What follows belongs to an exercise in optimizing a design on an open flow for small area, a short achievable clock period and few clock cycles per item; a production flow would make more cautious choices. Where RTL was checked, it was by simulation tests only, not by an equivalence proof against the original. Not every run is shown, and edits may drop behaviour that the tests do not exercise. Only the layout flow was run in runs 1 to 6; the RTL was not checked for function there.

File: flow/design.v
module CordicAccelerator(
  input         clock,
  input         reset,
  input         cmd_valid,
  output        cmd_ready,
  input  [6:0]  cmd_funct,
  input  [4:0]  cmd_rd,
  input  [63:0] cmd_rs1,
  input  [63:0] cmd_rs2,
  output        resp_valid,
  input         resp_ready,
  output [4:0]  resp_rd,
  output [63:0] resp_data,
  output        busy
);
  function [31:0] addc(input [31:0] a, input [31:0] b, input c);
    reg [31:0] g, p, gg, pp, gn, pn;
    integer k, l;
    begin
      g = a & b;
      p = a ^ b;
      gg = g;
      pp = p;
      gg[0] = g[0] | (p[0] & c);
      pp[0] = 1'b0;
      for (l = 0; l < 5; l = l + 1) begin
        gn = gg;
        pn = pp;
        for (k = 0; k < 32; k = k + 1)
          if (k[l]) begin
            gn[k] = gg[k] | (pp[k] & gg[((k >> l) << l) - 1]);
            pn[k] = pp[k] & pp[((k >> l) << l) - 1];
          end
        gg = gn;
        pp = pn;
      end
      addc = p ^ {gg[30:0], c};
    end
  endfunction
  wire recirc;    
  wire [31:0] res;
  wire [4:0] end_rd;
  wire take;      
  assign cmd_ready = take;
  wire accept = cmd_valid & take;
  wire [31:0] z0 = cmd_rs2[31:0];
  wire z0_fits = (z0[31:17] == {15{z0[31]}});
  wire [17:0] zc0 = z0_fits ? z0[17:0] : {z0[31], {17{~z0[31]}}};
  wire d1 = zc0[17];
  wire [17:0] zs2 = d1 ? zc0 + 18'd51472 : zc0 - 18'd51472;
  wire [16:0] z3 = (zs2[17:16] == {2{zs2[17]}}) ? zs2[16:0] : {zs2[17], {16{~zs2[17]}}};
  wire [31:0] x4 = cmd_rs1[31:0];
  wire [31:0] yt5 = ((cmd_rs1[31:0] ^ {32{d1}}) + {31'd0, d1}) ^ {32{~z3[16]}};
  reg [31:0] p1_x, p1_y;
  reg [16:0] p1_z;
  reg [4:0] p1_rd;
  reg p1_fn, p1_dn, p1_v;
  always @(posedge clock) begin
    if (reset) p1_v <= 1'b0;
    else p1_v <= accept | recirc;
    p1_x <= recirc ? res : x4;
    p1_y <= recirc ? {32{~z3[16]}} : yt5;
    p1_z <= z3;
    p1_rd <= recirc ? end_rd : cmd_rd;
    p1_fn <= ~recirc & cmd_funct[0];
    p1_dn <= recirc;
  end
  wire d6 = p1_z[16];
  wire [16:0] zs7 = d6 ? p1_z + 17'd30386 : p1_z - 17'd30386;
  wire [15:0] z8 = (zs7[16:15] == {2{zs7[16]}}) ? zs7[15:0] : {zs7[16], {15{~zs7[16]}}};
  wire [31:0] ys11 = $signed(p1_y) >>> 1;
  wire [31:0] xsh14 = $signed(p1_x) >>> 1;
  wire [31:0] xs12 = xsh14 & {32{~p1_dn}};
  wire [31:0] x9 = addc(p1_x, ys11, ~d6);
  wire [31:0] t13 = addc(p1_y, ~xs12, 1'b1);
  wire [31:0] yt10 = t13 ^ {32{d6 ^ z8[15]}};
  reg [31:0] p2_x, p2_y;
  reg [4:0] p2_rd;
  reg p2_fn, p2_dn, p2_v;
  reg [15:0] p2_z;
  always @(posedge clock) begin
    if (reset) p2_v <= 1'b0;
    else p2_v <= p1_v;
    p2_x <= x9;
    p2_y <= yt10;
    p2_rd <= p1_rd;
    p2_fn <= p1_fn;
    p2_dn <= p1_dn;
    p2_z <= z8;
  end
  wire d15 = p2_z[15];
  wire [15:0] zs16 = d15 ? p2_z + 16'd16055 : p2_z - 16'd16055;
  wire [14:0] z17 = (zs16[15:14] == {2{zs16[15]}}) ? zs16[14:0] : {zs16[15], {14{~zs16[15]}}};
  wire [31:0] ys20 = $signed(p2_y) >>> 2;
  wire [31:0] xsh23 = $signed(p2_x) >>> 2;
  wire [31:0] xs21 = xsh23 & {32{~p2_dn}};
  wire [31:0] x18 = addc(p2_x, ys20, ~d15);
  wire [31:0] t22 = addc(p2_y, ~xs21, 1'b1);
  wire [31:0] yt19 = t22 ^ {32{d15 ^ z17[14]}};
  reg [31:0] p3_x, p3_y;
  reg [4:0] p3_rd;
  reg p3_fn, p3_dn, p3_v;
  reg [14:0] p3_z;
  always @(posedge clock) begin
    if (reset) p3_v <= 1'b0;
    else p3_v <= p2_v;
    p3_x <= x18;
    p3_y <= yt19;
    p3_rd <= p2_rd;
    p3_fn <= p2_fn;
    p3_dn <= p2_dn;
    p3_z <= z17;
  end
  wire d24 = p3_z[14];
  wire [14:0] zs25 = d24 ? p3_z + 15'd8150 : p3_z - 15'd8150;
  wire [13:0] z26 = (zs25[14:13] == {2{zs25[14]}}) ? zs25[13:0] : {zs25[14], {13{~zs25[14]}}};
  wire [31:0] ys29 = $signed(p3_y) >>> 3;
  wire [31:0] xsh32 = $signed(p3_x) >>> 3;
  wire [31:0] xs30 = xsh32 & {32{~p3_dn}};
  wire [31:0] x27 = addc(p3_x, ys29, ~d24);
  wire [31:0] t31 = addc(p3_y, ~xs30, 1'b1);
  wire [31:0] yt28 = t31 ^ {32{d24 ^ z26[13]}};
  reg [31:0] p4_x, p4_y;
  reg [4:0] p4_rd;
  reg p4_fn, p4_dn, p4_v;
  reg [13:0] p4_z;
  always @(posedge clock) begin
    if (reset) p4_v <= 1'b0;
    else p4_v <= p3_v;
    p4_x <= x27;
    p4_y <= yt28;
    p4_rd <= p3_rd;
    p4_fn <= p3_fn;
    p4_dn <= p3_dn;
    p4_z <= z26;
  end
  wire d33 = p4_z[13];
  wire [13:0] zs34 = d33 ? p4_z + 14'd4091 : p4_z - 14'd4091;
  wire [12:0] z35 = (zs34[13:12] == {2{zs34[13]}}) ? zs34[12:0] : {zs34[13], {12{~zs34[13]}}};
  wire [31:0] ys38 = $signed(p4_y) >>> 4;
  wire [31:0] xsh41 = $signed(p4_x) >>> 4;
  wire [31:0] xs39 = xsh41 & {32{~p4_dn}};
  wire [31:0] x36 = addc(p4_x, ys38, ~d33);
  wire [31:0] t40 = addc(p4_y, ~xs39, 1'b1);
  wire [31:0] yt37 = t40 ^ {32{d33 ^ z35[12]}};
  reg [31:0] p5_x, p5_y;
  reg [4:0] p5_rd;
  reg p5_fn, p5_dn, p5_v;
  reg [12:0] p5_z;
  always @(posedge clock) begin
    if (reset) p5_v <= 1'b0;
    else p5_v <= p4_v;
    p5_x <= x36;
    p5_y <= yt37;
    p5_rd <= p4_rd;
    p5_fn <= p4_fn;
    p5_dn <= p4_dn;
    p5_z <= z35;
  end
  wire d42 = p5_z[12];
  wire [12:0] zs43 = d42 ? p5_z + 13'd2047 : p5_z - 13'd2047;
  wire [11:0] z44 = (zs43[12:11] == {2{zs43[12]}}) ? zs43[11:0] : {zs43[12], {11{~zs43[12]}}};
  wire [31:0] ys47 = $signed(p5_y) >>> 5;
  wire [31:0] xsh50 = $signed(p5_x) >>> 5;
  wire [31:0] xs48 = xsh50 & {32{~p5_dn}};
  wire [31:0] x45 = addc(p5_x, ys47, ~d42);
  wire [31:0] t49 = addc(p5_y, ~xs48, 1'b1);
  wire [31:0] yt46 = t49 ^ {32{d42 ^ z44[11]}};
  reg [31:0] p6_x, p6_y;
  reg [4:0] p6_rd;
  reg p6_fn, p6_dn, p6_v;
  reg [11:0] p6_z;
  always @(posedge clock) begin
    if (reset) p6_v <= 1'b0;
    else p6_v <= p5_v;
    p6_x <= x45;
    p6_y <= yt46;
    p6_rd <= p5_rd;
    p6_fn <= p5_fn;
    p6_dn <= p5_dn;
    p6_z <= z44;
  end
  wire d51 = p6_z[11];
  wire [11:0] zs52 = d51 ? p6_z + 12'd1024 : p6_z - 12'd1024;
  wire [10:0] z53 = (zs52[11:10] == {2{zs52[11]}}) ? zs52[10:0] : {zs52[11], {10{~zs52[11]}}};
  wire [31:0] ys56 = $signed(p6_y) >>> 6;
  wire [31:0] xsh59 = $signed(p6_x) >>> 6;
  wire [31:0] xs57 = xsh59 & {32{~p6_dn}};
  wire [31:0] x54 = addc(p6_x, ys56, ~d51);
  wire [31:0] t58 = addc(p6_y, ~xs57, 1'b1);
  wire [31:0] yt55 = t58 ^ {32{d51 ^ z53[10]}};
  reg [31:0] p7_x, p7_y;
  reg [4:0] p7_rd;
  reg p7_fn, p7_dn, p7_v;
  reg [10:0] p7_z;
  always @(posedge clock) begin
    if (reset) p7_v <= 1'b0;
    else p7_v <= p6_v;
    p7_x <= x54;
    p7_y <= yt55;
    p7_rd <= p6_rd;
    p7_fn <= p6_fn;
    p7_dn <= p6_dn;
    p7_z <= z53;
  end
  wire d60 = p7_z[10];
  wire [10:0] zs61 = d60 ? p7_z + 11'd512 : p7_z - 11'd512;
  wire [9:0] z62 = (zs61[10:9] == {2{zs61[10]}}) ? zs61[9:0] : {zs61[10], {9{~zs61[10]}}};
  wire [31:0] ys65 = $signed(p7_y) >>> 7;
  wire [31:0] xsh68 = $signed(p7_x) >>> 7;
  wire [31:0] xs66 = xsh68 & {32{~p7_dn}};
  wire [31:0] x63 = addc(p7_x, ys65, ~d60);
  wire [31:0] t67 = addc(p7_y, ~xs66, 1'b1);
  wire [31:0] yt64 = t67 ^ {32{d60 ^ z62[9]}};
  reg [31:0] p8_x, p8_y;
  reg [4:0] p8_rd;
  reg p8_fn, p8_dn, p8_v;
  reg [9:0] p8_z;
  always @(posedge clock) begin
    if (reset) p8_v <= 1'b0;
    else p8_v <= p7_v;
    p8_x <= x63;
    p8_y <= yt64;
    p8_rd <= p7_rd;
    p8_fn <= p7_fn;
    p8_dn <= p7_dn;
    p8_z <= z62;
  end
  wire d69 = p8_z[9];
  wire [9:0] zs70 = d69 ? p8_z + 10'd256 : p8_z - 10'd256;
  wire [8:0] z71 = (zs70[9:8] == {2{zs70[9]}}) ? zs70[8:0] : {zs70[9], {8{~zs70[9]}}};
  wire [31:0] ys74 = $signed(p8_y) >>> 8;
  wire [31:0] xsh77 = $signed(p8_x) >>> 8;
  wire [31:0] xs75 = xsh77 & {32{~p8_dn}};
  wire [31:0] x72 = addc(p8_x, ys74, ~d69);
  wire [31:0] t76 = addc(p8_y, ~xs75, 1'b1);
  wire [31:0] yt73 = t76 ^ {32{d69 ^ z71[8]}};
  reg [31:0] p9_x, p9_y;
  reg [4:0] p9_rd;
  reg p9_fn, p9_dn, p9_v;
  reg [8:0] p9_z;
  always @(posedge clock) begin
    if (reset) p9_v <= 1'b0;
    else p9_v <= p8_v;
    p9_x <= x72;
    p9_y <= yt73;
    p9_rd <= p8_rd;
    p9_fn <= p8_fn;
    p9_dn <= p8_dn;
    p9_z <= z71;
  end
  wire d78 = p9_z[8];
  wire [8:0] zs79 = d78 ? p9_z + 9'd128 : p9_z - 9'd128;
  wire [7:0] z80 = (zs79[8:7] == {2{zs79[8]}}) ? zs79[7:0] : {zs79[8], {7{~zs79[8]}}};
  wire [31:0] ys83 = $signed(p9_y) >>> 9;
  wire [31:0] xsh86 = $signed(p9_x) >>> 9;
  wire [31:0] xs84 = xsh86 & {32{~p9_dn}};
  wire [31:0] x81 = addc(p9_x, ys83, ~d78);
  wire [31:0] t85 = addc(p9_y, ~xs84, 1'b1);
  wire [31:0] yt82 = t85 ^ {32{d78 ^ z80[7]}};
  reg [31:0] p10_x, p10_y;
  reg [4:0] p10_rd;
  reg p10_fn, p10_dn, p10_v;
  reg [7:0] p10_z;
  always @(posedge clock) begin
    if (reset) p10_v <= 1'b0;
    else p10_v <= p9_v;
    p10_x <= x81;
    p10_y <= yt82;
    p10_rd <= p9_rd;
    p10_fn <= p9_fn;
    p10_dn <= p9_dn;
    p10_z <= z80;
  end
  wire d87 = p10_z[7];
  wire [7:0] zs88 = d87 ? p10_z + 8'd64 : p10_z - 8'd64;
  wire [6:0] z89 = (zs88[7:6] == {2{zs88[7]}}) ? zs88[6:0] : {zs88[7], {6{~zs88[7]}}};
  wire [31:0] ys92 = $signed(p10_y) >>> 10;
  wire [31:0] xsh95 = $signed(p10_x) >>> 10;
  wire [31:0] xs93 = xsh95 & {32{~p10_dn}};
  wire [31:0] x90 = addc(p10_x, ys92, ~d87);
  wire [31:0] t94 = addc(p10_y, ~xs93, 1'b1);
  wire [31:0] yt91 = t94 ^ {32{d87 ^ z89[6]}};
  reg [31:0] p11_x, p11_y;
  reg [4:0] p11_rd;
  reg p11_fn, p11_dn, p11_v;
  reg [6:0] p11_z;
  always @(posedge clock) begin
    if (reset) p11_v <= 1'b0;
    else p11_v <= p10_v;
    p11_x <= x90;
    p11_y <= yt91;
    p11_rd <= p10_rd;
    p11_fn <= p10_fn;
    p11_dn <= p10_dn;
    p11_z <= z89;
  end
  wire d96 = p11_z[6];
  wire [6:0] zs97 = d96 ? p11_z + 7'd32 : p11_z - 7'd32;
  wire [5:0] z98 = (zs97[6:5] == {2{zs97[6]}}) ? zs97[5:0] : {zs97[6], {5{~zs97[6]}}};
  wire [31:0] ys101 = $signed(p11_y) >>> 11;
  wire [31:0] xsh104 = $signed(p11_x) >>> 11;
  wire [31:0] xs102 = xsh104 & {32{~p11_dn}};
  wire [31:0] x99 = addc(p11_x, ys101, ~d96);
  wire [31:0] t103 = addc(p11_y, ~xs102, 1'b1);
  wire [31:0] yt100 = t103 ^ {32{d96 ^ z98[5]}};
  reg [31:0] p12_x, p12_y;
  reg [4:0] p12_rd;
  reg p12_fn, p12_dn, p12_v;
  reg [5:0] p12_z;
  always @(posedge clock) begin
    if (reset) p12_v <= 1'b0;
    else p12_v <= p11_v;
    p12_x <= x99;
    p12_y <= yt100;
    p12_rd <= p11_rd;
    p12_fn <= p11_fn;
    p12_dn <= p11_dn;
    p12_z <= z98;
  end
  wire d105 = p12_z[5];
  wire [5:0] zs106 = d105 ? p12_z + 6'd16 : p12_z - 6'd16;
  wire [4:0] z107 = (zs106[5:4] == {2{zs106[5]}}) ? zs106[4:0] : {zs106[5], {4{~zs106[5]}}};
  wire [31:0] ys110 = $signed(p12_y) >>> 12;
  wire [31:0] xsh113 = $signed(p12_x) >>> 12;
  wire [31:0] xs111 = xsh113 & {32{~p12_dn}};
  wire [31:0] x108 = addc(p12_x, ys110, ~d105);
  wire [31:0] t112 = addc(p12_y, ~xs111, 1'b1);
  wire [31:0] yt109 = t112 ^ {32{d105 ^ z107[4]}};
  reg [31:0] p13_x, p13_y;
  reg [4:0] p13_rd;
  reg p13_fn, p13_dn, p13_v;
  reg [4:0] p13_z;
  always @(posedge clock) begin
    if (reset) p13_v <= 1'b0;
    else p13_v <= p12_v;
    p13_x <= x108;
    p13_y <= yt109;
    p13_rd <= p12_rd;
    p13_fn <= p12_fn;
    p13_dn <= p12_dn;
    p13_z <= z107;
  end
  wire d114 = p13_z[4];
  wire [4:0] zs115 = d114 ? p13_z + 5'd8 : p13_z - 5'd8;
  wire [3:0] z116 = (zs115[4:3] == {2{zs115[4]}}) ? zs115[3:0] : {zs115[4], {3{~zs115[4]}}};
  wire [31:0] ys119 = $signed(p13_y) >>> 13;
  wire [31:0] xsh122 = $signed(p13_x) >>> 13;
  wire [31:0] xs120 = xsh122 & {32{~p13_dn}};
  wire [31:0] x117 = addc(p13_x, ys119, ~d114);
  wire [31:0] t121 = addc(p13_y, ~xs120, 1'b1);
  wire [31:0] yt118 = t121 ^ {32{d114 ^ z116[3]}};
  reg [31:0] p14_x, p14_y;
  reg [4:0] p14_rd;
  reg p14_fn, p14_dn, p14_v;
  reg [3:0] p14_z;
  always @(posedge clock) begin
    if (reset) p14_v <= 1'b0;
    else p14_v <= p13_v;
    p14_x <= x117;
    p14_y <= yt118;
    p14_rd <= p13_rd;
    p14_fn <= p13_fn;
    p14_dn <= p13_dn;
    p14_z <= z116;
  end
  wire d123 = p14_z[3];
  wire [3:0] zs124 = d123 ? p14_z + 4'd4 : p14_z - 4'd4;
  wire [2:0] z125 = (zs124[3:2] == {2{zs124[3]}}) ? zs124[2:0] : {zs124[3], {2{~zs124[3]}}};
  wire [31:0] ys128 = $signed(p14_y) >>> 14;
  wire [31:0] xsh131 = $signed(p14_x) >>> 14;
  wire [31:0] xs129 = xsh131 & {32{~p14_dn}};
  wire [31:0] x126 = addc(p14_x, ys128, ~d123);
  wire [31:0] t130 = addc(p14_y, ~xs129, 1'b1);
  wire [31:0] yt127 = t130 ^ {32{d123 ^ z125[2]}};
  reg [31:0] p15_x, p15_y;
  reg [4:0] p15_rd;
  reg p15_fn, p15_dn, p15_v;
  reg [2:0] p15_z;
  always @(posedge clock) begin
    if (reset) p15_v <= 1'b0;
    else p15_v <= p14_v;
    p15_x <= x126;
    p15_y <= yt127;
    p15_rd <= p14_rd;
    p15_fn <= p14_fn;
    p15_dn <= p14_dn;
    p15_z <= z125;
  end
  wire d132 = p15_z[2];
  wire [2:0] zs133 = d132 ? p15_z + 3'd2 : p15_z - 3'd2;
  wire [1:0] z134 = (zs133[2:1] == {2{zs133[2]}}) ? zs133[1:0] : {zs133[2], {1{~zs133[2]}}};
  wire [31:0] ys137 = $signed(p15_y) >>> 15;
  wire [31:0] xsh140 = $signed(p15_x) >>> 15;
  wire [31:0] xs138 = xsh140 & {32{~p15_dn}};
  wire [31:0] x135 = addc(p15_x, ys137, ~d132);
  wire [31:0] t139 = addc(p15_y, ~xs138, 1'b1);
  wire [31:0] yt136 = t139 ^ {32{d132 ^ z134[1]}};
  reg [31:0] p16_x, p16_y;
  reg [4:0] p16_rd;
  reg p16_fn, p16_dn, p16_v;
  reg [1:0] p16_z;
  always @(posedge clock) begin
    if (reset) p16_v <= 1'b0;
    else p16_v <= p15_v;
    p16_x <= x135;
    p16_y <= yt136;
    p16_rd <= p15_rd;
    p16_fn <= p15_fn;
    p16_dn <= p15_dn;
    p16_z <= z134;
  end
  wire d141 = p16_z[1];
  wire [1:0] zs142 = d141 ? p16_z + 2'd1 : p16_z - 2'd1;
  wire z143 = zs142[1];
  wire [31:0] ys146 = $signed(p16_y) >>> 16;
  wire [31:0] xsh149 = $signed(p16_x) >>> 16;
  wire [31:0] xs147 = xsh149 & {32{~p16_dn}};
  wire [31:0] x144 = addc(p16_x, ys146, ~d141);
  wire [31:0] t148 = addc(p16_y, ~xs147, 1'b1);
  wire [31:0] yt145 = t148 ^ {32{d141 ^ z143}};
  reg [31:0] p17_x, p17_y;
  reg [4:0] p17_rd;
  reg p17_fn, p17_dn, p17_v;
  reg p17_z;
  always @(posedge clock) begin
    if (reset) p17_v <= 1'b0;
    else p17_v <= p16_v;
    p17_x <= x144;
    p17_y <= yt145;
    p17_rd <= p16_rd;
    p17_fn <= p16_fn;
    p17_dn <= p16_dn;
    p17_z <= z143;
  end
  wire d150 = p17_z;
  wire [31:0] ys153 = $signed(p17_y) >>> 17;
  wire [31:0] xsh156 = $signed(p17_x) >>> 17;
  wire [31:0] xs154 = xsh156 & {32{~p17_dn}};
  wire [31:0] x151 = addc(p17_x, ys153, ~d150);
  wire [31:0] t155 = addc(p17_y, ~xs154, 1'b1);
  wire [31:0] yt152 = t155;
  reg [31:0] p18_x, p18_y;
  reg [4:0] p18_rd;
  reg p18_fn, p18_dn, p18_v;
  reg p18_d;
  always @(posedge clock) begin
    if (reset) p18_v <= 1'b0;
    else p18_v <= p17_v;
    p18_x <= x151;
    p18_y <= yt152;
    p18_rd <= p17_rd;
    p18_fn <= p17_fn;
    p18_dn <= p17_dn;
    p18_d <= d150;
  end
  wire [31:0] ys159 = $signed(p18_y) >>> 18;
  wire [31:0] xsh162 = $signed(p18_x) >>> 18;
  wire [31:0] xs160 = xsh162 & {32{~p18_dn}};
  wire [31:0] x157 = addc(p18_x, ys159, ~p18_d);
  wire [31:0] t161 = addc(p18_y, ~xs160, 1'b1);
  wire [31:0] yt158 = t161;
  reg [31:0] p19_x, p19_y;
  reg [4:0] p19_rd;
  reg p19_fn, p19_dn, p19_v;
  reg p19_d;
  always @(posedge clock) begin
    if (reset) p19_v <= 1'b0;
    else p19_v <= p18_v;
    p19_x <= x157;
    p19_y <= yt158;
    p19_rd <= p18_rd;
    p19_fn <= p18_fn;
    p19_dn <= p18_dn;
    p19_d <= p18_d;
  end
  wire [31:0] ys165 = $signed(p19_y) >>> 19;
  wire [31:0] xsh168 = $signed(p19_x) >>> 19;
  wire [31:0] xs166 = xsh168 & {32{~p19_dn}};
  wire [31:0] x163 = addc(p19_x, ys165, ~p19_d);
  wire [31:0] t167 = addc(p19_y, ~xs166, 1'b1);
  wire [31:0] yt164 = t167;
  reg [31:0] p20_x, p20_y;
  reg [4:0] p20_rd;
  reg p20_fn, p20_dn, p20_v;
  reg p20_d;
  always @(posedge clock) begin
    if (reset) p20_v <= 1'b0;
    else p20_v <= p19_v;
    p20_x <= x163;
    p20_y <= yt164;
    p20_rd <= p19_rd;
    p20_fn <= p19_fn;
    p20_dn <= p19_dn;
    p20_d <= p19_d;
  end
  wire [31:0] ys171 = $signed(p20_y) >>> 20;
  wire [31:0] xsh174 = $signed(p20_x) >>> 20;
  wire [31:0] xs172 = xsh174 & {32{~p20_dn}};
  wire [31:0] x169 = addc(p20_x, ys171, ~p20_d);
  wire [31:0] t173 = addc(p20_y, ~xs172, 1'b1);
  wire [31:0] yt170 = t173;
  reg [31:0] p21_x, p21_y;
  reg [4:0] p21_rd;
  reg p21_fn, p21_dn, p21_v;
  reg p21_d;
  always @(posedge clock) begin
    if (reset) p21_v <= 1'b0;
    else p21_v <= p20_v;
    p21_x <= x169;
    p21_y <= yt170;
    p21_rd <= p20_rd;
    p21_fn <= p20_fn;
    p21_dn <= p20_dn;
    p21_d <= p20_d;
  end
  wire [31:0] ys177 = $signed(p21_y) >>> 21;
  wire [31:0] xsh180 = $signed(p21_x) >>> 21;
  wire [31:0] xs178 = xsh180 & {32{~p21_dn}};
  wire [31:0] x175 = addc(p21_x, ys177, ~p21_d);
  wire [31:0] t179 = addc(p21_y, ~xs178, 1'b1);
  wire [31:0] yt176 = t179;
  reg [31:0] p22_x, p22_y;
  reg [4:0] p22_rd;
  reg p22_fn, p22_dn, p22_v;
  reg p22_d;
  always @(posedge clock) begin
    if (reset) p22_v <= 1'b0;
    else p22_v <= p21_v;
    p22_x <= x175;
    p22_y <= yt176;
    p22_rd <= p21_rd;
    p22_fn <= p21_fn;
    p22_dn <= p21_dn;
    p22_d <= p21_d;
  end
  wire [31:0] ys183 = $signed(p22_y) >>> 22;
  wire [31:0] xsh186 = $signed(p22_x) >>> 22;
  wire [31:0] xs184 = xsh186 & {32{~p22_dn}};
  wire [31:0] x181 = addc(p22_x, ys183, ~p22_d);
  wire [31:0] t185 = addc(p22_y, ~xs184, 1'b1);
  wire [31:0] yt182 = t185;
  reg [31:0] p23_x, p23_y;
  reg [4:0] p23_rd;
  reg p23_fn, p23_dn, p23_v;
  reg p23_d;
  always @(posedge clock) begin
    if (reset) p23_v <= 1'b0;
    else p23_v <= p22_v;
    p23_x <= x181;
    p23_y <= yt182;
    p23_rd <= p22_rd;
    p23_fn <= p22_fn;
    p23_dn <= p22_dn;
    p23_d <= p22_d;
  end
  wire [31:0] ys189 = $signed(p23_y) >>> 23;
  wire [31:0] xsh192 = $signed(p23_x) >>> 23;
  wire [31:0] xs190 = xsh192 & {32{~p23_dn}};
  wire [31:0] x187 = addc(p23_x, ys189, ~p23_d);
  wire [31:0] t191 = addc(p23_y, ~xs190, 1'b1);
  wire [31:0] yt188 = t191;
  reg [31:0] p24_x, p24_y;
  reg [4:0] p24_rd;
  reg p24_fn, p24_dn, p24_v;
  reg p24_d;
  always @(posedge clock) begin
    if (reset) p24_v <= 1'b0;
    else p24_v <= p23_v;
    p24_x <= x187;
    p24_y <= yt188;
    p24_rd <= p23_rd;
    p24_fn <= p23_fn;
    p24_dn <= p23_dn;
    p24_d <= p23_d;
  end
  wire [31:0] ys195 = $signed(p24_y) >>> 24;
  wire [31:0] xsh198 = $signed(p24_x) >>> 24;
  wire [31:0] xs196 = xsh198 & {32{~p24_dn}};
  wire [31:0] x193 = addc(p24_x, ys195, ~p24_d);
  wire [31:0] t197 = addc(p24_y, ~xs196, 1'b1);
  wire [31:0] yt194 = t197;
  reg [31:0] p25_x, p25_y;
  reg [4:0] p25_rd;
  reg p25_fn, p25_dn, p25_v;
  reg p25_d;
  always @(posedge clock) begin
    if (reset) p25_v <= 1'b0;
    else p25_v <= p24_v;
    p25_x <= x193;
    p25_y <= yt194;
    p25_rd <= p24_rd;
    p25_fn <= p24_fn;
    p25_dn <= p24_dn;
    p25_d <= p24_d;
  end
  wire [31:0] ys201 = $signed(p25_y) >>> 25;
  wire [31:0] xsh204 = $signed(p25_x) >>> 25;
  wire [31:0] xs202 = xsh204 & {32{~p25_dn}};
  wire [31:0] x199 = addc(p25_x, ys201, ~p25_d);
  wire [31:0] t203 = addc(p25_y, ~xs202, 1'b1);
  wire [31:0] yt200 = t203;
  reg [31:0] p26_x, p26_y;
  reg [4:0] p26_rd;
  reg p26_fn, p26_dn, p26_v;
  reg p26_d;
  always @(posedge clock) begin
    if (reset) p26_v <= 1'b0;
    else p26_v <= p25_v;
    p26_x <= x199;
    p26_y <= yt200;
    p26_rd <= p25_rd;
    p26_fn <= p25_fn;
    p26_dn <= p25_dn;
    p26_d <= p25_d;
  end
  wire [31:0] ys207 = $signed(p26_y) >>> 26;
  wire [31:0] xsh210 = $signed(p26_x) >>> 26;
  wire [31:0] xs208 = xsh210 & {32{~p26_dn}};
  wire [31:0] x205 = addc(p26_x, ys207, ~p26_d);
  wire [31:0] t209 = addc(p26_y, ~xs208, 1'b1);
  wire [31:0] yt206 = t209;
  reg [31:0] p27_x, p27_y;
  reg [4:0] p27_rd;
  reg p27_fn, p27_dn, p27_v;
  reg p27_d;
  always @(posedge clock) begin
    if (reset) p27_v <= 1'b0;
    else p27_v <= p26_v;
    p27_x <= x205;
    p27_y <= yt206;
    p27_rd <= p26_rd;
    p27_fn <= p26_fn;
    p27_dn <= p26_dn;
    p27_d <= p26_d;
  end
  wire [31:0] ys213 = $signed(p27_y) >>> 27;
  wire [31:0] xsh216 = $signed(p27_x) >>> 27;
  wire [31:0] xs214 = xsh216 & {32{~p27_dn}};
  wire [31:0] x211 = addc(p27_x, ys213, ~p27_d);
  wire [31:0] t215 = addc(p27_y, ~xs214, 1'b1);
  wire [31:0] yt212 = t215;
  reg [31:0] p28_x, p28_y;
  reg [4:0] p28_rd;
  reg p28_fn, p28_dn, p28_v;
  reg p28_d;
  always @(posedge clock) begin
    if (reset) p28_v <= 1'b0;
    else p28_v <= p27_v;
    p28_x <= x211;
    p28_y <= yt212;
    p28_rd <= p27_rd;
    p28_fn <= p27_fn;
    p28_dn <= p27_dn;
    p28_d <= p27_d;
  end
  wire [31:0] ys219 = $signed(p28_y) >>> 28;
  wire [31:0] xsh222 = $signed(p28_x) >>> 28;
  wire [31:0] xs220 = xsh222 & {32{~p28_dn}};
  wire [31:0] x217 = addc(p28_x, ys219, ~p28_d);
  wire [31:0] t221 = addc(p28_y, ~xs220, 1'b1);
  wire [31:0] yt218 = t221;
  reg [31:0] p29_x, p29_y;
  reg [4:0] p29_rd;
  reg p29_fn, p29_dn, p29_v;
  reg p29_d;
  always @(posedge clock) begin
    if (reset) p29_v <= 1'b0;
    else p29_v <= p28_v;
    p29_x <= x217;
    p29_y <= yt218;
    p29_rd <= p28_rd;
    p29_fn <= p28_fn;
    p29_dn <= p28_dn;
    p29_d <= p28_d;
  end
  wire [31:0] ys225 = $signed(p29_y) >>> 29;
  wire [31:0] xsh228 = $signed(p29_x) >>> 29;
  wire [31:0] xs226 = xsh228 & {32{~p29_dn}};
  wire [31:0] x223 = addc(p29_x, ys225, ~p29_d);
  wire [31:0] t227 = addc(p29_y, ~xs226, 1'b1);
  wire [31:0] yt224 = t227;
  reg [31:0] p30_x, p30_y;
  reg [4:0] p30_rd;
  reg p30_fn, p30_dn, p30_v;
  reg p30_d;
  always @(posedge clock) begin
    if (reset) p30_v <= 1'b0;
    else p30_v <= p29_v;
    p30_x <= x223;
    p30_y <= yt224;
    p30_rd <= p29_rd;
    p30_fn <= p29_fn;
    p30_dn <= p29_dn;
    p30_d <= p29_d;
  end
  wire [31:0] ys231 = $signed(p30_y) >>> 30;
  wire [31:0] xsh234 = $signed(p30_x) >>> 30;
  wire [31:0] xs232 = xsh234 & {32{~p30_dn}};
  wire [31:0] x229 = addc(p30_x, ys231, ~p30_d);
  wire [31:0] t233 = addc(p30_y, ~xs232, 1'b1);
  wire [31:0] yt230 = t233;
  reg [31:0] p31_x, p31_y;
  reg [4:0] p31_rd;
  reg p31_fn, p31_dn, p31_v;
  reg p31_d;
  always @(posedge clock) begin
    if (reset) p31_v <= 1'b0;
    else p31_v <= p30_v;
    p31_x <= x229;
    p31_y <= yt230;
    p31_rd <= p30_rd;
    p31_fn <= p30_fn;
    p31_dn <= p30_dn;
    p31_d <= p30_d;
  end
  wire [31:0] ys237 = $signed(p31_y) >>> 31;
  wire [31:0] xsh240 = $signed(p31_x) >>> 31;
  wire [31:0] xs238 = xsh240 & {32{~p31_dn}};
  wire [31:0] x235 = addc(p31_x, ys237, ~p31_d);
  wire [31:0] t239 = addc(p31_y, ~xs238, 1'b1);
  wire [31:0] yt236 = t239;
  assign res = p31_fn ? (yt236 ^ {32{~p31_d}}) : x235;
  assign end_rd = p31_rd;
  wire end_v = p31_v;
  reg [31:0] h_data, k_data;
  reg [4:0] h_rd, k_rd;
  reg hv, kv, busy_r;
  reg blocked;
  reg [4:0] wait_n;
  wire wait_0 = (wait_n == 5'd0);
  wire push = end_v & ~(hv & kv) & (~blocked | wait_0);
  assign recirc = end_v & ~push;
  assign take = ~recirc & ~blocked;
  wire pop = hv & resp_ready;
  wire h_load = ~hv | pop;
  wire hv_n = h_load ? (kv | push) : 1'b1;
  wire kv_n = h_load ? (kv & push) : (kv | push);
  wire inflight_n = hv_n | kv_n |
      (accept | recirc) |
      p1_v |
      p2_v |
      p3_v |
      p4_v |
      p5_v |
      p6_v |
      p7_v |
      p8_v |
      p9_v |
      p10_v |
      p11_v |
      p12_v |
      p13_v |
      p14_v |
      p15_v |
      p16_v |
      p17_v |
      p18_v |
      p19_v |
      p20_v |
      p21_v |
      p22_v |
      p23_v |
      p24_v |
      p25_v |
      p26_v |
      p27_v |
      p28_v |
      p29_v |
      p30_v;
  always @(posedge clock) begin
    if (reset) begin
      hv <= 1'b0;
      kv <= 1'b0;
      busy_r <= 1'b0;
      blocked <= 1'b0;
    end else begin
      hv <= hv_n;
      kv <= kv_n;
      busy_r <= inflight_n;
      if (recirc & (~blocked | wait_0))
        blocked <= 1'b1;
      else if (push & blocked)
        blocked <= 1'b0;
    end
    if (recirc & (~blocked | wait_0))
      wait_n <= 5'd30;
    else
      wait_n <= wait_n - 5'd1;
    if (h_load) begin
      h_data <= kv ? k_data : res;
      h_rd <= kv ? k_rd : end_rd;
    end
    if (h_load ? kv : ~kv) begin
      k_data <= res;
      k_rd <= end_rd;
    end
  end
  assign resp_valid = hv;
  assign resp_rd = h_rd;
  assign resp_data = {32'h0, h_data};
  assign busy = busy_r;
endmodule
File: flow/run.sh
#!/bin/bash
# synth_recipe.tcl (not shown) runs the flow's synth.tcl, then flattens the netlist and writes it again
# the make line also repeats each setting of config.mk as NAME=value (left out here)
make -C /OpenROAD-flow-scripts/flow DESIGN_CONFIG=/design/flow/config.mk WORK_HOME=/design/flow/orfs CLKGATE_MAP_FILE= SYNTH_SCRIPT=/design/flow/synth_recipe.tcl finish
File: flow/config.mk
export PLATFORM = sky130hd
export DESIGN_NAME = CordicAccelerator
export DESIGN_NICKNAME = CordicAccelerator
export VERILOG_FILES = /design/flow/design.v
export SDC_FILE = /design/flow/constraint.sdc
export NUM_CORES = 8
export LEC_CHECK = 0
export CAP_MARGIN = 20
export CORE_MARGIN = 2
export CORE_UTILIZATION = 60
export SETUP_SLACK_MARGIN = 2.5
export SLEW_MARGIN = 20
File: flow/constraint.sdc
create_clock -name core_clock -period 6.0 [get_ports {clock}]
set_input_delay 1.2000 -clock core_clock [delete_from_list [all_inputs] [get_ports {clock}]]
set_output_delay 1.2000 -clock core_clock [all_outputs]
set_load 0.01 [all_outputs]
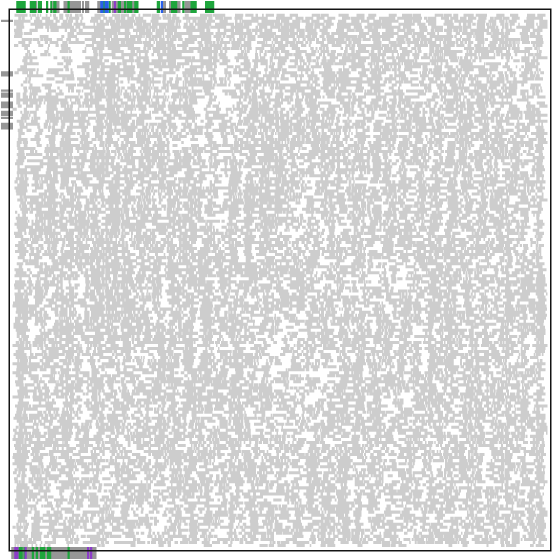
**Above:** run 1 (ports around the boundary).
Pins as bars across the die edge, other pins in grey.
- purple: cmd_funct (pins 7; direction input; edge 6 south, 1 north)
- blue: cmd_rd (pins 5; direction input; edge north)
- green: resp_data (pins 64; direction output; edge 52 north, 12 south)
- all pins by edge: 114 north, 82 south, 20 west

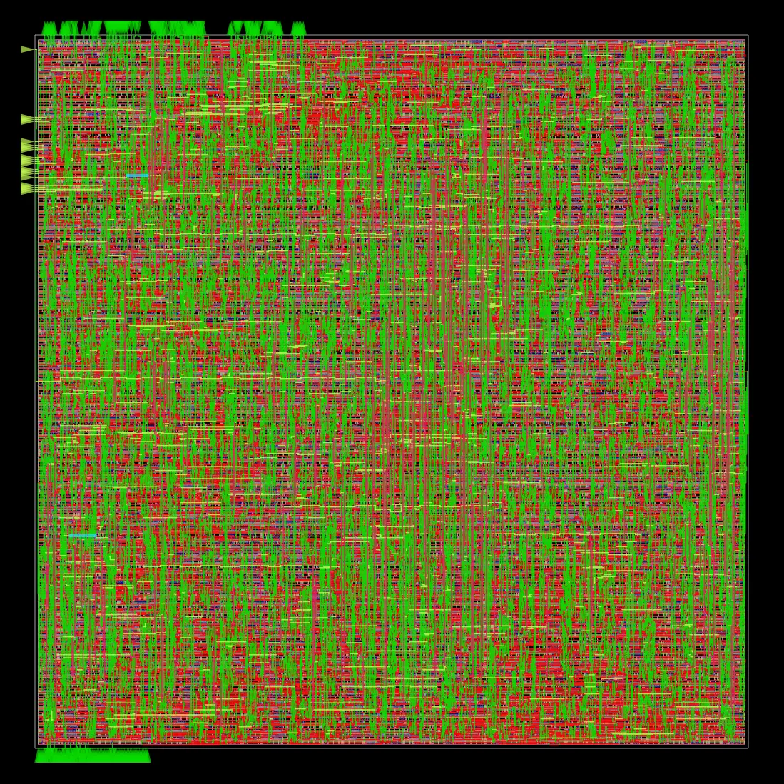
**Above:** run 1 (wires after detailed routing).
WL/cell: 20.0 µm
met2 WL: 179 mm
met3 wire length: 9.88 mm
Total Routing Usage GR: 0.289

==> out/metrics.cfg, run 1 <==
[sta]
rsz0062_at_grt = yes
worst_slew_margin_rel = 0.267
fin_crit_ps = 4140
finalHoldViolations = 0
period_share = 0.690
whs_ps = 272
fmax_mhz = 241

[routing]
drt_first_iter_violations = 4473
ant_nets = 0
vias = 99000

[grt]
antenna_found_initial = 9
grt_pass1_vias = 103000

[layout]
drive_above_1_share = 0.121
final.fill_count = 17000
design_area_um2 = 161000

[setup_path]
crit_path_cell_trace = buf_6 > or4_4 > a211oi_4 > nor2_4 > a21o_4 > inv_4 > fa_2 > nor2b_4 > o21ai_2 > nand2b_1 > a21o_1 > a21o_1 > a31oi_4 > o21ai_2 > a21o_1 > a21o_1 > xor2_2 > ha_4 > nor2_4 > inv_4 > clkbuf_16 > xnor2_1
critPathTopFamily = compound AO/OA/AOI/OAI gates
cp-start-kind = primary input

[logic_synthesis]
yosysTopAreaCell = dfxtp_1
synth_edf_count = 74
synthFlopType = dfxtp_1
syn_area_um2 = 139000
yosys-top-cells-count = dfxtp_1, ha_1, xnor2_1
ys.warnings.count = 1

[placement]
placed_area_um2 = 144000
gp_congestion = 0.928

[cts]
h-tree-depth = 5
cts_hold_buf = 0
clk_pin_slew_ps = 60
cts_tree = done

[floorplan]
dieArea_um2 = 235000
initial_utilization = 0.603
die_h_um = 485

[worst_hold_path]
hold_class = register to register

[outcome]
status = no timing/DRC/antenna violations

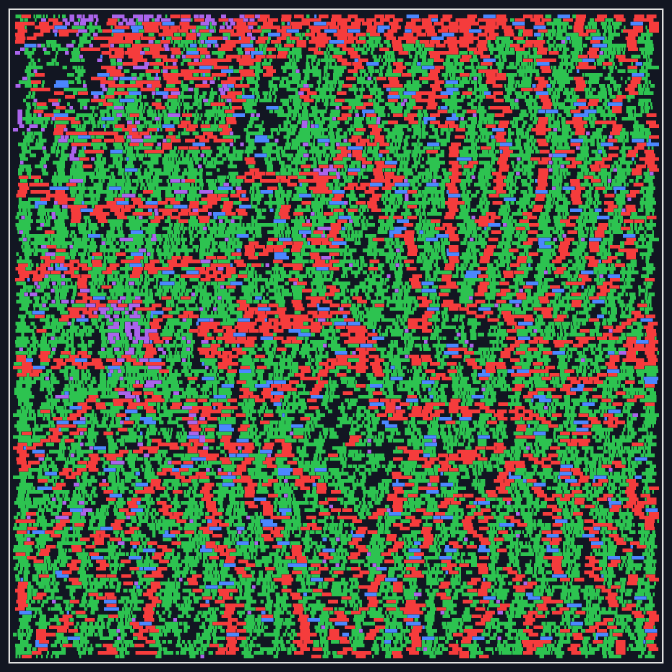
**Above:** run 1 (cells coloured by class).
- blue: clock drivers and dummy loads (cells 478)
- red: flip-flops (cells 2482)
- green: all other logic (cells 10946)
- purple: other buffers and delay cells (cells 498)

[run 1: routing by layer]
layer | share of wire | wire length (µm) | track usage
met5 | 0.000083 | 29 | 0
met4 | 0.059 | 20700 | 0.153
met3 | 0.028 | 9880 | 0.0309
met2 | 0.51 | 179000 | 0.533
met1 | 0.40 | 140000 | 0.327
[run 1: timing repair]
item	in CTS	in global routing
endpoints found under the setup margin	760	565
pin swaps	281	338
gates cloned	14	6
gates resized for setup	578	459
buffers inserted	192	129
hold endpoints to repair	0	0
[run 1: final timing paths]
check / start / end / slack, ps
min: p8_fn$_DFF_P_ / p9_fn$_DFF_P_ / 270
max reg2reg: p31_d$_DFF_P_ / p1_x[25]$_DFF_P_ / 2250
max: cmd_rs2[21] / p1_y[30]$_DFF_P_ / 1860
min reg2reg: p8_fn$_DFF_P_ / p9_fn$_DFF_P_ / 270
[run 1: logic make-up after synthesis]
group / Yosys count / share of synthesized area
mux: 72 / 0.00567
simple gates: 2774 / 0.105
compound gates: 2989 / 0.144
flops: 2482 / 0.364
buf+inv: 846 / 0.0238
xor+xnor: 2132 / 0.135
fa+ha+maj: 2267 / 0.223
other cells: 1 / 0.0000270
[run 1: area by class of cell]
cell class / instances / area, µm² / share of cell area
clock buffers: 354 / 7740 / 0.0480
multi-input cells: 10300 / 90100 / 0.559
diodes: 4 / 10.0 / 0.0000621
clock inverters: 124 / 1570 / 0.00971
repair buffers: 498 / 4820 / 0.0299
flip-flops and latches: 2482 / 50600 / 0.314
inverters: 672 / 2570 / 0.0160
well taps: 3026 / 3790 / 0.0235
[run 1: stage by stage]
step,utilization,worst slack [ps],cells
after floorplan,-,1180,13600
after global placement,0.627,410,16600
after detailed placement,0.627,380,16600
after CTS,0.687,1780,17300
after global routing,0.701,1720,17400
final,0.701,1860,17400
[run 1: cell usage in the layout, fill, tap and decap left out, types with 43 or more instances in the layout]
cell / synthesis / final
nand3_1: 170 / 168
nor3_1: 236 / 232
ha_1: 1920 / 1895
xor2_1: 667 / 604
nand2_1: 431 / 428
buf_4: 33 / 272
fa_2: 0 / 60
clkbuf_16: 0 / 289
and3_1: 63 / 62
a211oi_2: 3 / 54
nand2b_1: 554 / 541
and2_1: 57 / 57
dfxtp_1: 2408 / 2333
a21oi_2: 6 / 73
inv_1: 669 / 653
o21bai_1: 167 / 142
a21oi_1: 833 / 754
o21a_1: 319 / 314
fa_1: 347 / 287
o21ai_0: 385 / 326
and4_1: 67 / 67
xnor2_4: 0 / 48
a31oi_1: 100 / 81
nor2_1: 664 / 649
a221o_1: 47 / 44
xor2_2: 0 / 49
edfxtp_1: 74 / 74
xnor2_1: 1461 / 1348
nand4_1: 204 / 204
clkinv_2: 0 / 43
a21o_1: 668 / 667
xnor2_2: 0 / 69
nor2b_1: 172 / 164
buf_6: 0 / 74
clkdlybuf4s50_1: 0 / 96
## Run 2: what changed since run 1
--- a/flow/config.mk
+++ b/flow/config.mk
@@ -9,4 +9,4 @@
 export CORE_MARGIN = 2
 export CORE_UTILIZATION = 60
-export SETUP_SLACK_MARGIN = 2.5
+export SETUP_SLACK_MARGIN = 2.0
 export SLEW_MARGIN = 20
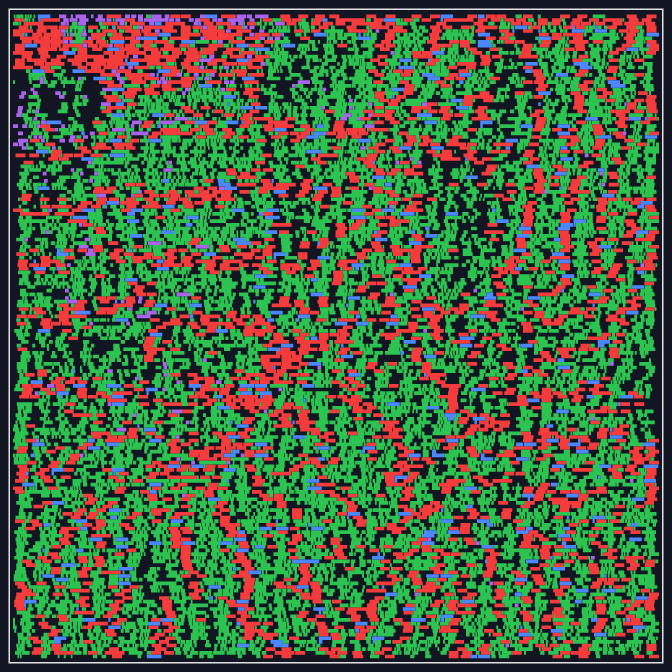
**Above:** run 2 (cells coloured by class).
- blue: clock drivers and dummy loads (cells 491)
- purple: other buffers and delay cells (cells 260)
- red: flip-flops (cells 2482)
- green: all other logic (cells 10941)

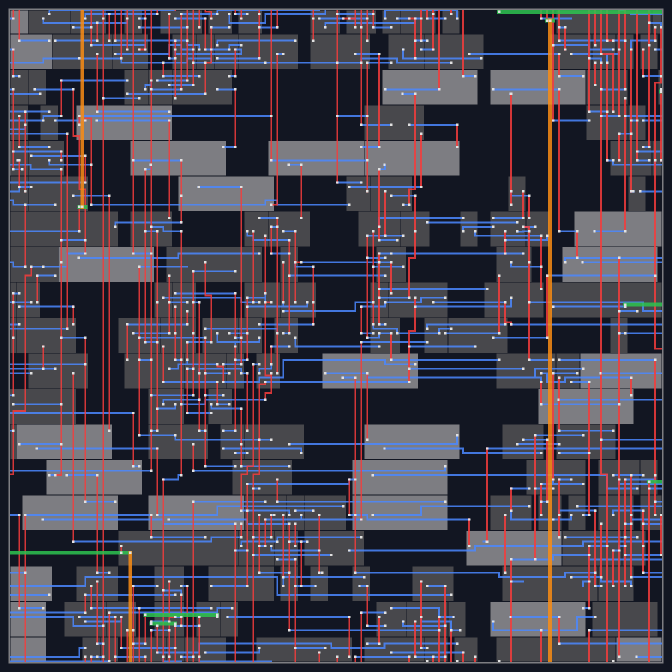
**Above:** run 2 (zoomed window).
Window x 339 to 389, y 96 to 146 µm. Cells in grey, sequential cells in the stronger grey; small squares are vias.
- orange: met4
- blue: met1
- green: met3
- red: met2
- most frequent: ha_1 (23), dfxtp_1 (22), a21oi_1 (19)
- sequential cells in the window: 22
- cells with their middle in the window: 159
- netlist names of flops here include: p25_x (12), p24_x (6), p23_x (3)

==> run 2 against run 1 <==
Against the previous run:
- via count decreased by 1.8%
- routed wire length decreased by 2.6%
- sequential share of layout area rose by 1.1 points
- flip-flop and latch count stayed put
- synthesized cell count stayed put
- first-iteration DRC count decreased by 3.2%
- critical endpoint is now p1_y[28]$_DFF_P_
- largest cell class unchanged
- highest routed layer unchanged
==> out/metrics.cfg, run 2 <==
[logic_synthesis]
synth_top_family_by_area = adder cells
yosys-top-cells-count = dfxtp_1, ha_1, xnor2_1
synthFlopType = dfxtp_1
synth_xor_area_frac = 0.135
synthSimpleGateAreaFrac = 0.105
synthMuxAreaShare = 0.00567
syn_inst = 13600
yosys.area_share.adder = 0.223
syn_area_um2 = 139000
ys.warnings.count = 1
synth_edf_count = 74

[setup_path]
crit_path_cell_trace = buf_6 > or4_4 > a211oi_4 > nor2_4 > a21o_1 > ha_4 > nor2b_4 > o21ai_2 > nand2b_1 > a21o_1 > a21o_1 > a31oi_4 > o21ai_2 > a21o_1 > a21o_1 > xor2_1 > ha_2 > nor2_4 > clkinv_4 > buf_12 > buf_16 > xnor2_2
critPathTopFamily = compound AO/OA/AOI/OAI gates
cp-start-kind = primary input
rrSetupSlack_ps = 2120
r2r_end = h_data[17]$_DFFE_PN_
r2r_cells = 17
critPathRequiredTime_ps = 6820
timing.rr.start = p31_dn$_DFF_P_

[placement]
placed_area_um2 = 144000
dp_slack_ps = 454
gp_congestion = 0.919

[floorplan]
initial_utilization = 0.603
die_h_um = 485
dieArea_um2 = 235000

[cts]
cts_tree = done
insertion_delay_ps = 950
clk_pin_slew_ps = 60
h-tree-depth = 5

[worst_hold_path]
holdPathEnd = p18_rd[3]$_DFF_P_
hold_class = register to register
hp-start = p17_rd[3]$_DFF_P_

[sta]
fmax_mhz = 238
fin_crit_ps = 4210
fin_ws_ps = 1790
rsz0062_at_grt = yes
finalHoldViolations = 0
worst_slew_margin_rel = 0.259
period_share = 0.701

[routing]
drt_first_iter_violations = 4328
wl_per_cell_um = 19.7
vias = 97100
ant_nets = 0

[layout]
fin_util = 0.676
multi_input_area_um2 = 86500
design_area_um2 = 155000
regArea_um2 = 50500
synthToLayoutAreaGrowth_pct = 12.0
layout_commonest_cell = dfxtp_1
final_cell_mix = dfxtp_1, ha_1, xnor2_1
final.fill_count = 17800
drive_above_1_share = 0.0693

[outcome]
status = no timing/DRC/antenna violations

[grt]
antenna_found_initial = 8
grt_use_total = 0.285
grt_pass1_vias = 101000

run 2: cell counts after synthesis:
Identical to the previous run, type by type.
run 2: worst max path at each step:
stage / from / end / cells past startpoint
6_report: cmd_rs2[21] / p1_y[28]$_DFF_P_ / 22
5_1_grt: cmd_rs2[21] / p1_y[28]$_DFF_P_ / 23
4_1_cts: cmd_rs2[24] / p1_y[28]$_DFF_P_ / 22
3_5_place_dp: cmd_rs2[21] / p1_y[28]$_DFF_P_ / 21
3_3_place_gp: cmd_rs2[17] / p1_y[31]$_DFF_P_ / 22
2_1_floorplan: cmd_rs2[21] / p1_z[4]$_DFF_P_ / 20
run 2: per-stage QoR:
stage	hold slack, ps	std cells
3_5_place_dp	312	16600
6_report	282	17200
5_1_grt	274	17200
2_1_floorplan	310	13600
3_3_place_gp	309	16600
4_1_cts	274	17200
run 2: cells by family after synthesis:
kind of cell	Yosys count
adders and majority gates	2267
AOI/OAI and AO/OA	2989
and+or+nand+nor	2774
xor gates and xnor gates	2132
other	1
DFF	2482
muxes	72
buffers and inverters	846
run 2: per-layer routing:
layer | track usage | routed length [µm] | part of all wire | vias up
met3 | 0.0341 | 9830 | 0.029 | 743
li1 | - | - | - | 48500
met1 | 0.328 | 140000 | 0.41 | 46400
met2 | 0.512 | 169000 | 0.50 | 1546
met5 | 0 | 250 | 0.00074 | -
met4 | 0.156 | 21000 | 0.062 | 4
run 2: repair_timing:
| action | CTS | global route |
|---|---|---|
| cloned | 10 | 2 |
| pin swaps | 44 | 61 |
| buffers inserted | 45 | 28 |
| setup endpoints to repair | 383 | 329 |
| resized for setup | 169 | 160 |
| hold endpoints to repair | 0 | 0 |
run 2: area by class of cell:
cell class / instances / area share
multi-input cells: 10300 / 0.557
flip-flops and latches: 2482 / 0.325
clock buffers: 390 / 0.0526
well taps: 3026 / 0.0244
repair buffers: 260 / 0.0167
inverters: 672 / 0.0165
clock inverters: 101 / 0.00770
diodes: 8 / 0.000129
==> run 3: a larger rewrite; changed files in full <==
==> flow/design.v <==
module CordicAccelerator(
  input         clock,
  input         reset,
  input         cmd_valid,
  output        cmd_ready,
  input  [6:0]  cmd_funct,
  input  [4:0]  cmd_rd,
  input  [63:0] cmd_rs1,
  input  [63:0] cmd_rs2,
  output        resp_valid,
  input         resp_ready,
  output [4:0]  resp_rd,
  output [63:0] resp_data,
  output        busy
);
  function [31:0] addc(input [31:0] a, input [31:0] b, input c);
    reg [31:0] g, p, gg, pp, gn, pn;
    integer k, l;
    begin
      g = a & b;
      p = a ^ b;
      gg = g;
      pp = p;
      gg[0] = g[0] | (p[0] & c);
      pp[0] = 1'b0;
      for (l = 0; l < 5; l = l + 1) begin
        gn = gg;
        pn = pp;
        for (k = 0; k < 32; k = k + 1)
          if (k[l]) begin
            gn[k] = gg[k] | (pp[k] & gg[((k >> l) << l) - 1]);
            pn[k] = pp[k] & pp[((k >> l) << l) - 1];
          end
        gg = gn;
        pp = pn;
      end
      addc = p ^ {gg[30:0], c};
    end
  endfunction
  wire recirc;    
  wire [31:0] res;
  wire [4:0] end_rd;
  wire take;      
  assign cmd_ready = take;
  wire accept = cmd_valid & take;
  wire [31:0] z0 = cmd_rs2[31:0];
  wire z0_fits = (z0[31:17] == {15{z0[31]}});
  wire [17:0] zc0 = z0_fits ? z0[17:0] : {z0[31], {17{~z0[31]}}};
  wire d1 = zc0[17];
  wire [17:0] zs2 = d1 ? zc0 + 18'd51472 : zc0 - 18'd51472;
  wire [16:0] z3 = (zs2[17:16] == {2{zs2[17]}}) ? zs2[16:0] : {zs2[17], {16{~zs2[17]}}};
  wire d6 = z0[31] ? ($signed(z0) < -32'sd51472) : ($signed(z0) < 32'sd51472);
  wire [31:0] x4 = cmd_rs1[31:0];
  wire [31:0] yt5 = ((cmd_rs1[31:0] ^ {32{d1}}) + {31'd0, d1}) ^ {32{~d6}};
  reg [31:0] p1_x, p1_y;
  reg [16:0] p1_z;
  reg [4:0] p1_rd;
  reg p1_fn, p1_dn, p1_v;
  always @(posedge clock) begin
    if (reset) p1_v <= 1'b0;
    else p1_v <= accept | recirc;
    p1_x <= recirc ? res : x4;
    p1_y <= recirc ? {32{~d6}} : yt5;
    p1_z <= z3;
    p1_rd <= recirc ? end_rd : cmd_rd;
    p1_fn <= ~recirc & cmd_funct[0];
    p1_dn <= recirc;
  end
  wire d7 = p1_z[16];
  wire [16:0] zs8 = d7 ? p1_z + 17'd30386 : p1_z - 17'd30386;
  wire [15:0] z9 = (zs8[16:15] == {2{zs8[16]}}) ? zs8[15:0] : {zs8[16], {15{~zs8[16]}}};
  wire [31:0] ys12 = $signed(p1_y) >>> 1;
  wire [31:0] xs13 = $signed(p1_x) >>> 1;
  wire [31:0] x10 = addc(p1_x, ys12, ~d7);
  wire [31:0] u14 = addc(~p1_y, xs13, 1'b0);
  wire [31:0] yt11 = p1_dn ? {32{~z9[15]}} : (u14 ^ {32{~(d7 ^ z9[15])}});
  reg [31:0] p2_x, p2_y;
  reg [4:0] p2_rd;
  reg p2_fn, p2_dn, p2_v;
  reg [15:0] p2_z;
  always @(posedge clock) begin
    if (reset) p2_v <= 1'b0;
    else p2_v <= p1_v;
    p2_x <= x10;
    p2_y <= yt11;
    p2_rd <= p1_rd;
    p2_fn <= p1_fn;
    p2_dn <= p1_dn;
    p2_z <= z9;
  end
  wire d15 = p2_z[15];
  wire [15:0] zs16 = d15 ? p2_z + 16'd16055 : p2_z - 16'd16055;
  wire [14:0] z17 = (zs16[15:14] == {2{zs16[15]}}) ? zs16[14:0] : {zs16[15], {14{~zs16[15]}}};
  wire [31:0] ys20 = $signed(p2_y) >>> 2;
  wire [31:0] xs21 = $signed(p2_x) >>> 2;
  wire [31:0] x18 = addc(p2_x, ys20, ~d15);
  wire [31:0] u22 = addc(~p2_y, xs21, 1'b0);
  wire [31:0] yt19 = p2_dn ? {32{~z17[14]}} : (u22 ^ {32{~(d15 ^ z17[14])}});
  reg [31:0] p3_x, p3_y;
  reg [4:0] p3_rd;
  reg p3_fn, p3_dn, p3_v;
  reg [14:0] p3_z;
  always @(posedge clock) begin
    if (reset) p3_v <= 1'b0;
    else p3_v <= p2_v;
    p3_x <= x18;
    p3_y <= yt19;
    p3_rd <= p2_rd;
    p3_fn <= p2_fn;
    p3_dn <= p2_dn;
    p3_z <= z17;
  end
  wire d23 = p3_z[14];
  wire [14:0] zs24 = d23 ? p3_z + 15'd8150 : p3_z - 15'd8150;
  wire [13:0] z25 = (zs24[14:13] == {2{zs24[14]}}) ? zs24[13:0] : {zs24[14], {13{~zs24[14]}}};
  wire [31:0] ys28 = $signed(p3_y) >>> 3;
  wire [31:0] xs29 = $signed(p3_x) >>> 3;
  wire [31:0] x26 = addc(p3_x, ys28, ~d23);
  wire [31:0] u30 = addc(~p3_y, xs29, 1'b0);
  wire [31:0] yt27 = p3_dn ? {32{~z25[13]}} : (u30 ^ {32{~(d23 ^ z25[13])}});
  reg [31:0] p4_x, p4_y;
  reg [4:0] p4_rd;
  reg p4_fn, p4_dn, p4_v;
  reg [13:0] p4_z;
  always @(posedge clock) begin
    if (reset) p4_v <= 1'b0;
    else p4_v <= p3_v;
    p4_x <= x26;
    p4_y <= yt27;
    p4_rd <= p3_rd;
    p4_fn <= p3_fn;
    p4_dn <= p3_dn;
    p4_z <= z25;
  end
  wire d31 = p4_z[13];
  wire [13:0] zs32 = d31 ? p4_z + 14'd4091 : p4_z - 14'd4091;
  wire [12:0] z33 = (zs32[13:12] == {2{zs32[13]}}) ? zs32[12:0] : {zs32[13], {12{~zs32[13]}}};
  wire [31:0] ys36 = $signed(p4_y) >>> 4;
  wire [31:0] xs37 = $signed(p4_x) >>> 4;
  wire [31:0] x34 = addc(p4_x, ys36, ~d31);
  wire [31:0] u38 = addc(~p4_y, xs37, 1'b0);
  wire [31:0] yt35 = p4_dn ? {32{~z33[12]}} : (u38 ^ {32{~(d31 ^ z33[12])}});
  reg [31:0] p5_x, p5_y;
  reg [4:0] p5_rd;
  reg p5_fn, p5_dn, p5_v;
  reg [12:0] p5_z;
  always @(posedge clock) begin
    if (reset) p5_v <= 1'b0;
    else p5_v <= p4_v;
    p5_x <= x34;
    p5_y <= yt35;
    p5_rd <= p4_rd;
    p5_fn <= p4_fn;
    p5_dn <= p4_dn;
    p5_z <= z33;
  end
  wire d39 = p5_z[12];
  wire [12:0] zs40 = d39 ? p5_z + 13'd2047 : p5_z - 13'd2047;
  wire [11:0] z41 = (zs40[12:11] == {2{zs40[12]}}) ? zs40[11:0] : {zs40[12], {11{~zs40[12]}}};
  wire [31:0] ys44 = $signed(p5_y) >>> 5;
  wire [31:0] xs45 = $signed(p5_x) >>> 5;
  wire [31:0] x42 = addc(p5_x, ys44, ~d39);
  wire [31:0] u46 = addc(~p5_y, xs45, 1'b0);
  wire [31:0] yt43 = p5_dn ? {32{~z41[11]}} : (u46 ^ {32{~(d39 ^ z41[11])}});
  reg [31:0] p6_x, p6_y;
  reg [4:0] p6_rd;
  reg p6_fn, p6_dn, p6_v;
  reg [11:0] p6_z;
  always @(posedge clock) begin
    if (reset) p6_v <= 1'b0;
    else p6_v <= p5_v;
    p6_x <= x42;
    p6_y <= yt43;
    p6_rd <= p5_rd;
    p6_fn <= p5_fn;
    p6_dn <= p5_dn;
    p6_z <= z41;
  end
  wire d47 = p6_z[11];
  wire [11:0] zs48 = d47 ? p6_z + 12'd1024 : p6_z - 12'd1024;
  wire [10:0] z49 = (zs48[11:10] == {2{zs48[11]}}) ? zs48[10:0] : {zs48[11], {10{~zs48[11]}}};
  wire [31:0] ys52 = $signed(p6_y) >>> 6;
  wire [31:0] xs53 = $signed(p6_x) >>> 6;
  wire [31:0] x50 = addc(p6_x, ys52, ~d47);
  wire [31:0] u54 = addc(~p6_y, xs53, 1'b0);
  wire [31:0] yt51 = p6_dn ? {32{~z49[10]}} : (u54 ^ {32{~(d47 ^ z49[10])}});
  reg [31:0] p7_x, p7_y;
  reg [4:0] p7_rd;
  reg p7_fn, p7_dn, p7_v;
  reg [10:0] p7_z;
  always @(posedge clock) begin
    if (reset) p7_v <= 1'b0;
    else p7_v <= p6_v;
    p7_x <= x50;
    p7_y <= yt51;
    p7_rd <= p6_rd;
    p7_fn <= p6_fn;
    p7_dn <= p6_dn;
    p7_z <= z49;
  end
  wire d55 = p7_z[10];
  wire [10:0] zs56 = d55 ? p7_z + 11'd512 : p7_z - 11'd512;
  wire [9:0] z57 = (zs56[10:9] == {2{zs56[10]}}) ? zs56[9:0] : {zs56[10], {9{~zs56[10]}}};
  wire [31:0] ys60 = $signed(p7_y) >>> 7;
  wire [31:0] xs61 = $signed(p7_x) >>> 7;
  wire [31:0] x58 = addc(p7_x, ys60, ~d55);
  wire [31:0] u62 = addc(~p7_y, xs61, 1'b0);
  wire [31:0] yt59 = p7_dn ? {32{~z57[9]}} : (u62 ^ {32{~(d55 ^ z57[9])}});
  reg [31:0] p8_x, p8_y;
  reg [4:0] p8_rd;
  reg p8_fn, p8_dn, p8_v;
  reg [9:0] p8_z;
  always @(posedge clock) begin
    if (reset) p8_v <= 1'b0;
    else p8_v <= p7_v;
    p8_x <= x58;
    p8_y <= yt59;
    p8_rd <= p7_rd;
    p8_fn <= p7_fn;
    p8_dn <= p7_dn;
    p8_z <= z57;
  end
  wire d63 = p8_z[9];
  wire [9:0] zs64 = d63 ? p8_z + 10'd256 : p8_z - 10'd256;
  wire [8:0] z65 = (zs64[9:8] == {2{zs64[9]}}) ? zs64[8:0] : {zs64[9], {8{~zs64[9]}}};
  wire [31:0] ys68 = $signed(p8_y) >>> 8;
  wire [31:0] xs69 = $signed(p8_x) >>> 8;
  wire [31:0] x66 = addc(p8_x, ys68, ~d63);
  wire [31:0] u70 = addc(~p8_y, xs69, 1'b0);
  wire [31:0] yt67 = p8_dn ? {32{~z65[8]}} : (u70 ^ {32{~(d63 ^ z65[8])}});
  reg [31:0] p9_x, p9_y;
  reg [4:0] p9_rd;
  reg p9_fn, p9_dn, p9_v;
  reg [8:0] p9_z;
  always @(posedge clock) begin
    if (reset) p9_v <= 1'b0;
    else p9_v <= p8_v;
    p9_x <= x66;
    p9_y <= yt67;
    p9_rd <= p8_rd;
    p9_fn <= p8_fn;
    p9_dn <= p8_dn;
    p9_z <= z65;
  end
  wire d71 = p9_z[8];
  wire [8:0] zs72 = d71 ? p9_z + 9'd128 : p9_z - 9'd128;
  wire [7:0] z73 = (zs72[8:7] == {2{zs72[8]}}) ? zs72[7:0] : {zs72[8], {7{~zs72[8]}}};
  wire [31:0] ys76 = $signed(p9_y) >>> 9;
  wire [31:0] xs77 = $signed(p9_x) >>> 9;
  wire [31:0] x74 = addc(p9_x, ys76, ~d71);
  wire [31:0] u78 = addc(~p9_y, xs77, 1'b0);
  wire [31:0] yt75 = p9_dn ? {32{~z73[7]}} : (u78 ^ {32{~(d71 ^ z73[7])}});
  reg [31:0] p10_x, p10_y;
  reg [4:0] p10_rd;
  reg p10_fn, p10_dn, p10_v;
  reg [7:0] p10_z;
  always @(posedge clock) begin
    if (reset) p10_v <= 1'b0;
    else p10_v <= p9_v;
    p10_x <= x74;
    p10_y <= yt75;
    p10_rd <= p9_rd;
    p10_fn <= p9_fn;
    p10_dn <= p9_dn;
    p10_z <= z73;
  end
  wire d79 = p10_z[7];
  wire [7:0] zs80 = d79 ? p10_z + 8'd64 : p10_z - 8'd64;
  wire [6:0] z81 = (zs80[7:6] == {2{zs80[7]}}) ? zs80[6:0] : {zs80[7], {6{~zs80[7]}}};
  wire [31:0] ys84 = $signed(p10_y) >>> 10;
  wire [31:0] xs85 = $signed(p10_x) >>> 10;
  wire [31:0] x82 = addc(p10_x, ys84, ~d79);
  wire [31:0] u86 = addc(~p10_y, xs85, 1'b0);
  wire [31:0] yt83 = p10_dn ? {32{~z81[6]}} : (u86 ^ {32{~(d79 ^ z81[6])}});
  reg [31:0] p11_x, p11_y;
  reg [4:0] p11_rd;
  reg p11_fn, p11_dn, p11_v;
  reg [6:0] p11_z;
  always @(posedge clock) begin
    if (reset) p11_v <= 1'b0;
    else p11_v <= p10_v;
    p11_x <= x82;
    p11_y <= yt83;
    p11_rd <= p10_rd;
    p11_fn <= p10_fn;
    p11_dn <= p10_dn;
    p11_z <= z81;
  end
  wire d87 = p11_z[6];
  wire [6:0] zs88 = d87 ? p11_z + 7'd32 : p11_z - 7'd32;
  wire [5:0] z89 = (zs88[6:5] == {2{zs88[6]}}) ? zs88[5:0] : {zs88[6], {5{~zs88[6]}}};
  wire [31:0] ys92 = $signed(p11_y) >>> 11;
  wire [31:0] xs93 = $signed(p11_x) >>> 11;
  wire [31:0] x90 = addc(p11_x, ys92, ~d87);
  wire [31:0] u94 = addc(~p11_y, xs93, 1'b0);
  wire [31:0] yt91 = p11_dn ? {32{~z89[5]}} : (u94 ^ {32{~(d87 ^ z89[5])}});
  reg [31:0] p12_x, p12_y;
  reg [4:0] p12_rd;
  reg p12_fn, p12_dn, p12_v;
  reg [5:0] p12_z;
  always @(posedge clock) begin
    if (reset) p12_v <= 1'b0;
    else p12_v <= p11_v;
    p12_x <= x90;
    p12_y <= yt91;
    p12_rd <= p11_rd;
    p12_fn <= p11_fn;
    p12_dn <= p11_dn;
    p12_z <= z89;
  end
  wire d95 = p12_z[5];
  wire [5:0] zs96 = d95 ? p12_z + 6'd16 : p12_z - 6'd16;
  wire [4:0] z97 = (zs96[5:4] == {2{zs96[5]}}) ? zs96[4:0] : {zs96[5], {4{~zs96[5]}}};
  wire [31:0] ys100 = $signed(p12_y) >>> 12;
  wire [31:0] xs101 = $signed(p12_x) >>> 12;
  wire [31:0] x98 = addc(p12_x, ys100, ~d95);
  wire [31:0] u102 = addc(~p12_y, xs101, 1'b0);
  wire [31:0] yt99 = p12_dn ? {32{~z97[4]}} : (u102 ^ {32{~(d95 ^ z97[4])}});
  reg [31:0] p13_x, p13_y;
  reg [4:0] p13_rd;
  reg p13_fn, p13_dn, p13_v;
  reg [4:0] p13_z;
  always @(posedge clock) begin
    if (reset) p13_v <= 1'b0;
    else p13_v <= p12_v;
    p13_x <= x98;
    p13_y <= yt99;
    p13_rd <= p12_rd;
    p13_fn <= p12_fn;
    p13_dn <= p12_dn;
    p13_z <= z97;
  end
  wire d103 = p13_z[4];
  wire [4:0] zs104 = d103 ? p13_z + 5'd8 : p13_z - 5'd8;
  wire [3:0] z105 = (zs104[4:3] == {2{zs104[4]}}) ? zs104[3:0] : {zs104[4], {3{~zs104[4]}}};
  wire [31:0] ys108 = $signed(p13_y) >>> 13;
  wire [31:0] xs109 = $signed(p13_x) >>> 13;
  wire [31:0] x106 = addc(p13_x, ys108, ~d103);
  wire [31:0] u110 = addc(~p13_y, xs109, 1'b0);
  wire [31:0] yt107 = p13_dn ? {32{~z105[3]}} : (u110 ^ {32{~(d103 ^ z105[3])}});
  reg [31:0] p14_x, p14_y;
  reg [4:0] p14_rd;
  reg p14_fn, p14_dn, p14_v;
  reg [3:0] p14_z;
  always @(posedge clock) begin
    if (reset) p14_v <= 1'b0;
    else p14_v <= p13_v;
    p14_x <= x106;
    p14_y <= yt107;
    p14_rd <= p13_rd;
    p14_fn <= p13_fn;
    p14_dn <= p13_dn;
    p14_z <= z105;
  end
  wire d111 = p14_z[3];
  wire [3:0] zs112 = d111 ? p14_z + 4'd4 : p14_z - 4'd4;
  wire [2:0] z113 = (zs112[3:2] == {2{zs112[3]}}) ? zs112[2:0] : {zs112[3], {2{~zs112[3]}}};
  wire [31:0] ys116 = $signed(p14_y) >>> 14;
  wire [31:0] xs117 = $signed(p14_x) >>> 14;
  wire [31:0] x114 = addc(p14_x, ys116, ~d111);
  wire [31:0] u118 = addc(~p14_y, xs117, 1'b0);
  wire [31:0] yt115 = p14_dn ? {32{~z113[2]}} : (u118 ^ {32{~(d111 ^ z113[2])}});
  reg [31:0] p15_x, p15_y;
  reg [4:0] p15_rd;
  reg p15_fn, p15_dn, p15_v;
  reg [2:0] p15_z;
  always @(posedge clock) begin
    if (reset) p15_v <= 1'b0;
    else p15_v <= p14_v;
    p15_x <= x114;
    p15_y <= yt115;
    p15_rd <= p14_rd;
    p15_fn <= p14_fn;
    p15_dn <= p14_dn;
    p15_z <= z113;
  end
  wire d119 = p15_z[2];
  wire [2:0] zs120 = d119 ? p15_z + 3'd2 : p15_z - 3'd2;
  wire [1:0] z121 = (zs120[2:1] == {2{zs120[2]}}) ? zs120[1:0] : {zs120[2], {1{~zs120[2]}}};
  wire [31:0] ys124 = $signed(p15_y) >>> 15;
  wire [31:0] xs125 = $signed(p15_x) >>> 15;
  wire [31:0] x122 = addc(p15_x, ys124, ~d119);
  wire [31:0] u126 = addc(~p15_y, xs125, 1'b0);
  wire [31:0] yt123 = p15_dn ? {32{~z121[1]}} : (u126 ^ {32{~(d119 ^ z121[1])}});
  reg [31:0] p16_x, p16_y;
  reg [4:0] p16_rd;
  reg p16_fn, p16_dn, p16_v;
  reg [1:0] p16_z;
  always @(posedge clock) begin
    if (reset) p16_v <= 1'b0;
    else p16_v <= p15_v;
    p16_x <= x122;
    p16_y <= yt123;
    p16_rd <= p15_rd;
    p16_fn <= p15_fn;
    p16_dn <= p15_dn;
    p16_z <= z121;
  end
  wire d127 = p16_z[1];
  wire [1:0] zs128 = d127 ? p16_z + 2'd1 : p16_z - 2'd1;
  wire z129 = zs128[1];
  wire [31:0] ys132 = $signed(p16_y) >>> 16;
  wire [31:0] xs133 = $signed(p16_x) >>> 16;
  wire [31:0] x130 = addc(p16_x, ys132, ~d127);
  wire [31:0] u134 = addc(~p16_y, xs133, 1'b0);
  wire [31:0] yt131 = p16_dn ? {32{~z129}} : (u134 ^ {32{~(d127 ^ z129)}});
  reg [31:0] p17_x, p17_y;
  reg [4:0] p17_rd;
  reg p17_fn, p17_dn, p17_v;
  reg p17_z;
  always @(posedge clock) begin
    if (reset) p17_v <= 1'b0;
    else p17_v <= p16_v;
    p17_x <= x130;
    p17_y <= yt131;
    p17_rd <= p16_rd;
    p17_fn <= p16_fn;
    p17_dn <= p16_dn;
    p17_z <= z129;
  end
  wire d135 = p17_z;
  wire [31:0] ys138 = $signed(p17_y) >>> 17;
  wire [31:0] xs139 = $signed(p17_x) >>> 17;
  wire [31:0] x136 = addc(p17_x, ys138, ~d135);
  wire [31:0] u140 = addc(~p17_y, xs139, 1'b0);
  wire [31:0] yt137 = p17_dn ? {32{~d135}} : (u140 ^ {32{~(d135 ^ d135)}});
  reg [31:0] p18_x, p18_y;
  reg [4:0] p18_rd;
  reg p18_fn, p18_dn, p18_v;
  reg p18_d;
  always @(posedge clock) begin
    if (reset) p18_v <= 1'b0;
    else p18_v <= p17_v;
    p18_x <= x136;
    p18_y <= yt137;
    p18_rd <= p17_rd;
    p18_fn <= p17_fn;
    p18_dn <= p17_dn;
    p18_d <= d135;
  end
  wire [31:0] ys143 = $signed(p18_y) >>> 18;
  wire [31:0] xs144 = $signed(p18_x) >>> 18;
  wire [31:0] x141 = addc(p18_x, ys143, ~p18_d);
  wire [31:0] u145 = addc(~p18_y, xs144, 1'b0);
  wire [31:0] yt142 = p18_dn ? {32{~p18_d}} : (u145 ^ {32{~(p18_d ^ p18_d)}});
  reg [31:0] p19_x, p19_y;
  reg [4:0] p19_rd;
  reg p19_fn, p19_dn, p19_v;
  reg p19_d;
  always @(posedge clock) begin
    if (reset) p19_v <= 1'b0;
    else p19_v <= p18_v;
    p19_x <= x141;
    p19_y <= yt142;
    p19_rd <= p18_rd;
    p19_fn <= p18_fn;
    p19_dn <= p18_dn;
    p19_d <= p18_d;
  end
  wire [31:0] ys148 = $signed(p19_y) >>> 19;
  wire [31:0] xs149 = $signed(p19_x) >>> 19;
  wire [31:0] x146 = addc(p19_x, ys148, ~p19_d);
  wire [31:0] u150 = addc(~p19_y, xs149, 1'b0);
  wire [31:0] yt147 = p19_dn ? {32{~p19_d}} : (u150 ^ {32{~(p19_d ^ p19_d)}});
  reg [31:0] p20_x, p20_y;
  reg [4:0] p20_rd;
  reg p20_fn, p20_dn, p20_v;
  reg p20_d;
  always @(posedge clock) begin
    if (reset) p20_v <= 1'b0;
    else p20_v <= p19_v;
    p20_x <= x146;
    p20_y <= yt147;
    p20_rd <= p19_rd;
    p20_fn <= p19_fn;
    p20_dn <= p19_dn;
    p20_d <= p19_d;
  end
  wire [31:0] ys153 = $signed(p20_y) >>> 20;
  wire [31:0] xs154 = $signed(p20_x) >>> 20;
  wire [31:0] x151 = addc(p20_x, ys153, ~p20_d);
  wire [31:0] u155 = addc(~p20_y, xs154, 1'b0);
  wire [31:0] yt152 = p20_dn ? {32{~p20_d}} : (u155 ^ {32{~(p20_d ^ p20_d)}});
  reg [31:0] p21_x, p21_y;
  reg [4:0] p21_rd;
  reg p21_fn, p21_dn, p21_v;
  reg p21_d;
  always @(posedge clock) begin
    if (reset) p21_v <= 1'b0;
    else p21_v <= p20_v;
    p21_x <= x151;
    p21_y <= yt152;
    p21_rd <= p20_rd;
    p21_fn <= p20_fn;
    p21_dn <= p20_dn;
    p21_d <= p20_d;
  end
  wire [31:0] ys158 = $signed(p21_y) >>> 21;
  wire [31:0] xs159 = $signed(p21_x) >>> 21;
  wire [31:0] x156 = addc(p21_x, ys158, ~p21_d);
  wire [31:0] u160 = addc(~p21_y, xs159, 1'b0);
  wire [31:0] yt157 = p21_dn ? {32{~p21_d}} : (u160 ^ {32{~(p21_d ^ p21_d)}});
  reg [31:0] p22_x, p22_y;
  reg [4:0] p22_rd;
  reg p22_fn, p22_dn, p22_v;
  reg p22_d;
  always @(posedge clock) begin
    if (reset) p22_v <= 1'b0;
    else p22_v <= p21_v;
    p22_x <= x156;
    p22_y <= yt157;
    p22_rd <= p21_rd;
    p22_fn <= p21_fn;
    p22_dn <= p21_dn;
    p22_d <= p21_d;
  end
  wire [31:0] ys163 = $signed(p22_y) >>> 22;
  wire [31:0] xs164 = $signed(p22_x) >>> 22;
  wire [31:0] x161 = addc(p22_x, ys163, ~p22_d);
  wire [31:0] u165 = addc(~p22_y, xs164, 1'b0);
  wire [31:0] yt162 = p22_dn ? {32{~p22_d}} : (u165 ^ {32{~(p22_d ^ p22_d)}});
  reg [31:0] p23_x, p23_y;
  reg [4:0] p23_rd;
  reg p23_fn, p23_dn, p23_v;
  reg p23_d;
  always @(posedge clock) begin
    if (reset) p23_v <= 1'b0;
    else p23_v <= p22_v;
    p23_x <= x161;
    p23_y <= yt162;
    p23_rd <= p22_rd;
    p23_fn <= p22_fn;
    p23_dn <= p22_dn;
    p23_d <= p22_d;
  end
  wire [31:0] ys168 = $signed(p23_y) >>> 23;
  wire [31:0] xs169 = $signed(p23_x) >>> 23;
  wire [31:0] x166 = addc(p23_x, ys168, ~p23_d);
  wire [31:0] u170 = addc(~p23_y, xs169, 1'b0);
  wire [31:0] yt167 = p23_dn ? {32{~p23_d}} : (u170 ^ {32{~(p23_d ^ p23_d)}});
  reg [31:0] p24_x, p24_y;
  reg [4:0] p24_rd;
  reg p24_fn, p24_dn, p24_v;
  reg p24_d;
  always @(posedge clock) begin
    if (reset) p24_v <= 1'b0;
    else p24_v <= p23_v;
    p24_x <= x166;
    p24_y <= yt167;
    p24_rd <= p23_rd;
    p24_fn <= p23_fn;
    p24_dn <= p23_dn;
    p24_d <= p23_d;
  end
  wire [31:0] ys173 = $signed(p24_y) >>> 24;
  wire [31:0] xs174 = $signed(p24_x) >>> 24;
  wire [31:0] x171 = addc(p24_x, ys173, ~p24_d);
  wire [31:0] u175 = addc(~p24_y, xs174, 1'b0);
  wire [31:0] yt172 = p24_dn ? {32{~p24_d}} : (u175 ^ {32{~(p24_d ^ p24_d)}});
  reg [31:0] p25_x, p25_y;
  reg [4:0] p25_rd;
  reg p25_fn, p25_dn, p25_v;
  reg p25_d;
  always @(posedge clock) begin
    if (reset) p25_v <= 1'b0;
    else p25_v <= p24_v;
    p25_x <= x171;
    p25_y <= yt172;
    p25_rd <= p24_rd;
    p25_fn <= p24_fn;
    p25_dn <= p24_dn;
    p25_d <= p24_d;
  end
  wire [31:0] ys178 = $signed(p25_y) >>> 25;
  wire [31:0] xs179 = $signed(p25_x) >>> 25;
  wire [31:0] x176 = addc(p25_x, ys178, ~p25_d);
  wire [31:0] u180 = addc(~p25_y, xs179, 1'b0);
  wire [31:0] yt177 = p25_dn ? {32{~p25_d}} : (u180 ^ {32{~(p25_d ^ p25_d)}});
  reg [31:0] p26_x, p26_y;
  reg [4:0] p26_rd;
  reg p26_fn, p26_dn, p26_v;
  reg p26_d;
  always @(posedge clock) begin
    if (reset) p26_v <= 1'b0;
    else p26_v <= p25_v;
    p26_x <= x176;
    p26_y <= yt177;
    p26_rd <= p25_rd;
    p26_fn <= p25_fn;
    p26_dn <= p25_dn;
    p26_d <= p25_d;
  end
  wire [31:0] ys183 = $signed(p26_y) >>> 26;
  wire [31:0] xs184 = $signed(p26_x) >>> 26;
  wire [31:0] x181 = addc(p26_x, ys183, ~p26_d);
  wire [31:0] u185 = addc(~p26_y, xs184, 1'b0);
  wire [31:0] yt182 = p26_dn ? {32{~p26_d}} : (u185 ^ {32{~(p26_d ^ p26_d)}});
  reg [31:0] p27_x, p27_y;
  reg [4:0] p27_rd;
  reg p27_fn, p27_dn, p27_v;
  reg p27_d;
  always @(posedge clock) begin
    if (reset) p27_v <= 1'b0;
    else p27_v <= p26_v;
    p27_x <= x181;
    p27_y <= yt182;
    p27_rd <= p26_rd;
    p27_fn <= p26_fn;
    p27_dn <= p26_dn;
    p27_d <= p26_d;
  end
  wire [31:0] ys188 = $signed(p27_y) >>> 27;
  wire [31:0] xs189 = $signed(p27_x) >>> 27;
  wire [31:0] x186 = addc(p27_x, ys188, ~p27_d);
  wire [31:0] u190 = addc(~p27_y, xs189, 1'b0);
  wire [31:0] yt187 = p27_dn ? {32{~p27_d}} : (u190 ^ {32{~(p27_d ^ p27_d)}});
  reg [31:0] p28_x, p28_y;
  reg [4:0] p28_rd;
  reg p28_fn, p28_dn, p28_v;
  reg p28_d;
  always @(posedge clock) begin
    if (reset) p28_v <= 1'b0;
    else p28_v <= p27_v;
    p28_x <= x186;
    p28_y <= yt187;
    p28_rd <= p27_rd;
    p28_fn <= p27_fn;
    p28_dn <= p27_dn;
    p28_d <= p27_d;
  end
  wire [31:0] ys193 = $signed(p28_y) >>> 28;
  wire [31:0] xs194 = $signed(p28_x) >>> 28;
  wire [31:0] x191 = addc(p28_x, ys193, ~p28_d);
  wire [31:0] u195 = addc(~p28_y, xs194, 1'b0);
  wire [31:0] yt192 = p28_dn ? {32{~p28_d}} : (u195 ^ {32{~(p28_d ^ p28_d)}});
  reg [31:0] p29_x, p29_y;
  reg [4:0] p29_rd;
  reg p29_fn, p29_dn, p29_v;
  reg p29_d;
  always @(posedge clock) begin
    if (reset) p29_v <= 1'b0;
    else p29_v <= p28_v;
    p29_x <= x191;
    p29_y <= yt192;
    p29_rd <= p28_rd;
    p29_fn <= p28_fn;
    p29_dn <= p28_dn;
    p29_d <= p28_d;
  end
  wire [31:0] ys198 = $signed(p29_y) >>> 29;
  wire [31:0] xs199 = $signed(p29_x) >>> 29;
  wire [31:0] x196 = addc(p29_x, ys198, ~p29_d);
  wire [31:0] u200 = addc(~p29_y, xs199, 1'b0);
  wire [31:0] yt197 = p29_dn ? {32{~p29_d}} : (u200 ^ {32{~(p29_d ^ p29_d)}});
  reg [31:0] p30_x, p30_y;
  reg [4:0] p30_rd;
  reg p30_fn, p30_dn, p30_v;
  reg p30_d;
  always @(posedge clock) begin
    if (reset) p30_v <= 1'b0;
    else p30_v <= p29_v;
    p30_x <= x196;
    p30_y <= yt197;
    p30_rd <= p29_rd;
    p30_fn <= p29_fn;
    p30_dn <= p29_dn;
    p30_d <= p29_d;
  end
  wire [31:0] ys203 = $signed(p30_y) >>> 30;
  wire [31:0] xs204 = $signed(p30_x) >>> 30;
  wire [31:0] x201 = addc(p30_x, ys203, ~p30_d);
  wire [31:0] u205 = addc(~p30_y, xs204, 1'b0);
  wire [31:0] yt202 = p30_dn ? {32{~p30_d}} : (u205 ^ {32{~(p30_d ^ p30_d)}});
  reg [31:0] p31_x, p31_y;
  reg [4:0] p31_rd;
  reg p31_fn, p31_dn, p31_v;
  reg p31_d;
  always @(posedge clock) begin
    if (reset) p31_v <= 1'b0;
    else p31_v <= p30_v;
    p31_x <= x201;
    p31_y <= yt202;
    p31_rd <= p30_rd;
    p31_fn <= p30_fn;
    p31_dn <= p30_dn;
    p31_d <= p30_d;
  end
  wire [31:0] ys208 = $signed(p31_y) >>> 31;
  wire [31:0] xs209 = $signed(p31_x) >>> 31;
  wire [31:0] x206 = addc(p31_x, ys208, ~p31_d);
  wire [31:0] u210 = addc(~p31_y, xs209, 1'b0);
  wire [31:0] yt207 = p31_dn ? {32{~p31_d}} : (u210 ^ {32{~(p31_d ^ p31_d)}});
  assign res = p31_fn ? (yt207 ^ {32{~p31_d}}) : x206;
  assign end_rd = p31_rd;
  wire end_v = p31_v;
  reg [31:0] h_data, k_data;
  reg [4:0] h_rd, k_rd;
  reg hv, kv, busy_r;
  reg blocked;
  reg [4:0] wait_n;
  wire wait_0 = (wait_n == 5'd0);
  wire push = end_v & ~(hv & kv) & (~blocked | wait_0);
  assign recirc = end_v & ~push;
  assign take = ~recirc & ~blocked;
  wire pop = hv & resp_ready;
  wire h_load = ~hv | pop;
  wire hv_n = h_load ? (kv | push) : 1'b1;
  wire kv_n = h_load ? (kv & push) : (kv | push);
  wire inflight_n = hv_n | kv_n |
      (accept | recirc) |
      p1_v |
      p2_v |
      p3_v |
      p4_v |
      p5_v |
      p6_v |
      p7_v |
      p8_v |
      p9_v |
      p10_v |
      p11_v |
      p12_v |
      p13_v |
      p14_v |
      p15_v |
      p16_v |
      p17_v |
      p18_v |
      p19_v |
      p20_v |
      p21_v |
      p22_v |
      p23_v |
      p24_v |
      p25_v |
      p26_v |
      p27_v |
      p28_v |
      p29_v |
      p30_v;
  always @(posedge clock) begin
    if (reset) begin
      hv <= 1'b0;
      kv <= 1'b0;
      busy_r <= 1'b0;
      blocked <= 1'b0;
    end else begin
      hv <= hv_n;
      kv <= kv_n;
      busy_r <= inflight_n;
      if (recirc & (~blocked | wait_0))
        blocked <= 1'b1;
      else if (push & blocked)
        blocked <= 1'b0;
    end
    if (recirc & (~blocked | wait_0))
      wait_n <= 5'd30;
    else
      wait_n <= wait_n - 5'd1;
    if (h_load) begin
      h_data <= kv ? k_data : res;
      h_rd <= kv ? k_rd : end_rd;
    end
    if (h_load ? kv : ~kv) begin
      k_data <= res;
      k_rd <= end_rd;
    end
  end
  assign resp_valid = hv;
  assign resp_rd = h_rd;
  assign resp_data = {32'h0, h_data};
  assign busy = busy_r;
endmodule
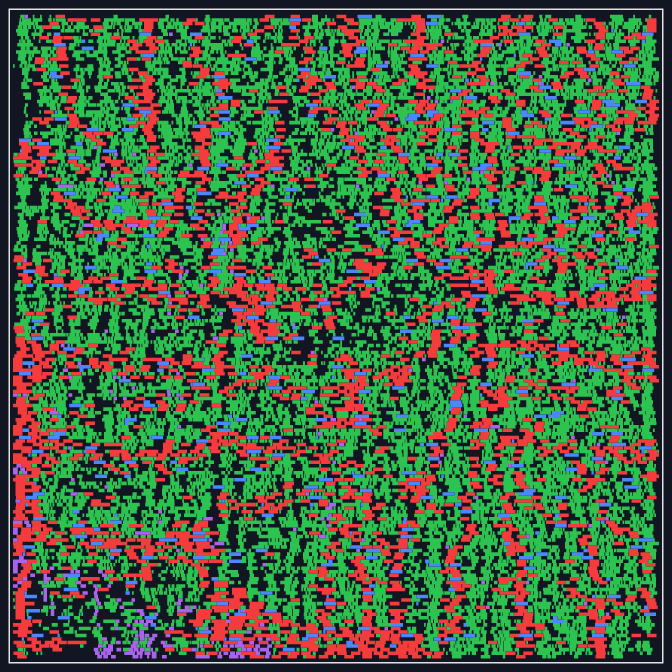
**Above:** run 3 (cells coloured by class).
- purple: other buffers and delay cells (cells 304)
- red: flip-flops (cells 2482)
- blue: clock drivers and dummy loads (cells 488)
- green: all other logic (cells 12968)

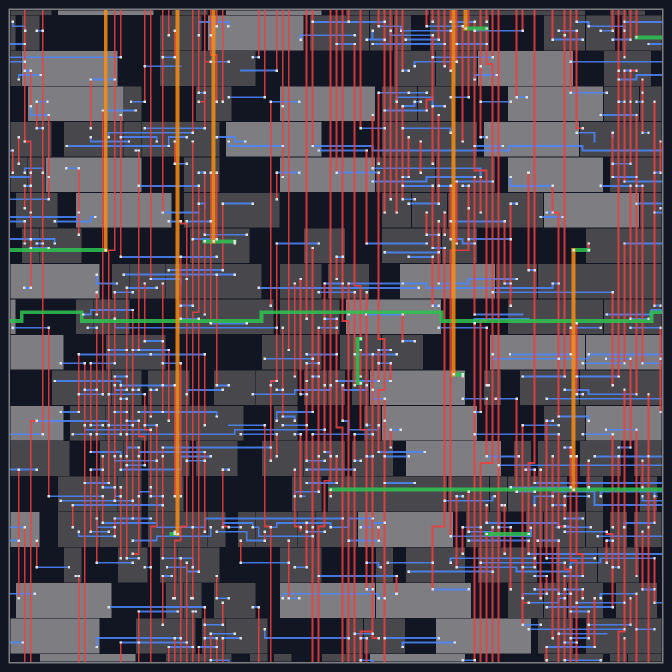
**Above:** run 3 (zoomed window).
Window x 351 to 401, y 100 to 150 µm. Cells in grey, sequential cells in the stronger grey; small squares are vias.
- green: met3
- red: met2
- blue: met1
- orange: met4
- sequential cells in the window: 30
- netlist names of flops here include: p14_y (7), p15_x (6), p14_x (5)
- cells with their middle in the window: 169
- most frequent: xnor2_1 (31), dfxtp_1 (30), ha_1 (21)

==> run 3 against run 2 <==
Against the previous run:
- highest routed layer unchanged
- sequential share of layout area fell by 1.9 points
- clock skew decreased by 4.0 ps
- non-clock buffer count is 44 higher
- via count rose by 12%
- synthesized cell count up 16%
- still clean
==> out/metrics.cfg, run 3 <==
[sta]
fin_crit_ps = 4120
worst_slew_margin_rel = 0.318
rsz0062_at_grt = yes
finalHoldViolations = 0
period_share = 0.687

[routing]
vias = 109000
vias_per_cell = 5.61
drt_first_iter_violations = 5586
ant_nets = 0
wl_per_cell_um = 19.3

[floorplan]
dieArea_um2 = 251000
initial_utilization = 0.604
die_h_um = 501

[outcome]
status = no timing/DRC/antenna violations

[placement]
gp_congestion = 0.963
placed_area_um2 = 153000
dp_cells = 18900

[layout]
design_area_um2 = 165000
instances_no_fill = 19500
synthToLayoutAreaGrowth_pct = 11.0
drive_above_1_share = 0.0656
multi_input_area_um2 = 92100
final.fill_count = 19600
final_cell_mix = dfxtp_1, ha_1, xnor2_1
regArea_um2 = 50500
layout_commonest_cell = dfxtp_1

[logic_synthesis]
yosys-top-cells-count = dfxtp_1, ha_1, xnor2_1
synth_edf_count = 74
syn_inst = 15800
yosysTopAreaCell = dfxtp_1
synthFlopType = dfxtp_1
ys.warnings.count = 1
syn_area_um2 = 148000

[setup_path]
cp-start-kind = register
timing.rr.start = p5_z[12]$_DFF_P_
worst_setup_path_startpoint = p5_z[12]$_DFF_P_
critPathRequiredTime_ps = 6790
crit_path_cell_trace = inv_2 > fa_2 > nor2b_1 > o21ai_0 > a21boi_1 > o21ai_1 > a21boi_1 > o21ai_1 > a21oi_2 > o21ai_2 > a21oi_2 > nor2_2 > ha_1 > nor2_4 > clkinvlp_4 > or4_1 > a21oi_1 > a2111o_1 > nor4_1

[worst_hold_path]
hold_class = register to register
hp-start = p19_rd[1]$_DFF_P_

[cts]
insertion_delay_ps = 910
cts_tree = done
cts_hold_buf = 0
numCtsBuffers = 285
clk_pin_slew_ps = 60

[grt]
antenna_found_initial = 10
grt_use_total = 0.294
grt_pass1_vias = 113000
grt-ovfl-total = 0

==> run 3: cell types whose count changed in the layout (fill, tap and decap cells not counted), sizes merged, moves of 48 or more <==
cell / previous run / this run
nand4: 205 / 105
xor2: 667 / 763
and4: 68 / 18
xnor2: 1463 / 1820
or3: 39 / 112
a21oi: 839 / 1134
o21ai: 393 / 569
o21a: 319 / 213
and3: 63 / 115
nor2b: 172 / 220
nand2b: 554 / 131
nor2: 664 / 1211
a31oi: 100 / 149
inv: 673 / 1560
==> run 3: final timing paths <==
check | to | slack [ps] | cells after the start
max | p6_y[31]$_DFF_P_ | 1880 | 19
min | p20_rd[1]$_DFF_P_ | 300 | 0
max reg2reg | p6_y[31]$_DFF_P_ | 1880 | 19
min reg2reg | p20_rd[1]$_DFF_P_ | 300 | 0
==> run 3: timing repair <==
action	in CTS	in global routing
gates cloned	6	3
endpoints found under the setup margin	332	343
gates resized for setup	98	192
buffers inserted	57	42
pin swaps	32	85
==> run 3: final cells by class <==
type | instances | share of cell area
multi-input cells | 11400 | 0.559
flip-flops and latches | 2482 | 0.306
clock buffers | 376 | 0.0493
inverters | 1559 | 0.0358
well taps | 3220 | 0.0244
repair buffers | 304 | 0.0169
clock inverters | 112 | 0.00877
diodes | 6 | 0.0000911
==> run 3: cells by family (layout without fill, tap and decap cells) <==
logic type | count (synthesis) | count (layout) | synth area share
XOR/XNOR | 2583 | 2583 | 0.152
other | 1 | 38 | 0.0000253
flip-flops | 2482 | 2482 | 0.340
multiplexers | 67 | 67 | 0.00498
adder cells (fa/ha/maj) | 2267 | 2267 | 0.209
AND/OR/NAND/NOR | 3029 | 3029 | 0.0969
AO/OA/AOI/OAI | 3428 | 3431 | 0.149
buffers and inverters | 1896 | 2351 | 0.0488
==> run 3: metrics by stage <==
step	utilization	hold WS [ps]	worst slack, ps
after floorplan	-	310	1380
after global placement	0.623	310	365
after detailed placement	0.623	312	395
after CTS	0.665	299	1800
after global routing	0.670	313	1650
final	0.670	303	1880
==> run 3: metal layers <==
layer  up-vias  wire, µm  GRT usage
met5         -        41          0
met4         6     21000      0.147
met3       921     11600     0.0307
met2      2045    192000      0.543
met1     52000    152000      0.335
li1      54200         -          -
==> run 3: critical path, delay by kind of cell (launching register included) <==
| kind | cells | cell delay [ps] |
|---|---|---|
| compound gates | 10 | 1760 |
| fa+ha+maj | 2 | 590 |
| simple gates | 5 | 970 |
| flops | 1 | 400 |
| buf+inv | 2 | 300 |
## Run 4: what changed since run 3
--- a/flow/config.mk
+++ b/flow/config.mk
@@ -9,4 +9,4 @@
 export CORE_MARGIN = 2
 export CORE_UTILIZATION = 60
-export SETUP_SLACK_MARGIN = 2.0
+export SETUP_SLACK_MARGIN = 2.5
 export SLEW_MARGIN = 20
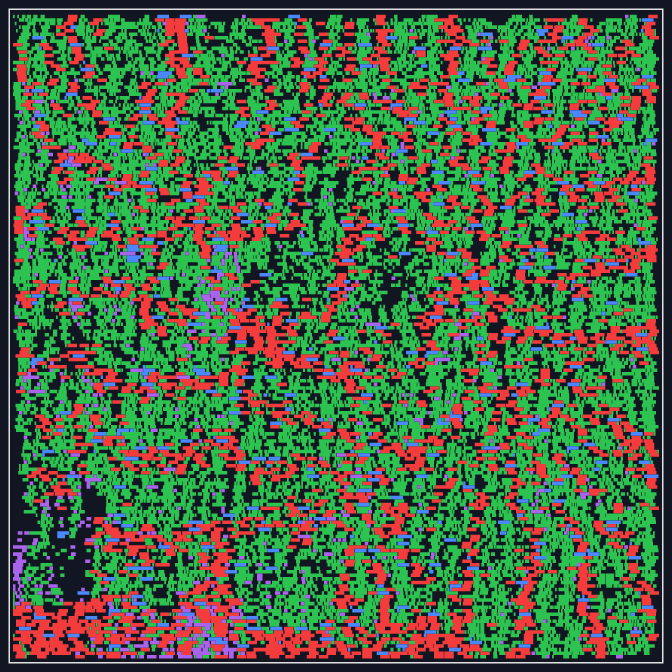
**Above:** run 4 (cells coloured by class).
- blue: clock drivers and dummy loads (cells 494)
- red: flip-flops (cells 2482)
- green: all other logic (cells 12973)
- purple: other buffers and delay cells (cells 682)

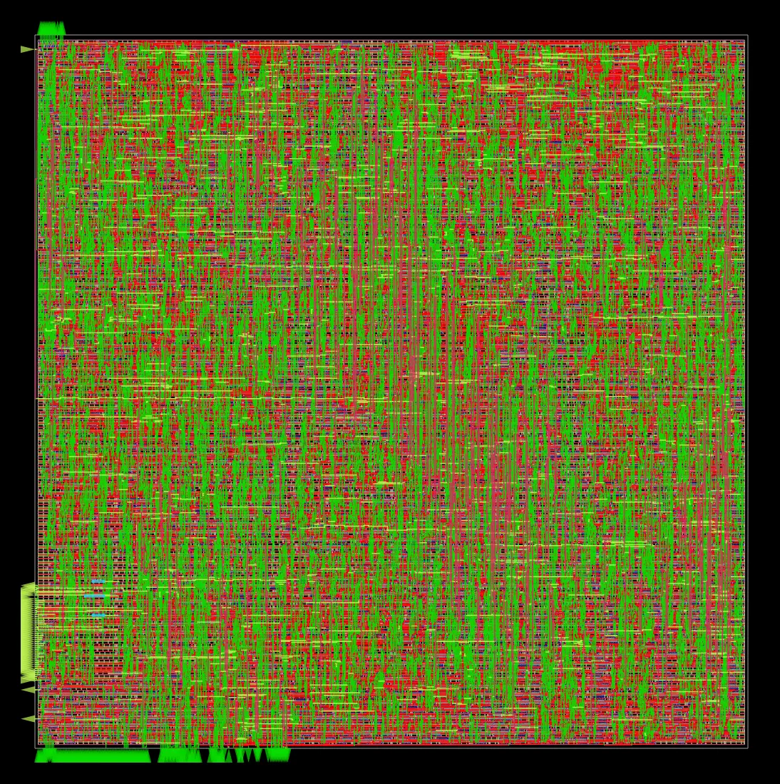
**Above:** run 4 (wires after detailed routing).
met2 WL: 195 mm
uppermost layer routed: met5

==> run 4 against run 3 <==
Against the previous run:
- still clean
- clock skew rose by 9.4 ps
- global-route usage rose by 0.51 points
- synthesized cell count did not move
- largest cell class unchanged
==> out/metrics.cfg, run 4 <==
[logic_synthesis]
syn_area_um2 = 148000
synthFlopType = dfxtp_1
ys.warnings.count = 1
syn_inst = 15800
synth_edf_count = 74
yosys-top-cells-count = dfxtp_1, ha_1, xnor2_1

[sta]
fmax_mhz = 259
worst_slew_margin_rel = 0.333
rsz0062_at_grt = yes
period_share = 0.643

[layout]
fin_util = 0.700
layout_commonest_cell = dfxtp_1
synthToLayoutAreaGrowth_pct = 15.9
drive_above_1_share = 0.123
final_cell_mix = dfxtp_1, ha_1, xnor2_1

[setup_path]
path_depth = 19
timing.rr.start = p4_z[13]$_DFF_P_
crit_path_cell_trace = clkinvlp_4 > ha_4 > buf_4 > a21oi_2 > o21ai_1 > a21oi_1 > o21ai_1 > a21oi_2 > nor2b_1 > o21ai_0 > a211o_1 > o21a_1 > ha_2 > nor2_4 > inv_4 > buf_6 > or4_4 > o21ai_4 > nor4_2
crit_path_end = p5_y[31]$_DFF_P_
critPathTopFamily = compound AO/OA/AOI/OAI gates
worst_setup_path_startpoint = p4_z[13]$_DFF_P_
r2r_end = p5_y[31]$_DFF_P_
cp-start-kind = register
rrSetupSlack_ps = 2140

[floorplan]
initial_utilization = 0.604
dieArea_um2 = 251000
die_h_um = 501

[placement]
placed_area_um2 = 153000
gp_congestion = 0.949

[grt]
grt-ovfl-total = 0
use_met2 = 0.547

[cts]
cts_hold_buf = 0
insertion_delay_ps = 960
cts_tree = done
clk_pin_slew_ps = 60

[worst_hold_path]
hold_class = register to register

[routing]
drt_first_iter_violations = 5204
vias_per_cell = 5.63
vias = 112000
ant_nets = 0

[outcome]
status = no timing/DRC/antenna violations

-- run 4: cell types whose count changed in the layout (fill, tap and decap cells not counted), moves of 30 or more --
cell	delta
buf_4	+286
a21oi_1	-82
buf_6	+77
a21oi_2	+69
fa_1	-64
fa_2	+64
dfxtp_1	-52
o21ai_0	-52
xnor2_1	-48
xnor2_2	+45
nor2_1	-36
dfxtp_2	+34
o21ai_2	+30
-- run 4: cell families after synthesis --
kind of cell	Yosys count	synth area share
AOI/OAI and AO/OA	3428	0.149
xor gates and xnor gates	2583	0.152
adders and majority gates	2267	0.209
buffers and inverters	1896	0.0488
DFF	2482	0.340
muxes	67	0.00498
other	1	0.0000253
and+or+nand+nor	3029	0.0969
-- run 4: cell type report --
class	count	area [µm²]	area share
Antenna cell	5	12.5	0.0000727
Clock inverter	116	1360	0.00791
Tap cell	3220	4030	0.0234
Timing Repair inverter	6	56.3	0.000327
Sequential cell	2482	50600	0.294
Clock buffer	378	8150	0.0474
Inverter	1559	5930	0.0344
Timing Repair Buffer	682	6240	0.0363
Multi-Input combinational cell	11400	95700	0.556
-- run 4: through the flow --
step	std cells	setup slack (ps)
floorplan	15800	1450
global placement	18900	707
detailed placement	18900	731
CTS	19700	2210
global route	19900	1980
finish	19900	2140
-- run 4: timing repair --
action / 4_1_cts / 5_1_grt
endpoints found under the hold margin: 0 / 0
pin swaps: 300 / 402
setup buffers: 299 / 182
endpoints found under the setup margin: 792 / 636
cloned: 16 / 6
resized for setup: 625 / 575
-- run 4: worst min path at each step --
stage / from / to / slack (ps) / cells past startpoint
6_report: p14_z[0]$_DFF_P_ / p15_z[0]$_DFF_P_ / 310 / 0
5_1_grt: p14_z[0]$_DFF_P_ / p15_z[0]$_DFF_P_ / 310 / 0
4_1_cts: p14_z[0]$_DFF_P_ / p15_z[0]$_DFF_P_ / 310 / 0
3_5_place_dp: p9_z[0]$_DFF_P_ / p10_z[0]$_DFF_P_ / 310 / 0
3_3_place_gp: p23_rd[2]$_DFF_P_ / p24_rd[2]$_DFF_P_ / 310 / 0
2_1_floorplan: p9_fn$_DFF_P_ / p10_fn$_DFF_P_ / 310 / 0
-- run 4: layer usage --
layer / up-vias / part of all wire
met5: - / 0.000070
met4: 6 / 0.060
met3: 1008 / 0.031
met2: 2121 / 0.50
met1: 53800 / 0.41
li1: 54900 / -
--- run 5: outline of the changes from run 4 ---
flow/design.v: 773 -> 818 lines; modules unchanged: 0
  CordicAccelerator: edited, 773 -> 818 lines
--- a/flow/config.mk
+++ b/flow/config.mk
@@ -9,4 +9,5 @@
 export CORE_MARGIN = 2
 export CORE_UTILIZATION = 60
+export CTS_BUF_LIST = sky130_fd_sc_hd__clkbuf_4 sky130_fd_sc_hd__clkbuf_8
 export SETUP_SLACK_MARGIN = 2.5
 export SLEW_MARGIN = 20
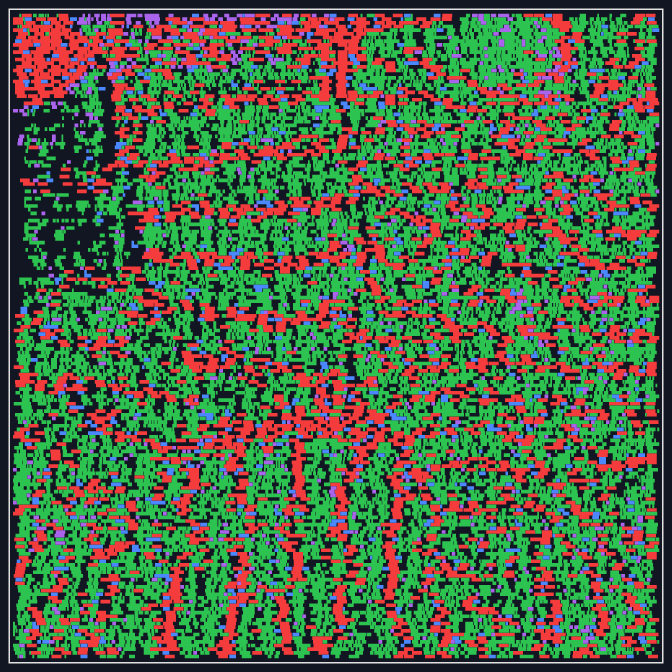
**Above:** run 5 (cells coloured by class).
- purple: other buffers and delay cells (cells 732)
- blue: clock drivers and dummy loads (cells 734)
- green: all other logic (cells 11075)
- red: flip-flops (cells 2482)

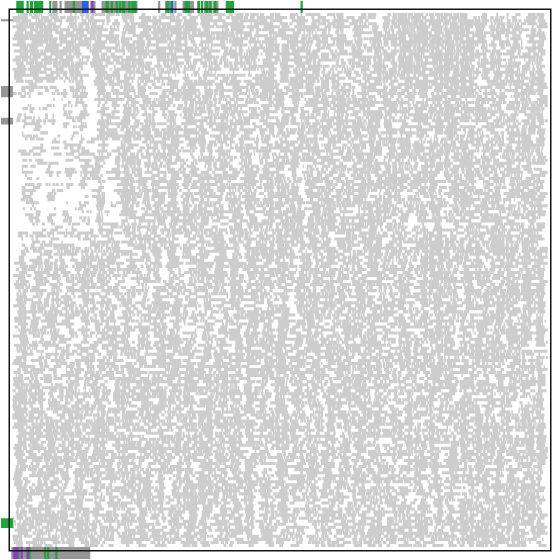
**Above:** run 5 (ports around the boundary).
Pins as bars across the die edge, other pins in grey.
- green: resp_data (pins 64; direction output; edge 52 north, 6 south, 6 west)
- blue: cmd_rd (pins 5; direction input; edge north)
- purple: cmd_funct (pins 7; direction input; edge 6 south, 1 north)
- all pins by edge: 122 north, 76 south, 18 west

==> run 5 against run 4 <==
Against the previous run:
- critical path depth up 1
- routed wire length down 14%
- cell area down 4.7%
- utilization up 1.4 points
- flip-flop and latch count unchanged
- fmax down 20%
- area after synthesis down 6.8%
- synthesized cell count down 13%
- first-iteration DRC count down 4.3%
==> out/metrics.cfg, run 5 <==
[outcome]
status = no timing/DRC/antenna violations

[layout]
multi_input_area_um2 = 91300
regArea_um2 = 50700
drive_above_1_share = 0.172
synthToLayoutAreaGrowth_pct = 18.5
instances_no_fill = 18100
final_cell_mix = dfxtp_1, ha_1, xnor2_1
layout_commonest_cell = dfxtp_1

[grt]
grt_use_total = 0.275
antenna_found_initial = 13
grt-ovfl-total = 0
grt_pass1_vias = 105000

[sta]
fin_crit_ps = 4810
fmax_mhz = 208
finalHoldViolations = 0
maxSlewViolCount = 0
period_share = 0.802
rsz0062_at_grt = yes
worst_pin_slew_ps = 1060
worst_slew_margin_rel = 0.284
fin_ws_ps = 1190

[routing]
top_layer = met4
wl_per_cell_um = 18.5
vias_per_cell = 5.60
met2_length_mm = 159
ant_nets = 0
dr_wl_met3_mm = 14.3
drt_first_iter_violations = 4981
drt-met1-wl_mm = 152
vias = 101000

[logic_synthesis]
ys.warnings.count = 1
synthFlopType = dfxtp_1
syn_area_um2 = 138000
yosysTopAreaCell = dfxtp_1
syn_inst = 13700
synth_edf_count = 74

[cts]
clk_pin_slew_ps = 60
cts_tree = done
numCtsBuffers = 420
insertion_delay_ps = 1110
cts_hold_buf = 0
h-tree-depth = 5

[placement]
dp_cells = 16700
gp_congestion = 0.906
hpwl_mm = 246
dp_slack_ps = 704

[setup_path]
critPathTopFamily = compound AO/OA/AOI/OAI gates
cp-start-kind = register
crit_path_cell_trace = buf_6 > fa_2 > nand2b_4 > a21oi_4 > o31a_1 > o41a_1 > or3_4 > a31oi_4 > buf_4 > o21ai_0 > ha_1 > a21boi_2 > o21ai_1 > nand2b_1 > a21o_1 > a211o_1 > a21bo_2 > xnor2_4 > or2_4 > a41oi_1
crit_buf_inv = 2
critPathRequiredTime_ps = 6940

[worst_hold_path]
hold_class = register to register

[floorplan]
dieArea_um2 = 234000
die_h_um = 484
initial_utilization = 0.602

## run 5: cell types whose count changed after synthesis, moves of 85 or more
cell      before   now
inv_1       1529   697
nor2_1      1209   746
nand2b_1     131   590
xnor2_1     1820  1428
a21oi_1     1131   787
clkbuf_1     218   123
xor2_1       763   678
## run 5: layer usage
layer / up-vias / GRT usage
met2: 1789 / 0.468
met1: 48800 / 0.365
met3: 613 / 0.0368
li1: 49900 / -
met5: - / 0
met4: 0 / 0.0756
## run 5: cells by family (layout without fill, tap and decap cells)
family                     after synthesis  in the layout  share of synthesized area
and+or+nand+nor                       2968           2980                      0.111
muxes                                   56             56                    0.00445
buffers and inverters                  875           2163                     0.0247
xor gates and xnor gates              2109           2109                      0.134
adders and majority gates             2257           2257                      0.223
AOI/OAI and AO/OA                     2944           2944                      0.139
DFF                                   2482           2482                      0.365
other                                    1             39                  0.0000271
## run 5: metrics by stage
| stage | hold WS, ps | instance area (µm²) | utilization |
|---|---|---|---|
| floorplan | 310 | 140000 | - |
| global placement | 310 | 144000 | 0.628 |
| detailed placement | 312 | 144000 | 0.628 |
| CTS | 303 | 160000 | 0.696 |
| global route | 312 | 164000 | 0.714 |
| finish | 310 | 164000 | 0.714 |
## run 5: layout make-up
class                   instances  area share
inverters                     697      0.0162
well taps                    3026      0.0231
multi-input cells           10400       0.557
flip-flops and latches       2482       0.309
repair buffers                732      0.0386
diodes                          7    0.000107
clock buffers                 625      0.0486
clock inverters               109     0.00701
## run 5: repair_timing
item                                    CTS  global route
pin swaps                               541           491
endpoints found under the setup margin  792           581
setup buffers                           366           210
cloned                                   11             3
resized for setup                       930           579
## run 5: final timing paths
path	startpoint	to	slack (ps)	cells past startpoint
max	p1_z[16]$_DFF_P_	p2_z[13]$_DFF_P_	1190	20
min	p6_fn$_DFF_P_	p7_fn$_DFF_P_	310	0
max reg2reg	p1_z[16]$_DFF_P_	p2_z[13]$_DFF_P_	1190	20
min reg2reg	p6_fn$_DFF_P_	p7_fn$_DFF_P_	310	0
## run 5: worst reg2reg max path, delay by kind of cell, from the launching register on
kind | cells | cell delay (ps)
XOR/XNOR | 1 | 160
flip-flops | 1 | 430
AND/OR/NAND/NOR | 4 | 920
AO/OA/AOI/OAI | 11 | 2350
adder cells (fa/ha/maj) | 2 | 550
buffers and inverters | 2 | 330
## Run 6: what changed since run 5
--- a/flow/design.v
+++ b/flow/design.v
@@ -690,53 +690,35 @@
     p29_d <= p28_d;
   end
-  wire [31:0] ys210 = $signed(p29_y) >>> 29;
-  wire [31:0] xs211 = $signed(p29_x) >>> 29;
-  wire [31:0] x208 = addc(p29_x, ys210, ~p29_d);
-  wire [31:0] xg213 = xs211 & {32{~p29_dn}};
-  wire [31:0] u212 = addc(p29_y, ~xg213, 1'b1);
-  wire [31:0] yt209 = u212 ^ {32{p29_d ^ p29_d}};
-  reg [31:0] p30_x, p30_y;
-  reg [4:0] p30_rd;
-  reg p30_fn, p30_dn, p30_v;
-  reg p30_d;
-  always @(posedge clock) begin
-    if (reset) p30_v <= 1'b0;
-    else p30_v <= p29_v;
-    p30_x <= x208;
-    p30_y <= yt209;
-    p30_rd <= p29_rd;
-    p30_fn <= p29_fn;
-    p30_dn <= p29_dn;
-    p30_d <= p29_d;
-  end
-  wire [31:0] ys216 = $signed(p30_y) >>> 30;
-  wire [31:0] xs217 = $signed(p30_x) >>> 30;
-  wire [31:0] x214 = addc(p30_x, ys216, ~p30_d);
-  wire [31:0] xg219 = xs217 & {32{~p30_dn}};
-  wire [31:0] u218 = addc(p30_y, ~xg219, 1'b1);
-  wire [31:0] yt215 = u218 ^ {32{p30_d ^ p30_d}};
-  reg [31:0] p31_x, p31_y;
-  reg [4:0] p31_rd;
-  reg p31_fn, p31_dn, p31_v;
-  reg p31_d;
-  always @(posedge clock) begin
-    if (reset) p31_v <= 1'b0;
-    else p31_v <= p30_v;
-    p31_x <= x214;
-    p31_y <= yt215;
-    p31_rd <= p30_rd;
-    p31_fn <= p30_fn;
-    p31_dn <= p30_dn;
-    p31_d <= p30_d;
-  end
-  wire [31:0] ys222 = $signed(p31_y) >>> 31;
-  wire [31:0] xs223 = $signed(p31_x) >>> 31;
-  wire [31:0] x220 = addc(p31_x, ys222, ~p31_d);
-  wire [31:0] xg225 = xs223 & {32{~p31_dn}};
-  wire [31:0] u224 = addc(p31_y, ~xg225, 1'b1);
-  wire [31:0] yt221 = u224 ^ {32{p31_d ^ p31_d}};
-  assign res = p31_fn ? (yt221 ^ {32{~p31_d}}) : x220;
-  assign end_rd = p31_rd;
-  wire end_v = p31_v;
+  wire [31:0] y29 = p29_y ^ {32{~p29_d}};
+  wire [31:0] em = p29_fn ? y29 : p29_x;
+  wire [31:0] eo = p29_fn ? p29_x : y29;
+  wire etn = ~(p29_fn ^ p29_d);   
+  wire [4:0] em3 = {{2{em[31]}}, em[31:29]};
+  wire [4:0] eo3 = {{2{eo[31]}}, eo[31:29]};
+  wire [4:0] ea = etn ? -eo3 : eo3;
+  wire [4:0] eb = etn ? em3 : -em3;
+  wire [4:0] eml = {2'b00, em[2:0]};
+  wire [4:0] eol = {2'b00, eo[2:0]};
+  wire m_all1 = &em[29:3];
+  wire m_all0 = ~|em[29:3];
+  wire o_all1 = &eo[29:3];
+  wire o_all0 = ~|eo[29:3];
+  wire [4:0] es1 = eml + ea;
+  wire [1:0] et2m = em[31:30] + {1'b0, es1[4:3] == 2'b01 & m_all1} - {1'b0, es1[4:3] == 2'b11 & m_all0};
+  wire [4:0] em2 = {{3{et2m[1]}}, et2m};
+  wire [4:0] ev = etn ? em2 : -em2;
+  wire [4:0] es2 = eol + eb;
+  wire [1:0] et2o = eo[31:30] + {1'b0, es2[4:3] == 2'b01 & o_all1} - {1'b0, es2[4:3] == 2'b11 & o_all0};
+  wire [4:0] es3 = eol + eb + ev;
+  wire esgn = eo[31] ^ (es3[4:3] == 2'b01 & o_all1 & eo[30]) ^ (es3[4:3] == 2'b11 & o_all0 & ~eo[30]);
+  wire [4:0] eq = {{3{et2o[1]}}, et2o} - {4'b0000, esgn};
+  wire [4:0] ee = p29_dn ? 5'd0 : (etn ? -eq : eq);
+  wire [4:0] es4 = eml + ea + ee;
+  wire [28:0] emh = em[31:3];
+  wire [28:0] emhp = emh + 29'd1;
+  wire [28:0] emhm = emh - 29'd1;
+  assign res = {es4[4:3] == 2'b01 ? emhp : (es4[4:3] == 2'b11 ? emhm : emh), es4[2:0]};
+  assign end_rd = p29_rd;
+  wire end_v = p29_v;
   reg [31:0] h_data, k_data;
   reg [4:0] h_rd, k_rd;
@@ -781,7 +763,5 @@
       p26_v |
       p27_v |
-      p28_v |
-      p29_v |
-      p30_v;
+      p28_v;
   always @(posedge clock) begin
     if (reset) begin
@@ -800,5 +780,5 @@
     end
     if (recirc & (~blocked | wait_0))
-      wait_n <= 5'd30;
+      wait_n <= 5'd28;
     else
       wait_n <= wait_n - 5'd1;
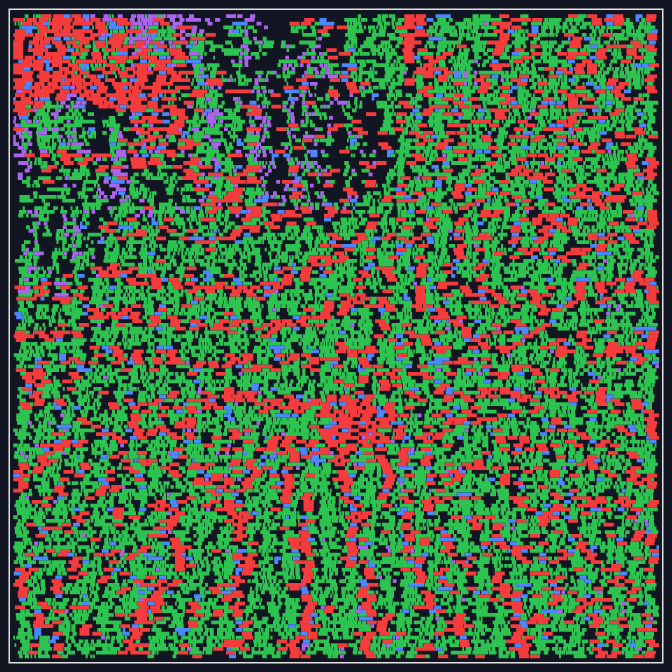
**Above:** run 6 (cells coloured by class).
- red: flip-flops (cells 2336)
- green: all other logic (cells 10485)
- purple: other buffers and delay cells (cells 575)
- blue: clock drivers and dummy loads (cells 706)

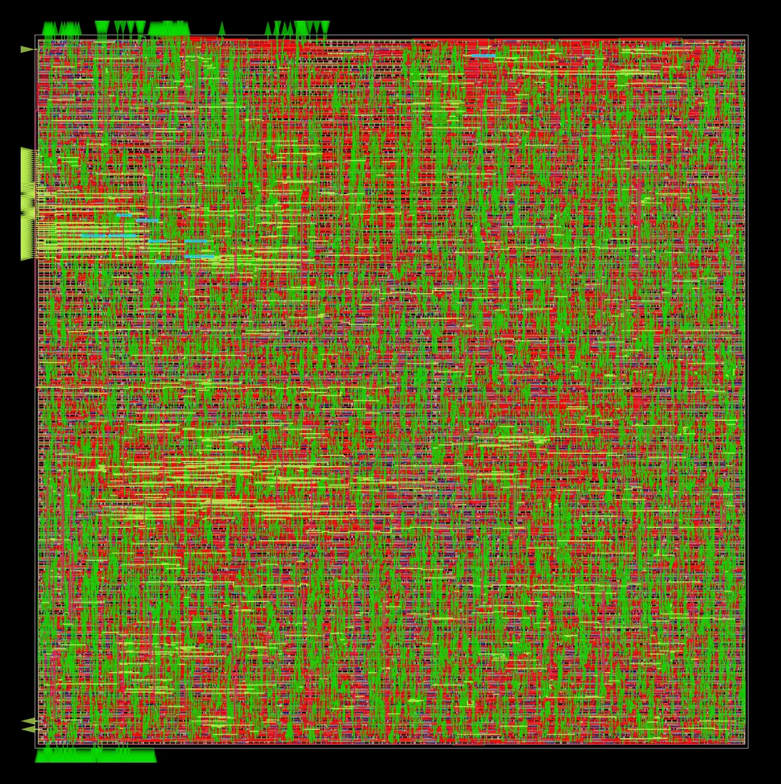
**Above:** run 6 (wires after detailed routing).
drt total wl: 320 mm
Total Routing Usage GR: 0.282
via count: 94.4k
met1 wire length: 151 mm
met2 WL: 147 mm

==> run 6 against run 5 <==
Against the previous run:
- the layout now fails its checks (negative setup slack)
- cell area shrank 7.3%
- routed wire length decreased by 4.2%
- critical path type unchanged
- flip-flop and latch count decreased by 146
- utilization shrank 1.3 points
- sequential share of layout area rose by 0.43 points
- global-route usage increased by 0.75 points
- first-iteration DRC count fell by 3.7%
- via count down 6.6%
==> out/metrics.cfg, run 6 <==
[outcome]
status = failed layout checks
violations = negative setup slack

[setup_path]
cp-start-kind = register
crit_path_max_fanout = 7
critPathRequiredTime_ps = 6790

[sta]
rsz0062_at_grt = yes
maxSlewViolCount = 0
finalHoldViolations = 0
setup_violations = 96
period_share = 1.44
worst_slew_margin_rel = 0.306
worst_pin_slew_ps = 1040
fin_ws_ps = -2660
fmax_mhz = 115
fin_crit_ps = 8660

[layout]
drive_above_1_share = 0.134
synthToLayoutAreaGrowth_pct = 16.1
layout_commonest_cell = dfxtp_1
instances_no_fill = 17000
design_area_um2 = 152000
fin_util = 0.700
final_nets = 16000
final.fill_count = 16200
final_cell_mix = dfxtp_1, ha_1, xnor2_1

[placement]
hpwl_mm = 248
placed_area_um2 = 138000
gp_congestion = 0.894
dp_cells = 16000
portBuffers = 113

[logic_synthesis]
synth_top_area_frac = 0.346
syn_area_um2 = 131000
ys.warnings.count = 1
synth_most_common_cell = dfxtp_1
yosys-top-cells-count = dfxtp_1, ha_1, xnor2_1
synth_edf_count = 74
synthFlopType = dfxtp_1
yosysTopAreaCell = dfxtp_1
syn_inst = 13000
synth_area_leaders = dfxtp_1, ha_1, xnor2_1

[grt]
grt_pass1_wl_mm = 509
grt_pass1_vias = 96800
grt-ovfl-total = 0
antenna_found_initial = 27

[cts]
numCtsBuffers = 403
clk_pin_slew_ps = 60
h-tree-depth = 5
cts_tree = done
insertion_delay_ps = 1090

[floorplan]
die_h_um = 471
num_rows = 171
initial_utilization = 0.603
boundaryPins = 216
dieArea_um2 = 222000

[worst_hold_path]
hold_class = register to register

[routing]
ant_nets = 0
drt_first_iter_violations = 4796
vias_per_cell = 5.56
wl_per_cell_um = 18.9

## run 6: final cells by class
type | instances | area, µm² | share of cell area
clock inverters | 99 | 1300 | 0.00856
flip-flops and latches | 2336 | 47600 | 0.314
diodes | 19 | 47.5 | 0.000313
clock buffers | 607 | 7890 | 0.0519
well taps | 2854 | 3570 | 0.0235
multi-input cells | 9853 | 84200 | 0.554
repair buffers | 575 | 4860 | 0.0320
inverters | 632 | 2390 | 0.0157
## run 6: timing repair
item | in CTS | in global routing
pin swaps | 166 | 208
gates resized for setup | 407 | 363
setup endpoints to repair | 942 | 941
hold buffers | 0 | 0
gates cloned | 5 | 3
buffers inserted | 120 | 91
## run 6: kinds of logic (layout without fill, tap and decap cells)
logic type,count (synthesis),count (layout),share of synthesized area
AOI/OAI and AO/OA,2809,2809,0.141
muxes,83,83,0.00694
adders and majority gates,2078,2078,0.217
and+or+nand+nor,2770,2773,0.108
DFF,2336,2336,0.363
buffers and inverters,813,1913,0.0245
xor gates and xnor gates,2078,2078,0.139
other,1,51,0.0000287
## run 6: path summary, 6_finish.rpt
kind	startpoint	to	slack [ps]	depth (start not counted)
max	p29_d$_DFF_P_	h_data[18]$_DFFE_PN_	-2660	43
min	p10_fn$_DFF_P_	p11_fn$_DFF_P_	270	0
max reg2reg	p29_d$_DFF_P_	h_data[18]$_DFFE_PN_	-2660	43
min reg2reg	p10_fn$_DFF_P_	p11_fn$_DFF_P_	270	0
## run 6: routing by layer
layer | wire (µm) | track usage
met1 | 151000 | 0.387
met4 | 7480 | 0.0756
met3 | 14000 | 0.0426
met5 | 116 | 0
met2 | 147000 | 0.463
## run 6: worst max-delay path: cells and delay by family, from the launching register on
kind / cells / cell delay (ps)
fa+ha+maj: 8 / 2030
compound gates: 11 / 1960
xor+xnor: 10 / 1640
simple gates: 7 / 1630
mux: 2 / 410
flops: 1 / 380
buf+inv: 5 / 380
## run 6: metrics by stage
step	setup TNS, ps	worst slack (ps)	hold WS [ps]
after floorplan	-218480	-2820	310
after global placement	-241040	-2870	310
after detailed placement	-240590	-2890	312
after CTS	-236890	-2820	250
after global routing	-264480	-3100	258
final	-222210	-2660	267
--- run 7: outline of the changes from run 6 ---
flow/design.v: 798 -> 787 lines; modules unchanged: 0
  CordicAccelerator: edited, 798 -> 787 lines
--- a/flow/config.mk
+++ b/flow/config.mk
@@ -9,5 +9,4 @@
 export CORE_MARGIN = 2
 export CORE_UTILIZATION = 60
-export CTS_BUF_LIST = sky130_fd_sc_hd__clkbuf_4 sky130_fd_sc_hd__clkbuf_8
-export SETUP_SLACK_MARGIN = 2.5
+export SETUP_SLACK_MARGIN = 3.0
 export SLEW_MARGIN = 20
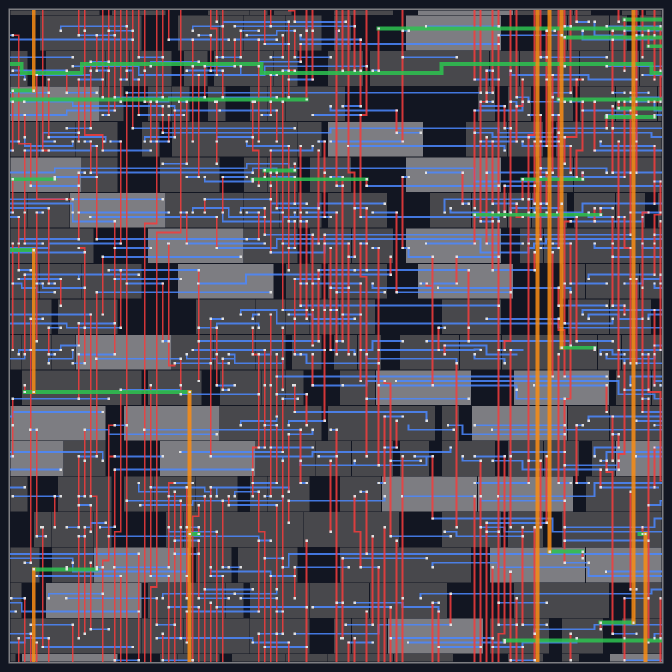
**Above:** run 7 (zoomed window).
Window x 351 to 401, y 100 to 150 µm. Cells in grey, sequential cells in the stronger grey; small squares are vias.
- red: met2
- green: met3
- orange: met4
- blue: met1
- sequential cells in the window: 25
- cells with their middle in the window: 185
- netlist names of flops here include: p27_y (15), p26_x (3), p27_x (2)
- most frequent: dfxtp_1 (25), ha_1 (20)

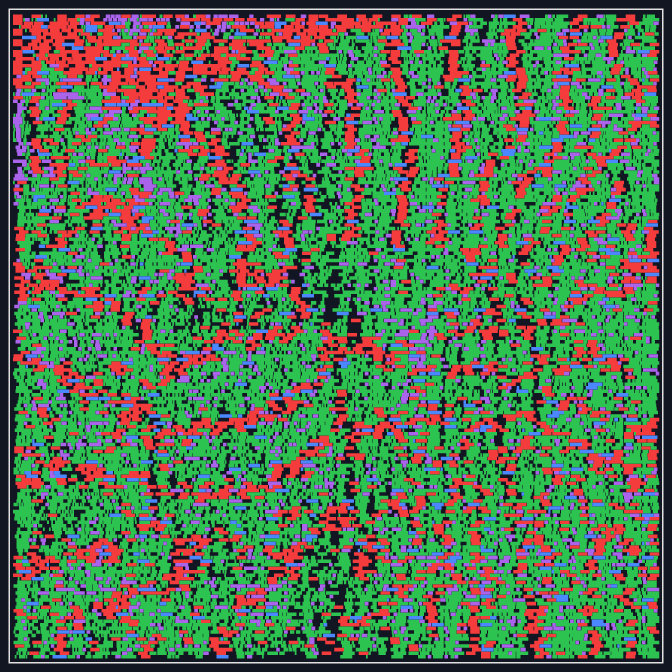
**Above:** run 7 (cells coloured by class).
- green: all other logic (cells 12639)
- purple: other buffers and delay cells (cells 2031)
- blue: clock drivers and dummy loads (cells 510)
- red: flip-flops (cells 2540)

==> run 7 against run 6 <==
Against the previous run:
- now clean on timing, DRC and antenna
- non-clock buffer count up 1456
- final cell count rose by 23%
- synthesized cell count is 18% higher
- clock skew rose by 24 ps
- die area increased by 13%
- first-iteration DRC count is 52% higher
- critical endpoint is now blocked$_SDFFE_PP0P_
- largest cell class unchanged
==> out/metrics.cfg, run 7 <==
[placement]
hpwl_mm = 301
dp_slack_ps = 1360
gp_congestion = 0.933
portBuffers = 113

[worst_hold_path]
holdPathEnd = p26_fn$_DFF_P_
hp-start = p25_fn$_DFF_P_
hold_depth = 0

[sta]
fmax_mhz = 273
rsz0062_at_grt = yes
finalHoldViolations = 0
setup_violations = 0
setup-tns-final_ps = 0
maxSlewViolCount = 0
worst_slew_margin_rel = 0.361

[routing]
vias_per_cell = 5.90
drt_first_iter_violations = 7269
wl_per_cell_um = 22.4
ant_nets = 0
vias = 124000

[floorplan]
initial_utilization = 0.603
die_h_um = 501
num_rows = 182

[logic_synthesis]
synth_top_area_frac = 0.333
yosys-top-cells-count = dfxtp_1, ha_1, xnor2_1
synth_most_common_cell = dfxtp_1
yosysTopAreaCell = dfxtp_1
ys.warnings.count = 1
synth_area_leaders = dfxtp_1, ha_1, xnor2_1
syn_area_um2 = 148000
syn_inst = 15400

[setup_path]
crit_path_max_fanout = 2
cp-start-kind = register
rrSetupSlack_ps = 2330
timing.rr.start = wait_n[0]$_SDFF_PP1_

[layout]
final_cell_mix = dfxtp_1, ha_1, xnor2_1
multi_input_area_um2 = 113000
layout_commonest_cell = dfxtp_1
final_nets = 19900
synthToLayoutAreaGrowth_pct = 36.5
regArea_um2 = 51800
final.fill_count = 13800

[cts]
numCtsBuffers = 293
clk_pin_slew_ps = 60
cts_hold_buf = 0
insertion_delay_ps = 980

[grt]
grt_use_total = 0.339
grt-ovfl-total = 0

[outcome]
status = no timing/DRC/antenna violations

Testbench counts for the RTL of run 7, summed over its fixed seeds: cycles 1,864, items 1,600.
==> run 7: cell families after synthesis <==
| family | count (synthesis) | share of synthesized area |
|---|---|---|
| buffers and inverters | 1128 | 0.0295 |
| other | 1 | 0.0000253 |
| adders and majority gates | 2226 | 0.205 |
| DFF | 2540 | 0.348 |
| muxes | 67 | 0.00496 |
| and+or+nand+nor | 3607 | 0.118 |
| AOI/OAI and AO/OA | 3225 | 0.143 |
| xor gates and xnor gates | 2572 | 0.152 |
==> run 7: final cells by class <==
class	count	share of cell area
Multi-Input combinational cell	11800	0.558
Sequential cell	2540	0.256
Timing Repair Buffer	2031	0.100
Clock buffer	398	0.0418
Tap cell	3220	0.0199
Inverter	876	0.0167
Clock inverter	112	0.00680
Timing Repair inverter	9	0.000340
Antenna cell	14	0.000173
==> run 7: how the worst max path moves through the flow <==
stage / cells past startpoint / slack (ps) / from / end
5_1_grt: 28 / 2240 / wait_n[0]$_SDFF_PP1_ / blocked$_SDFFE_PP0P_
3_3_place_gp: 12 / 1420 / p32_y[31]$_DFF_P_ / h_data[17]$_DFFE_PN_
3_5_place_dp: 12 / 1360 / p32_y[31]$_DFF_P_ / h_data[17]$_DFFE_PN_
2_1_floorplan: 15 / 2190 / p32_d$_DFF_P_ / h_data[28]$_DFFE_PN_
4_1_cts: 10 / 2390 / wait_n[0]$_SDFF_PP1_ / cmd_ready
6_report: 28 / 2330 / wait_n[0]$_SDFF_PP1_ / blocked$_SDFFE_PP0P_
==> run 7: metrics by stage <==
step                      cell area, µm²   util  hold WS [ps]  cells
after floorplan                   154000      -           310  15400
after CTS                         188000  0.766           307  20300
after global routing              202000  0.823           325  20900
after global placement            157000  0.639           310  18500
final                             202000  0.823           325  21000
after detailed placement          157000  0.639           312  18500
==> run 7: worst max-delay path, delay by kind of cell (launching register included) <==
kind,cells,cell delay [ps]
adder cells (fa/ha/maj),1,190
flip-flops,1,350
AO/OA/AOI/OAI,2,120
buffers and inverters,23,2740
AND/OR/NAND/NOR,2,230
==> run 7: timing repair <==
item | CTS | global route
endpoints found under the setup margin | 1583 | 1218
buffers inserted | 1171 | 639
pin swaps | 1314 | 1418
endpoints found under the hold margin | 0 | 0
resized for setup | 2187 | 1743
gates cloned | 62 | 17
==> run 7: metal layers <==
| layer | part of all wire | GRT usage |
|---|---|---|
| met1 | 0.38 | 0.386 |
| met2 | 0.50 | 0.600 |
| met3 | 0.053 | 0.0527 |
| met4 | 0.072 | 0.196 |
| met5 | 0.00033 | 0 |

[separate check: timing with driven ports]
The flow's constraints put no driver on any port. The routed layouts listed below were extracted and timed again, unchanged, in two steps.
Step 1 (the two cells are an assumption about what drives the block):
set clk [get_ports {clock}]
set_driving_cell -lib_cell sky130_fd_sc_hd__clkbuf_16 $clk
set_driving_cell -lib_cell sky130_fd_sc_hd__buf_2 [delete_from_list [all_inputs] $clk]
Step 2 adds t to the input delays and takes it off the output delays; t is the mean of the earliest and latest rising clock arrival at the registers after step 1. Input paths then give back, and output paths get back, about the clock's delay inside the block.
Slacks: ideal / step 1 / step 2; pairs: ideal / step 1.
| run | shift t [ns] | setup WS [ns] | worst register clock-pin slew, ns | worst slew at a driven data input, ns |
|---|---|---|---|---|
| run 1 | 1.007 | 1.859 / 1.908 / 0.901 | 0.07 / 0.07 | 0.12 |
| run 2 | 0.994 | 1.795 / 1.838 / 0.844 | 0.07 / 0.07 | 0.10 |
| run 3 | 0.981 | 1.880 / 1.880 / 1.192 | 0.07 / 0.07 | 0.08 |
| run 4 | 1.018 | 2.141 / 2.141 / 1.356 | 0.07 / 0.07 | 0.11 |
| run 5 | 1.145 | 1.187 / 1.187 / 1.187 | 0.07 / 0.07 | 0.13 |
| run 6 | 1.146 | -2.663 / -2.663 / -2.663 | 0.07 / 0.07 | 0.14 |
| run 7 | 1.022 | 2.335 / 2.297 / 2.335 | 0.07 / 0.07 | 0.15 |
For run 1, which loses most, drivers alone change the setup slack by +0.049 ns; drivers and shift together by -0.958 ns.
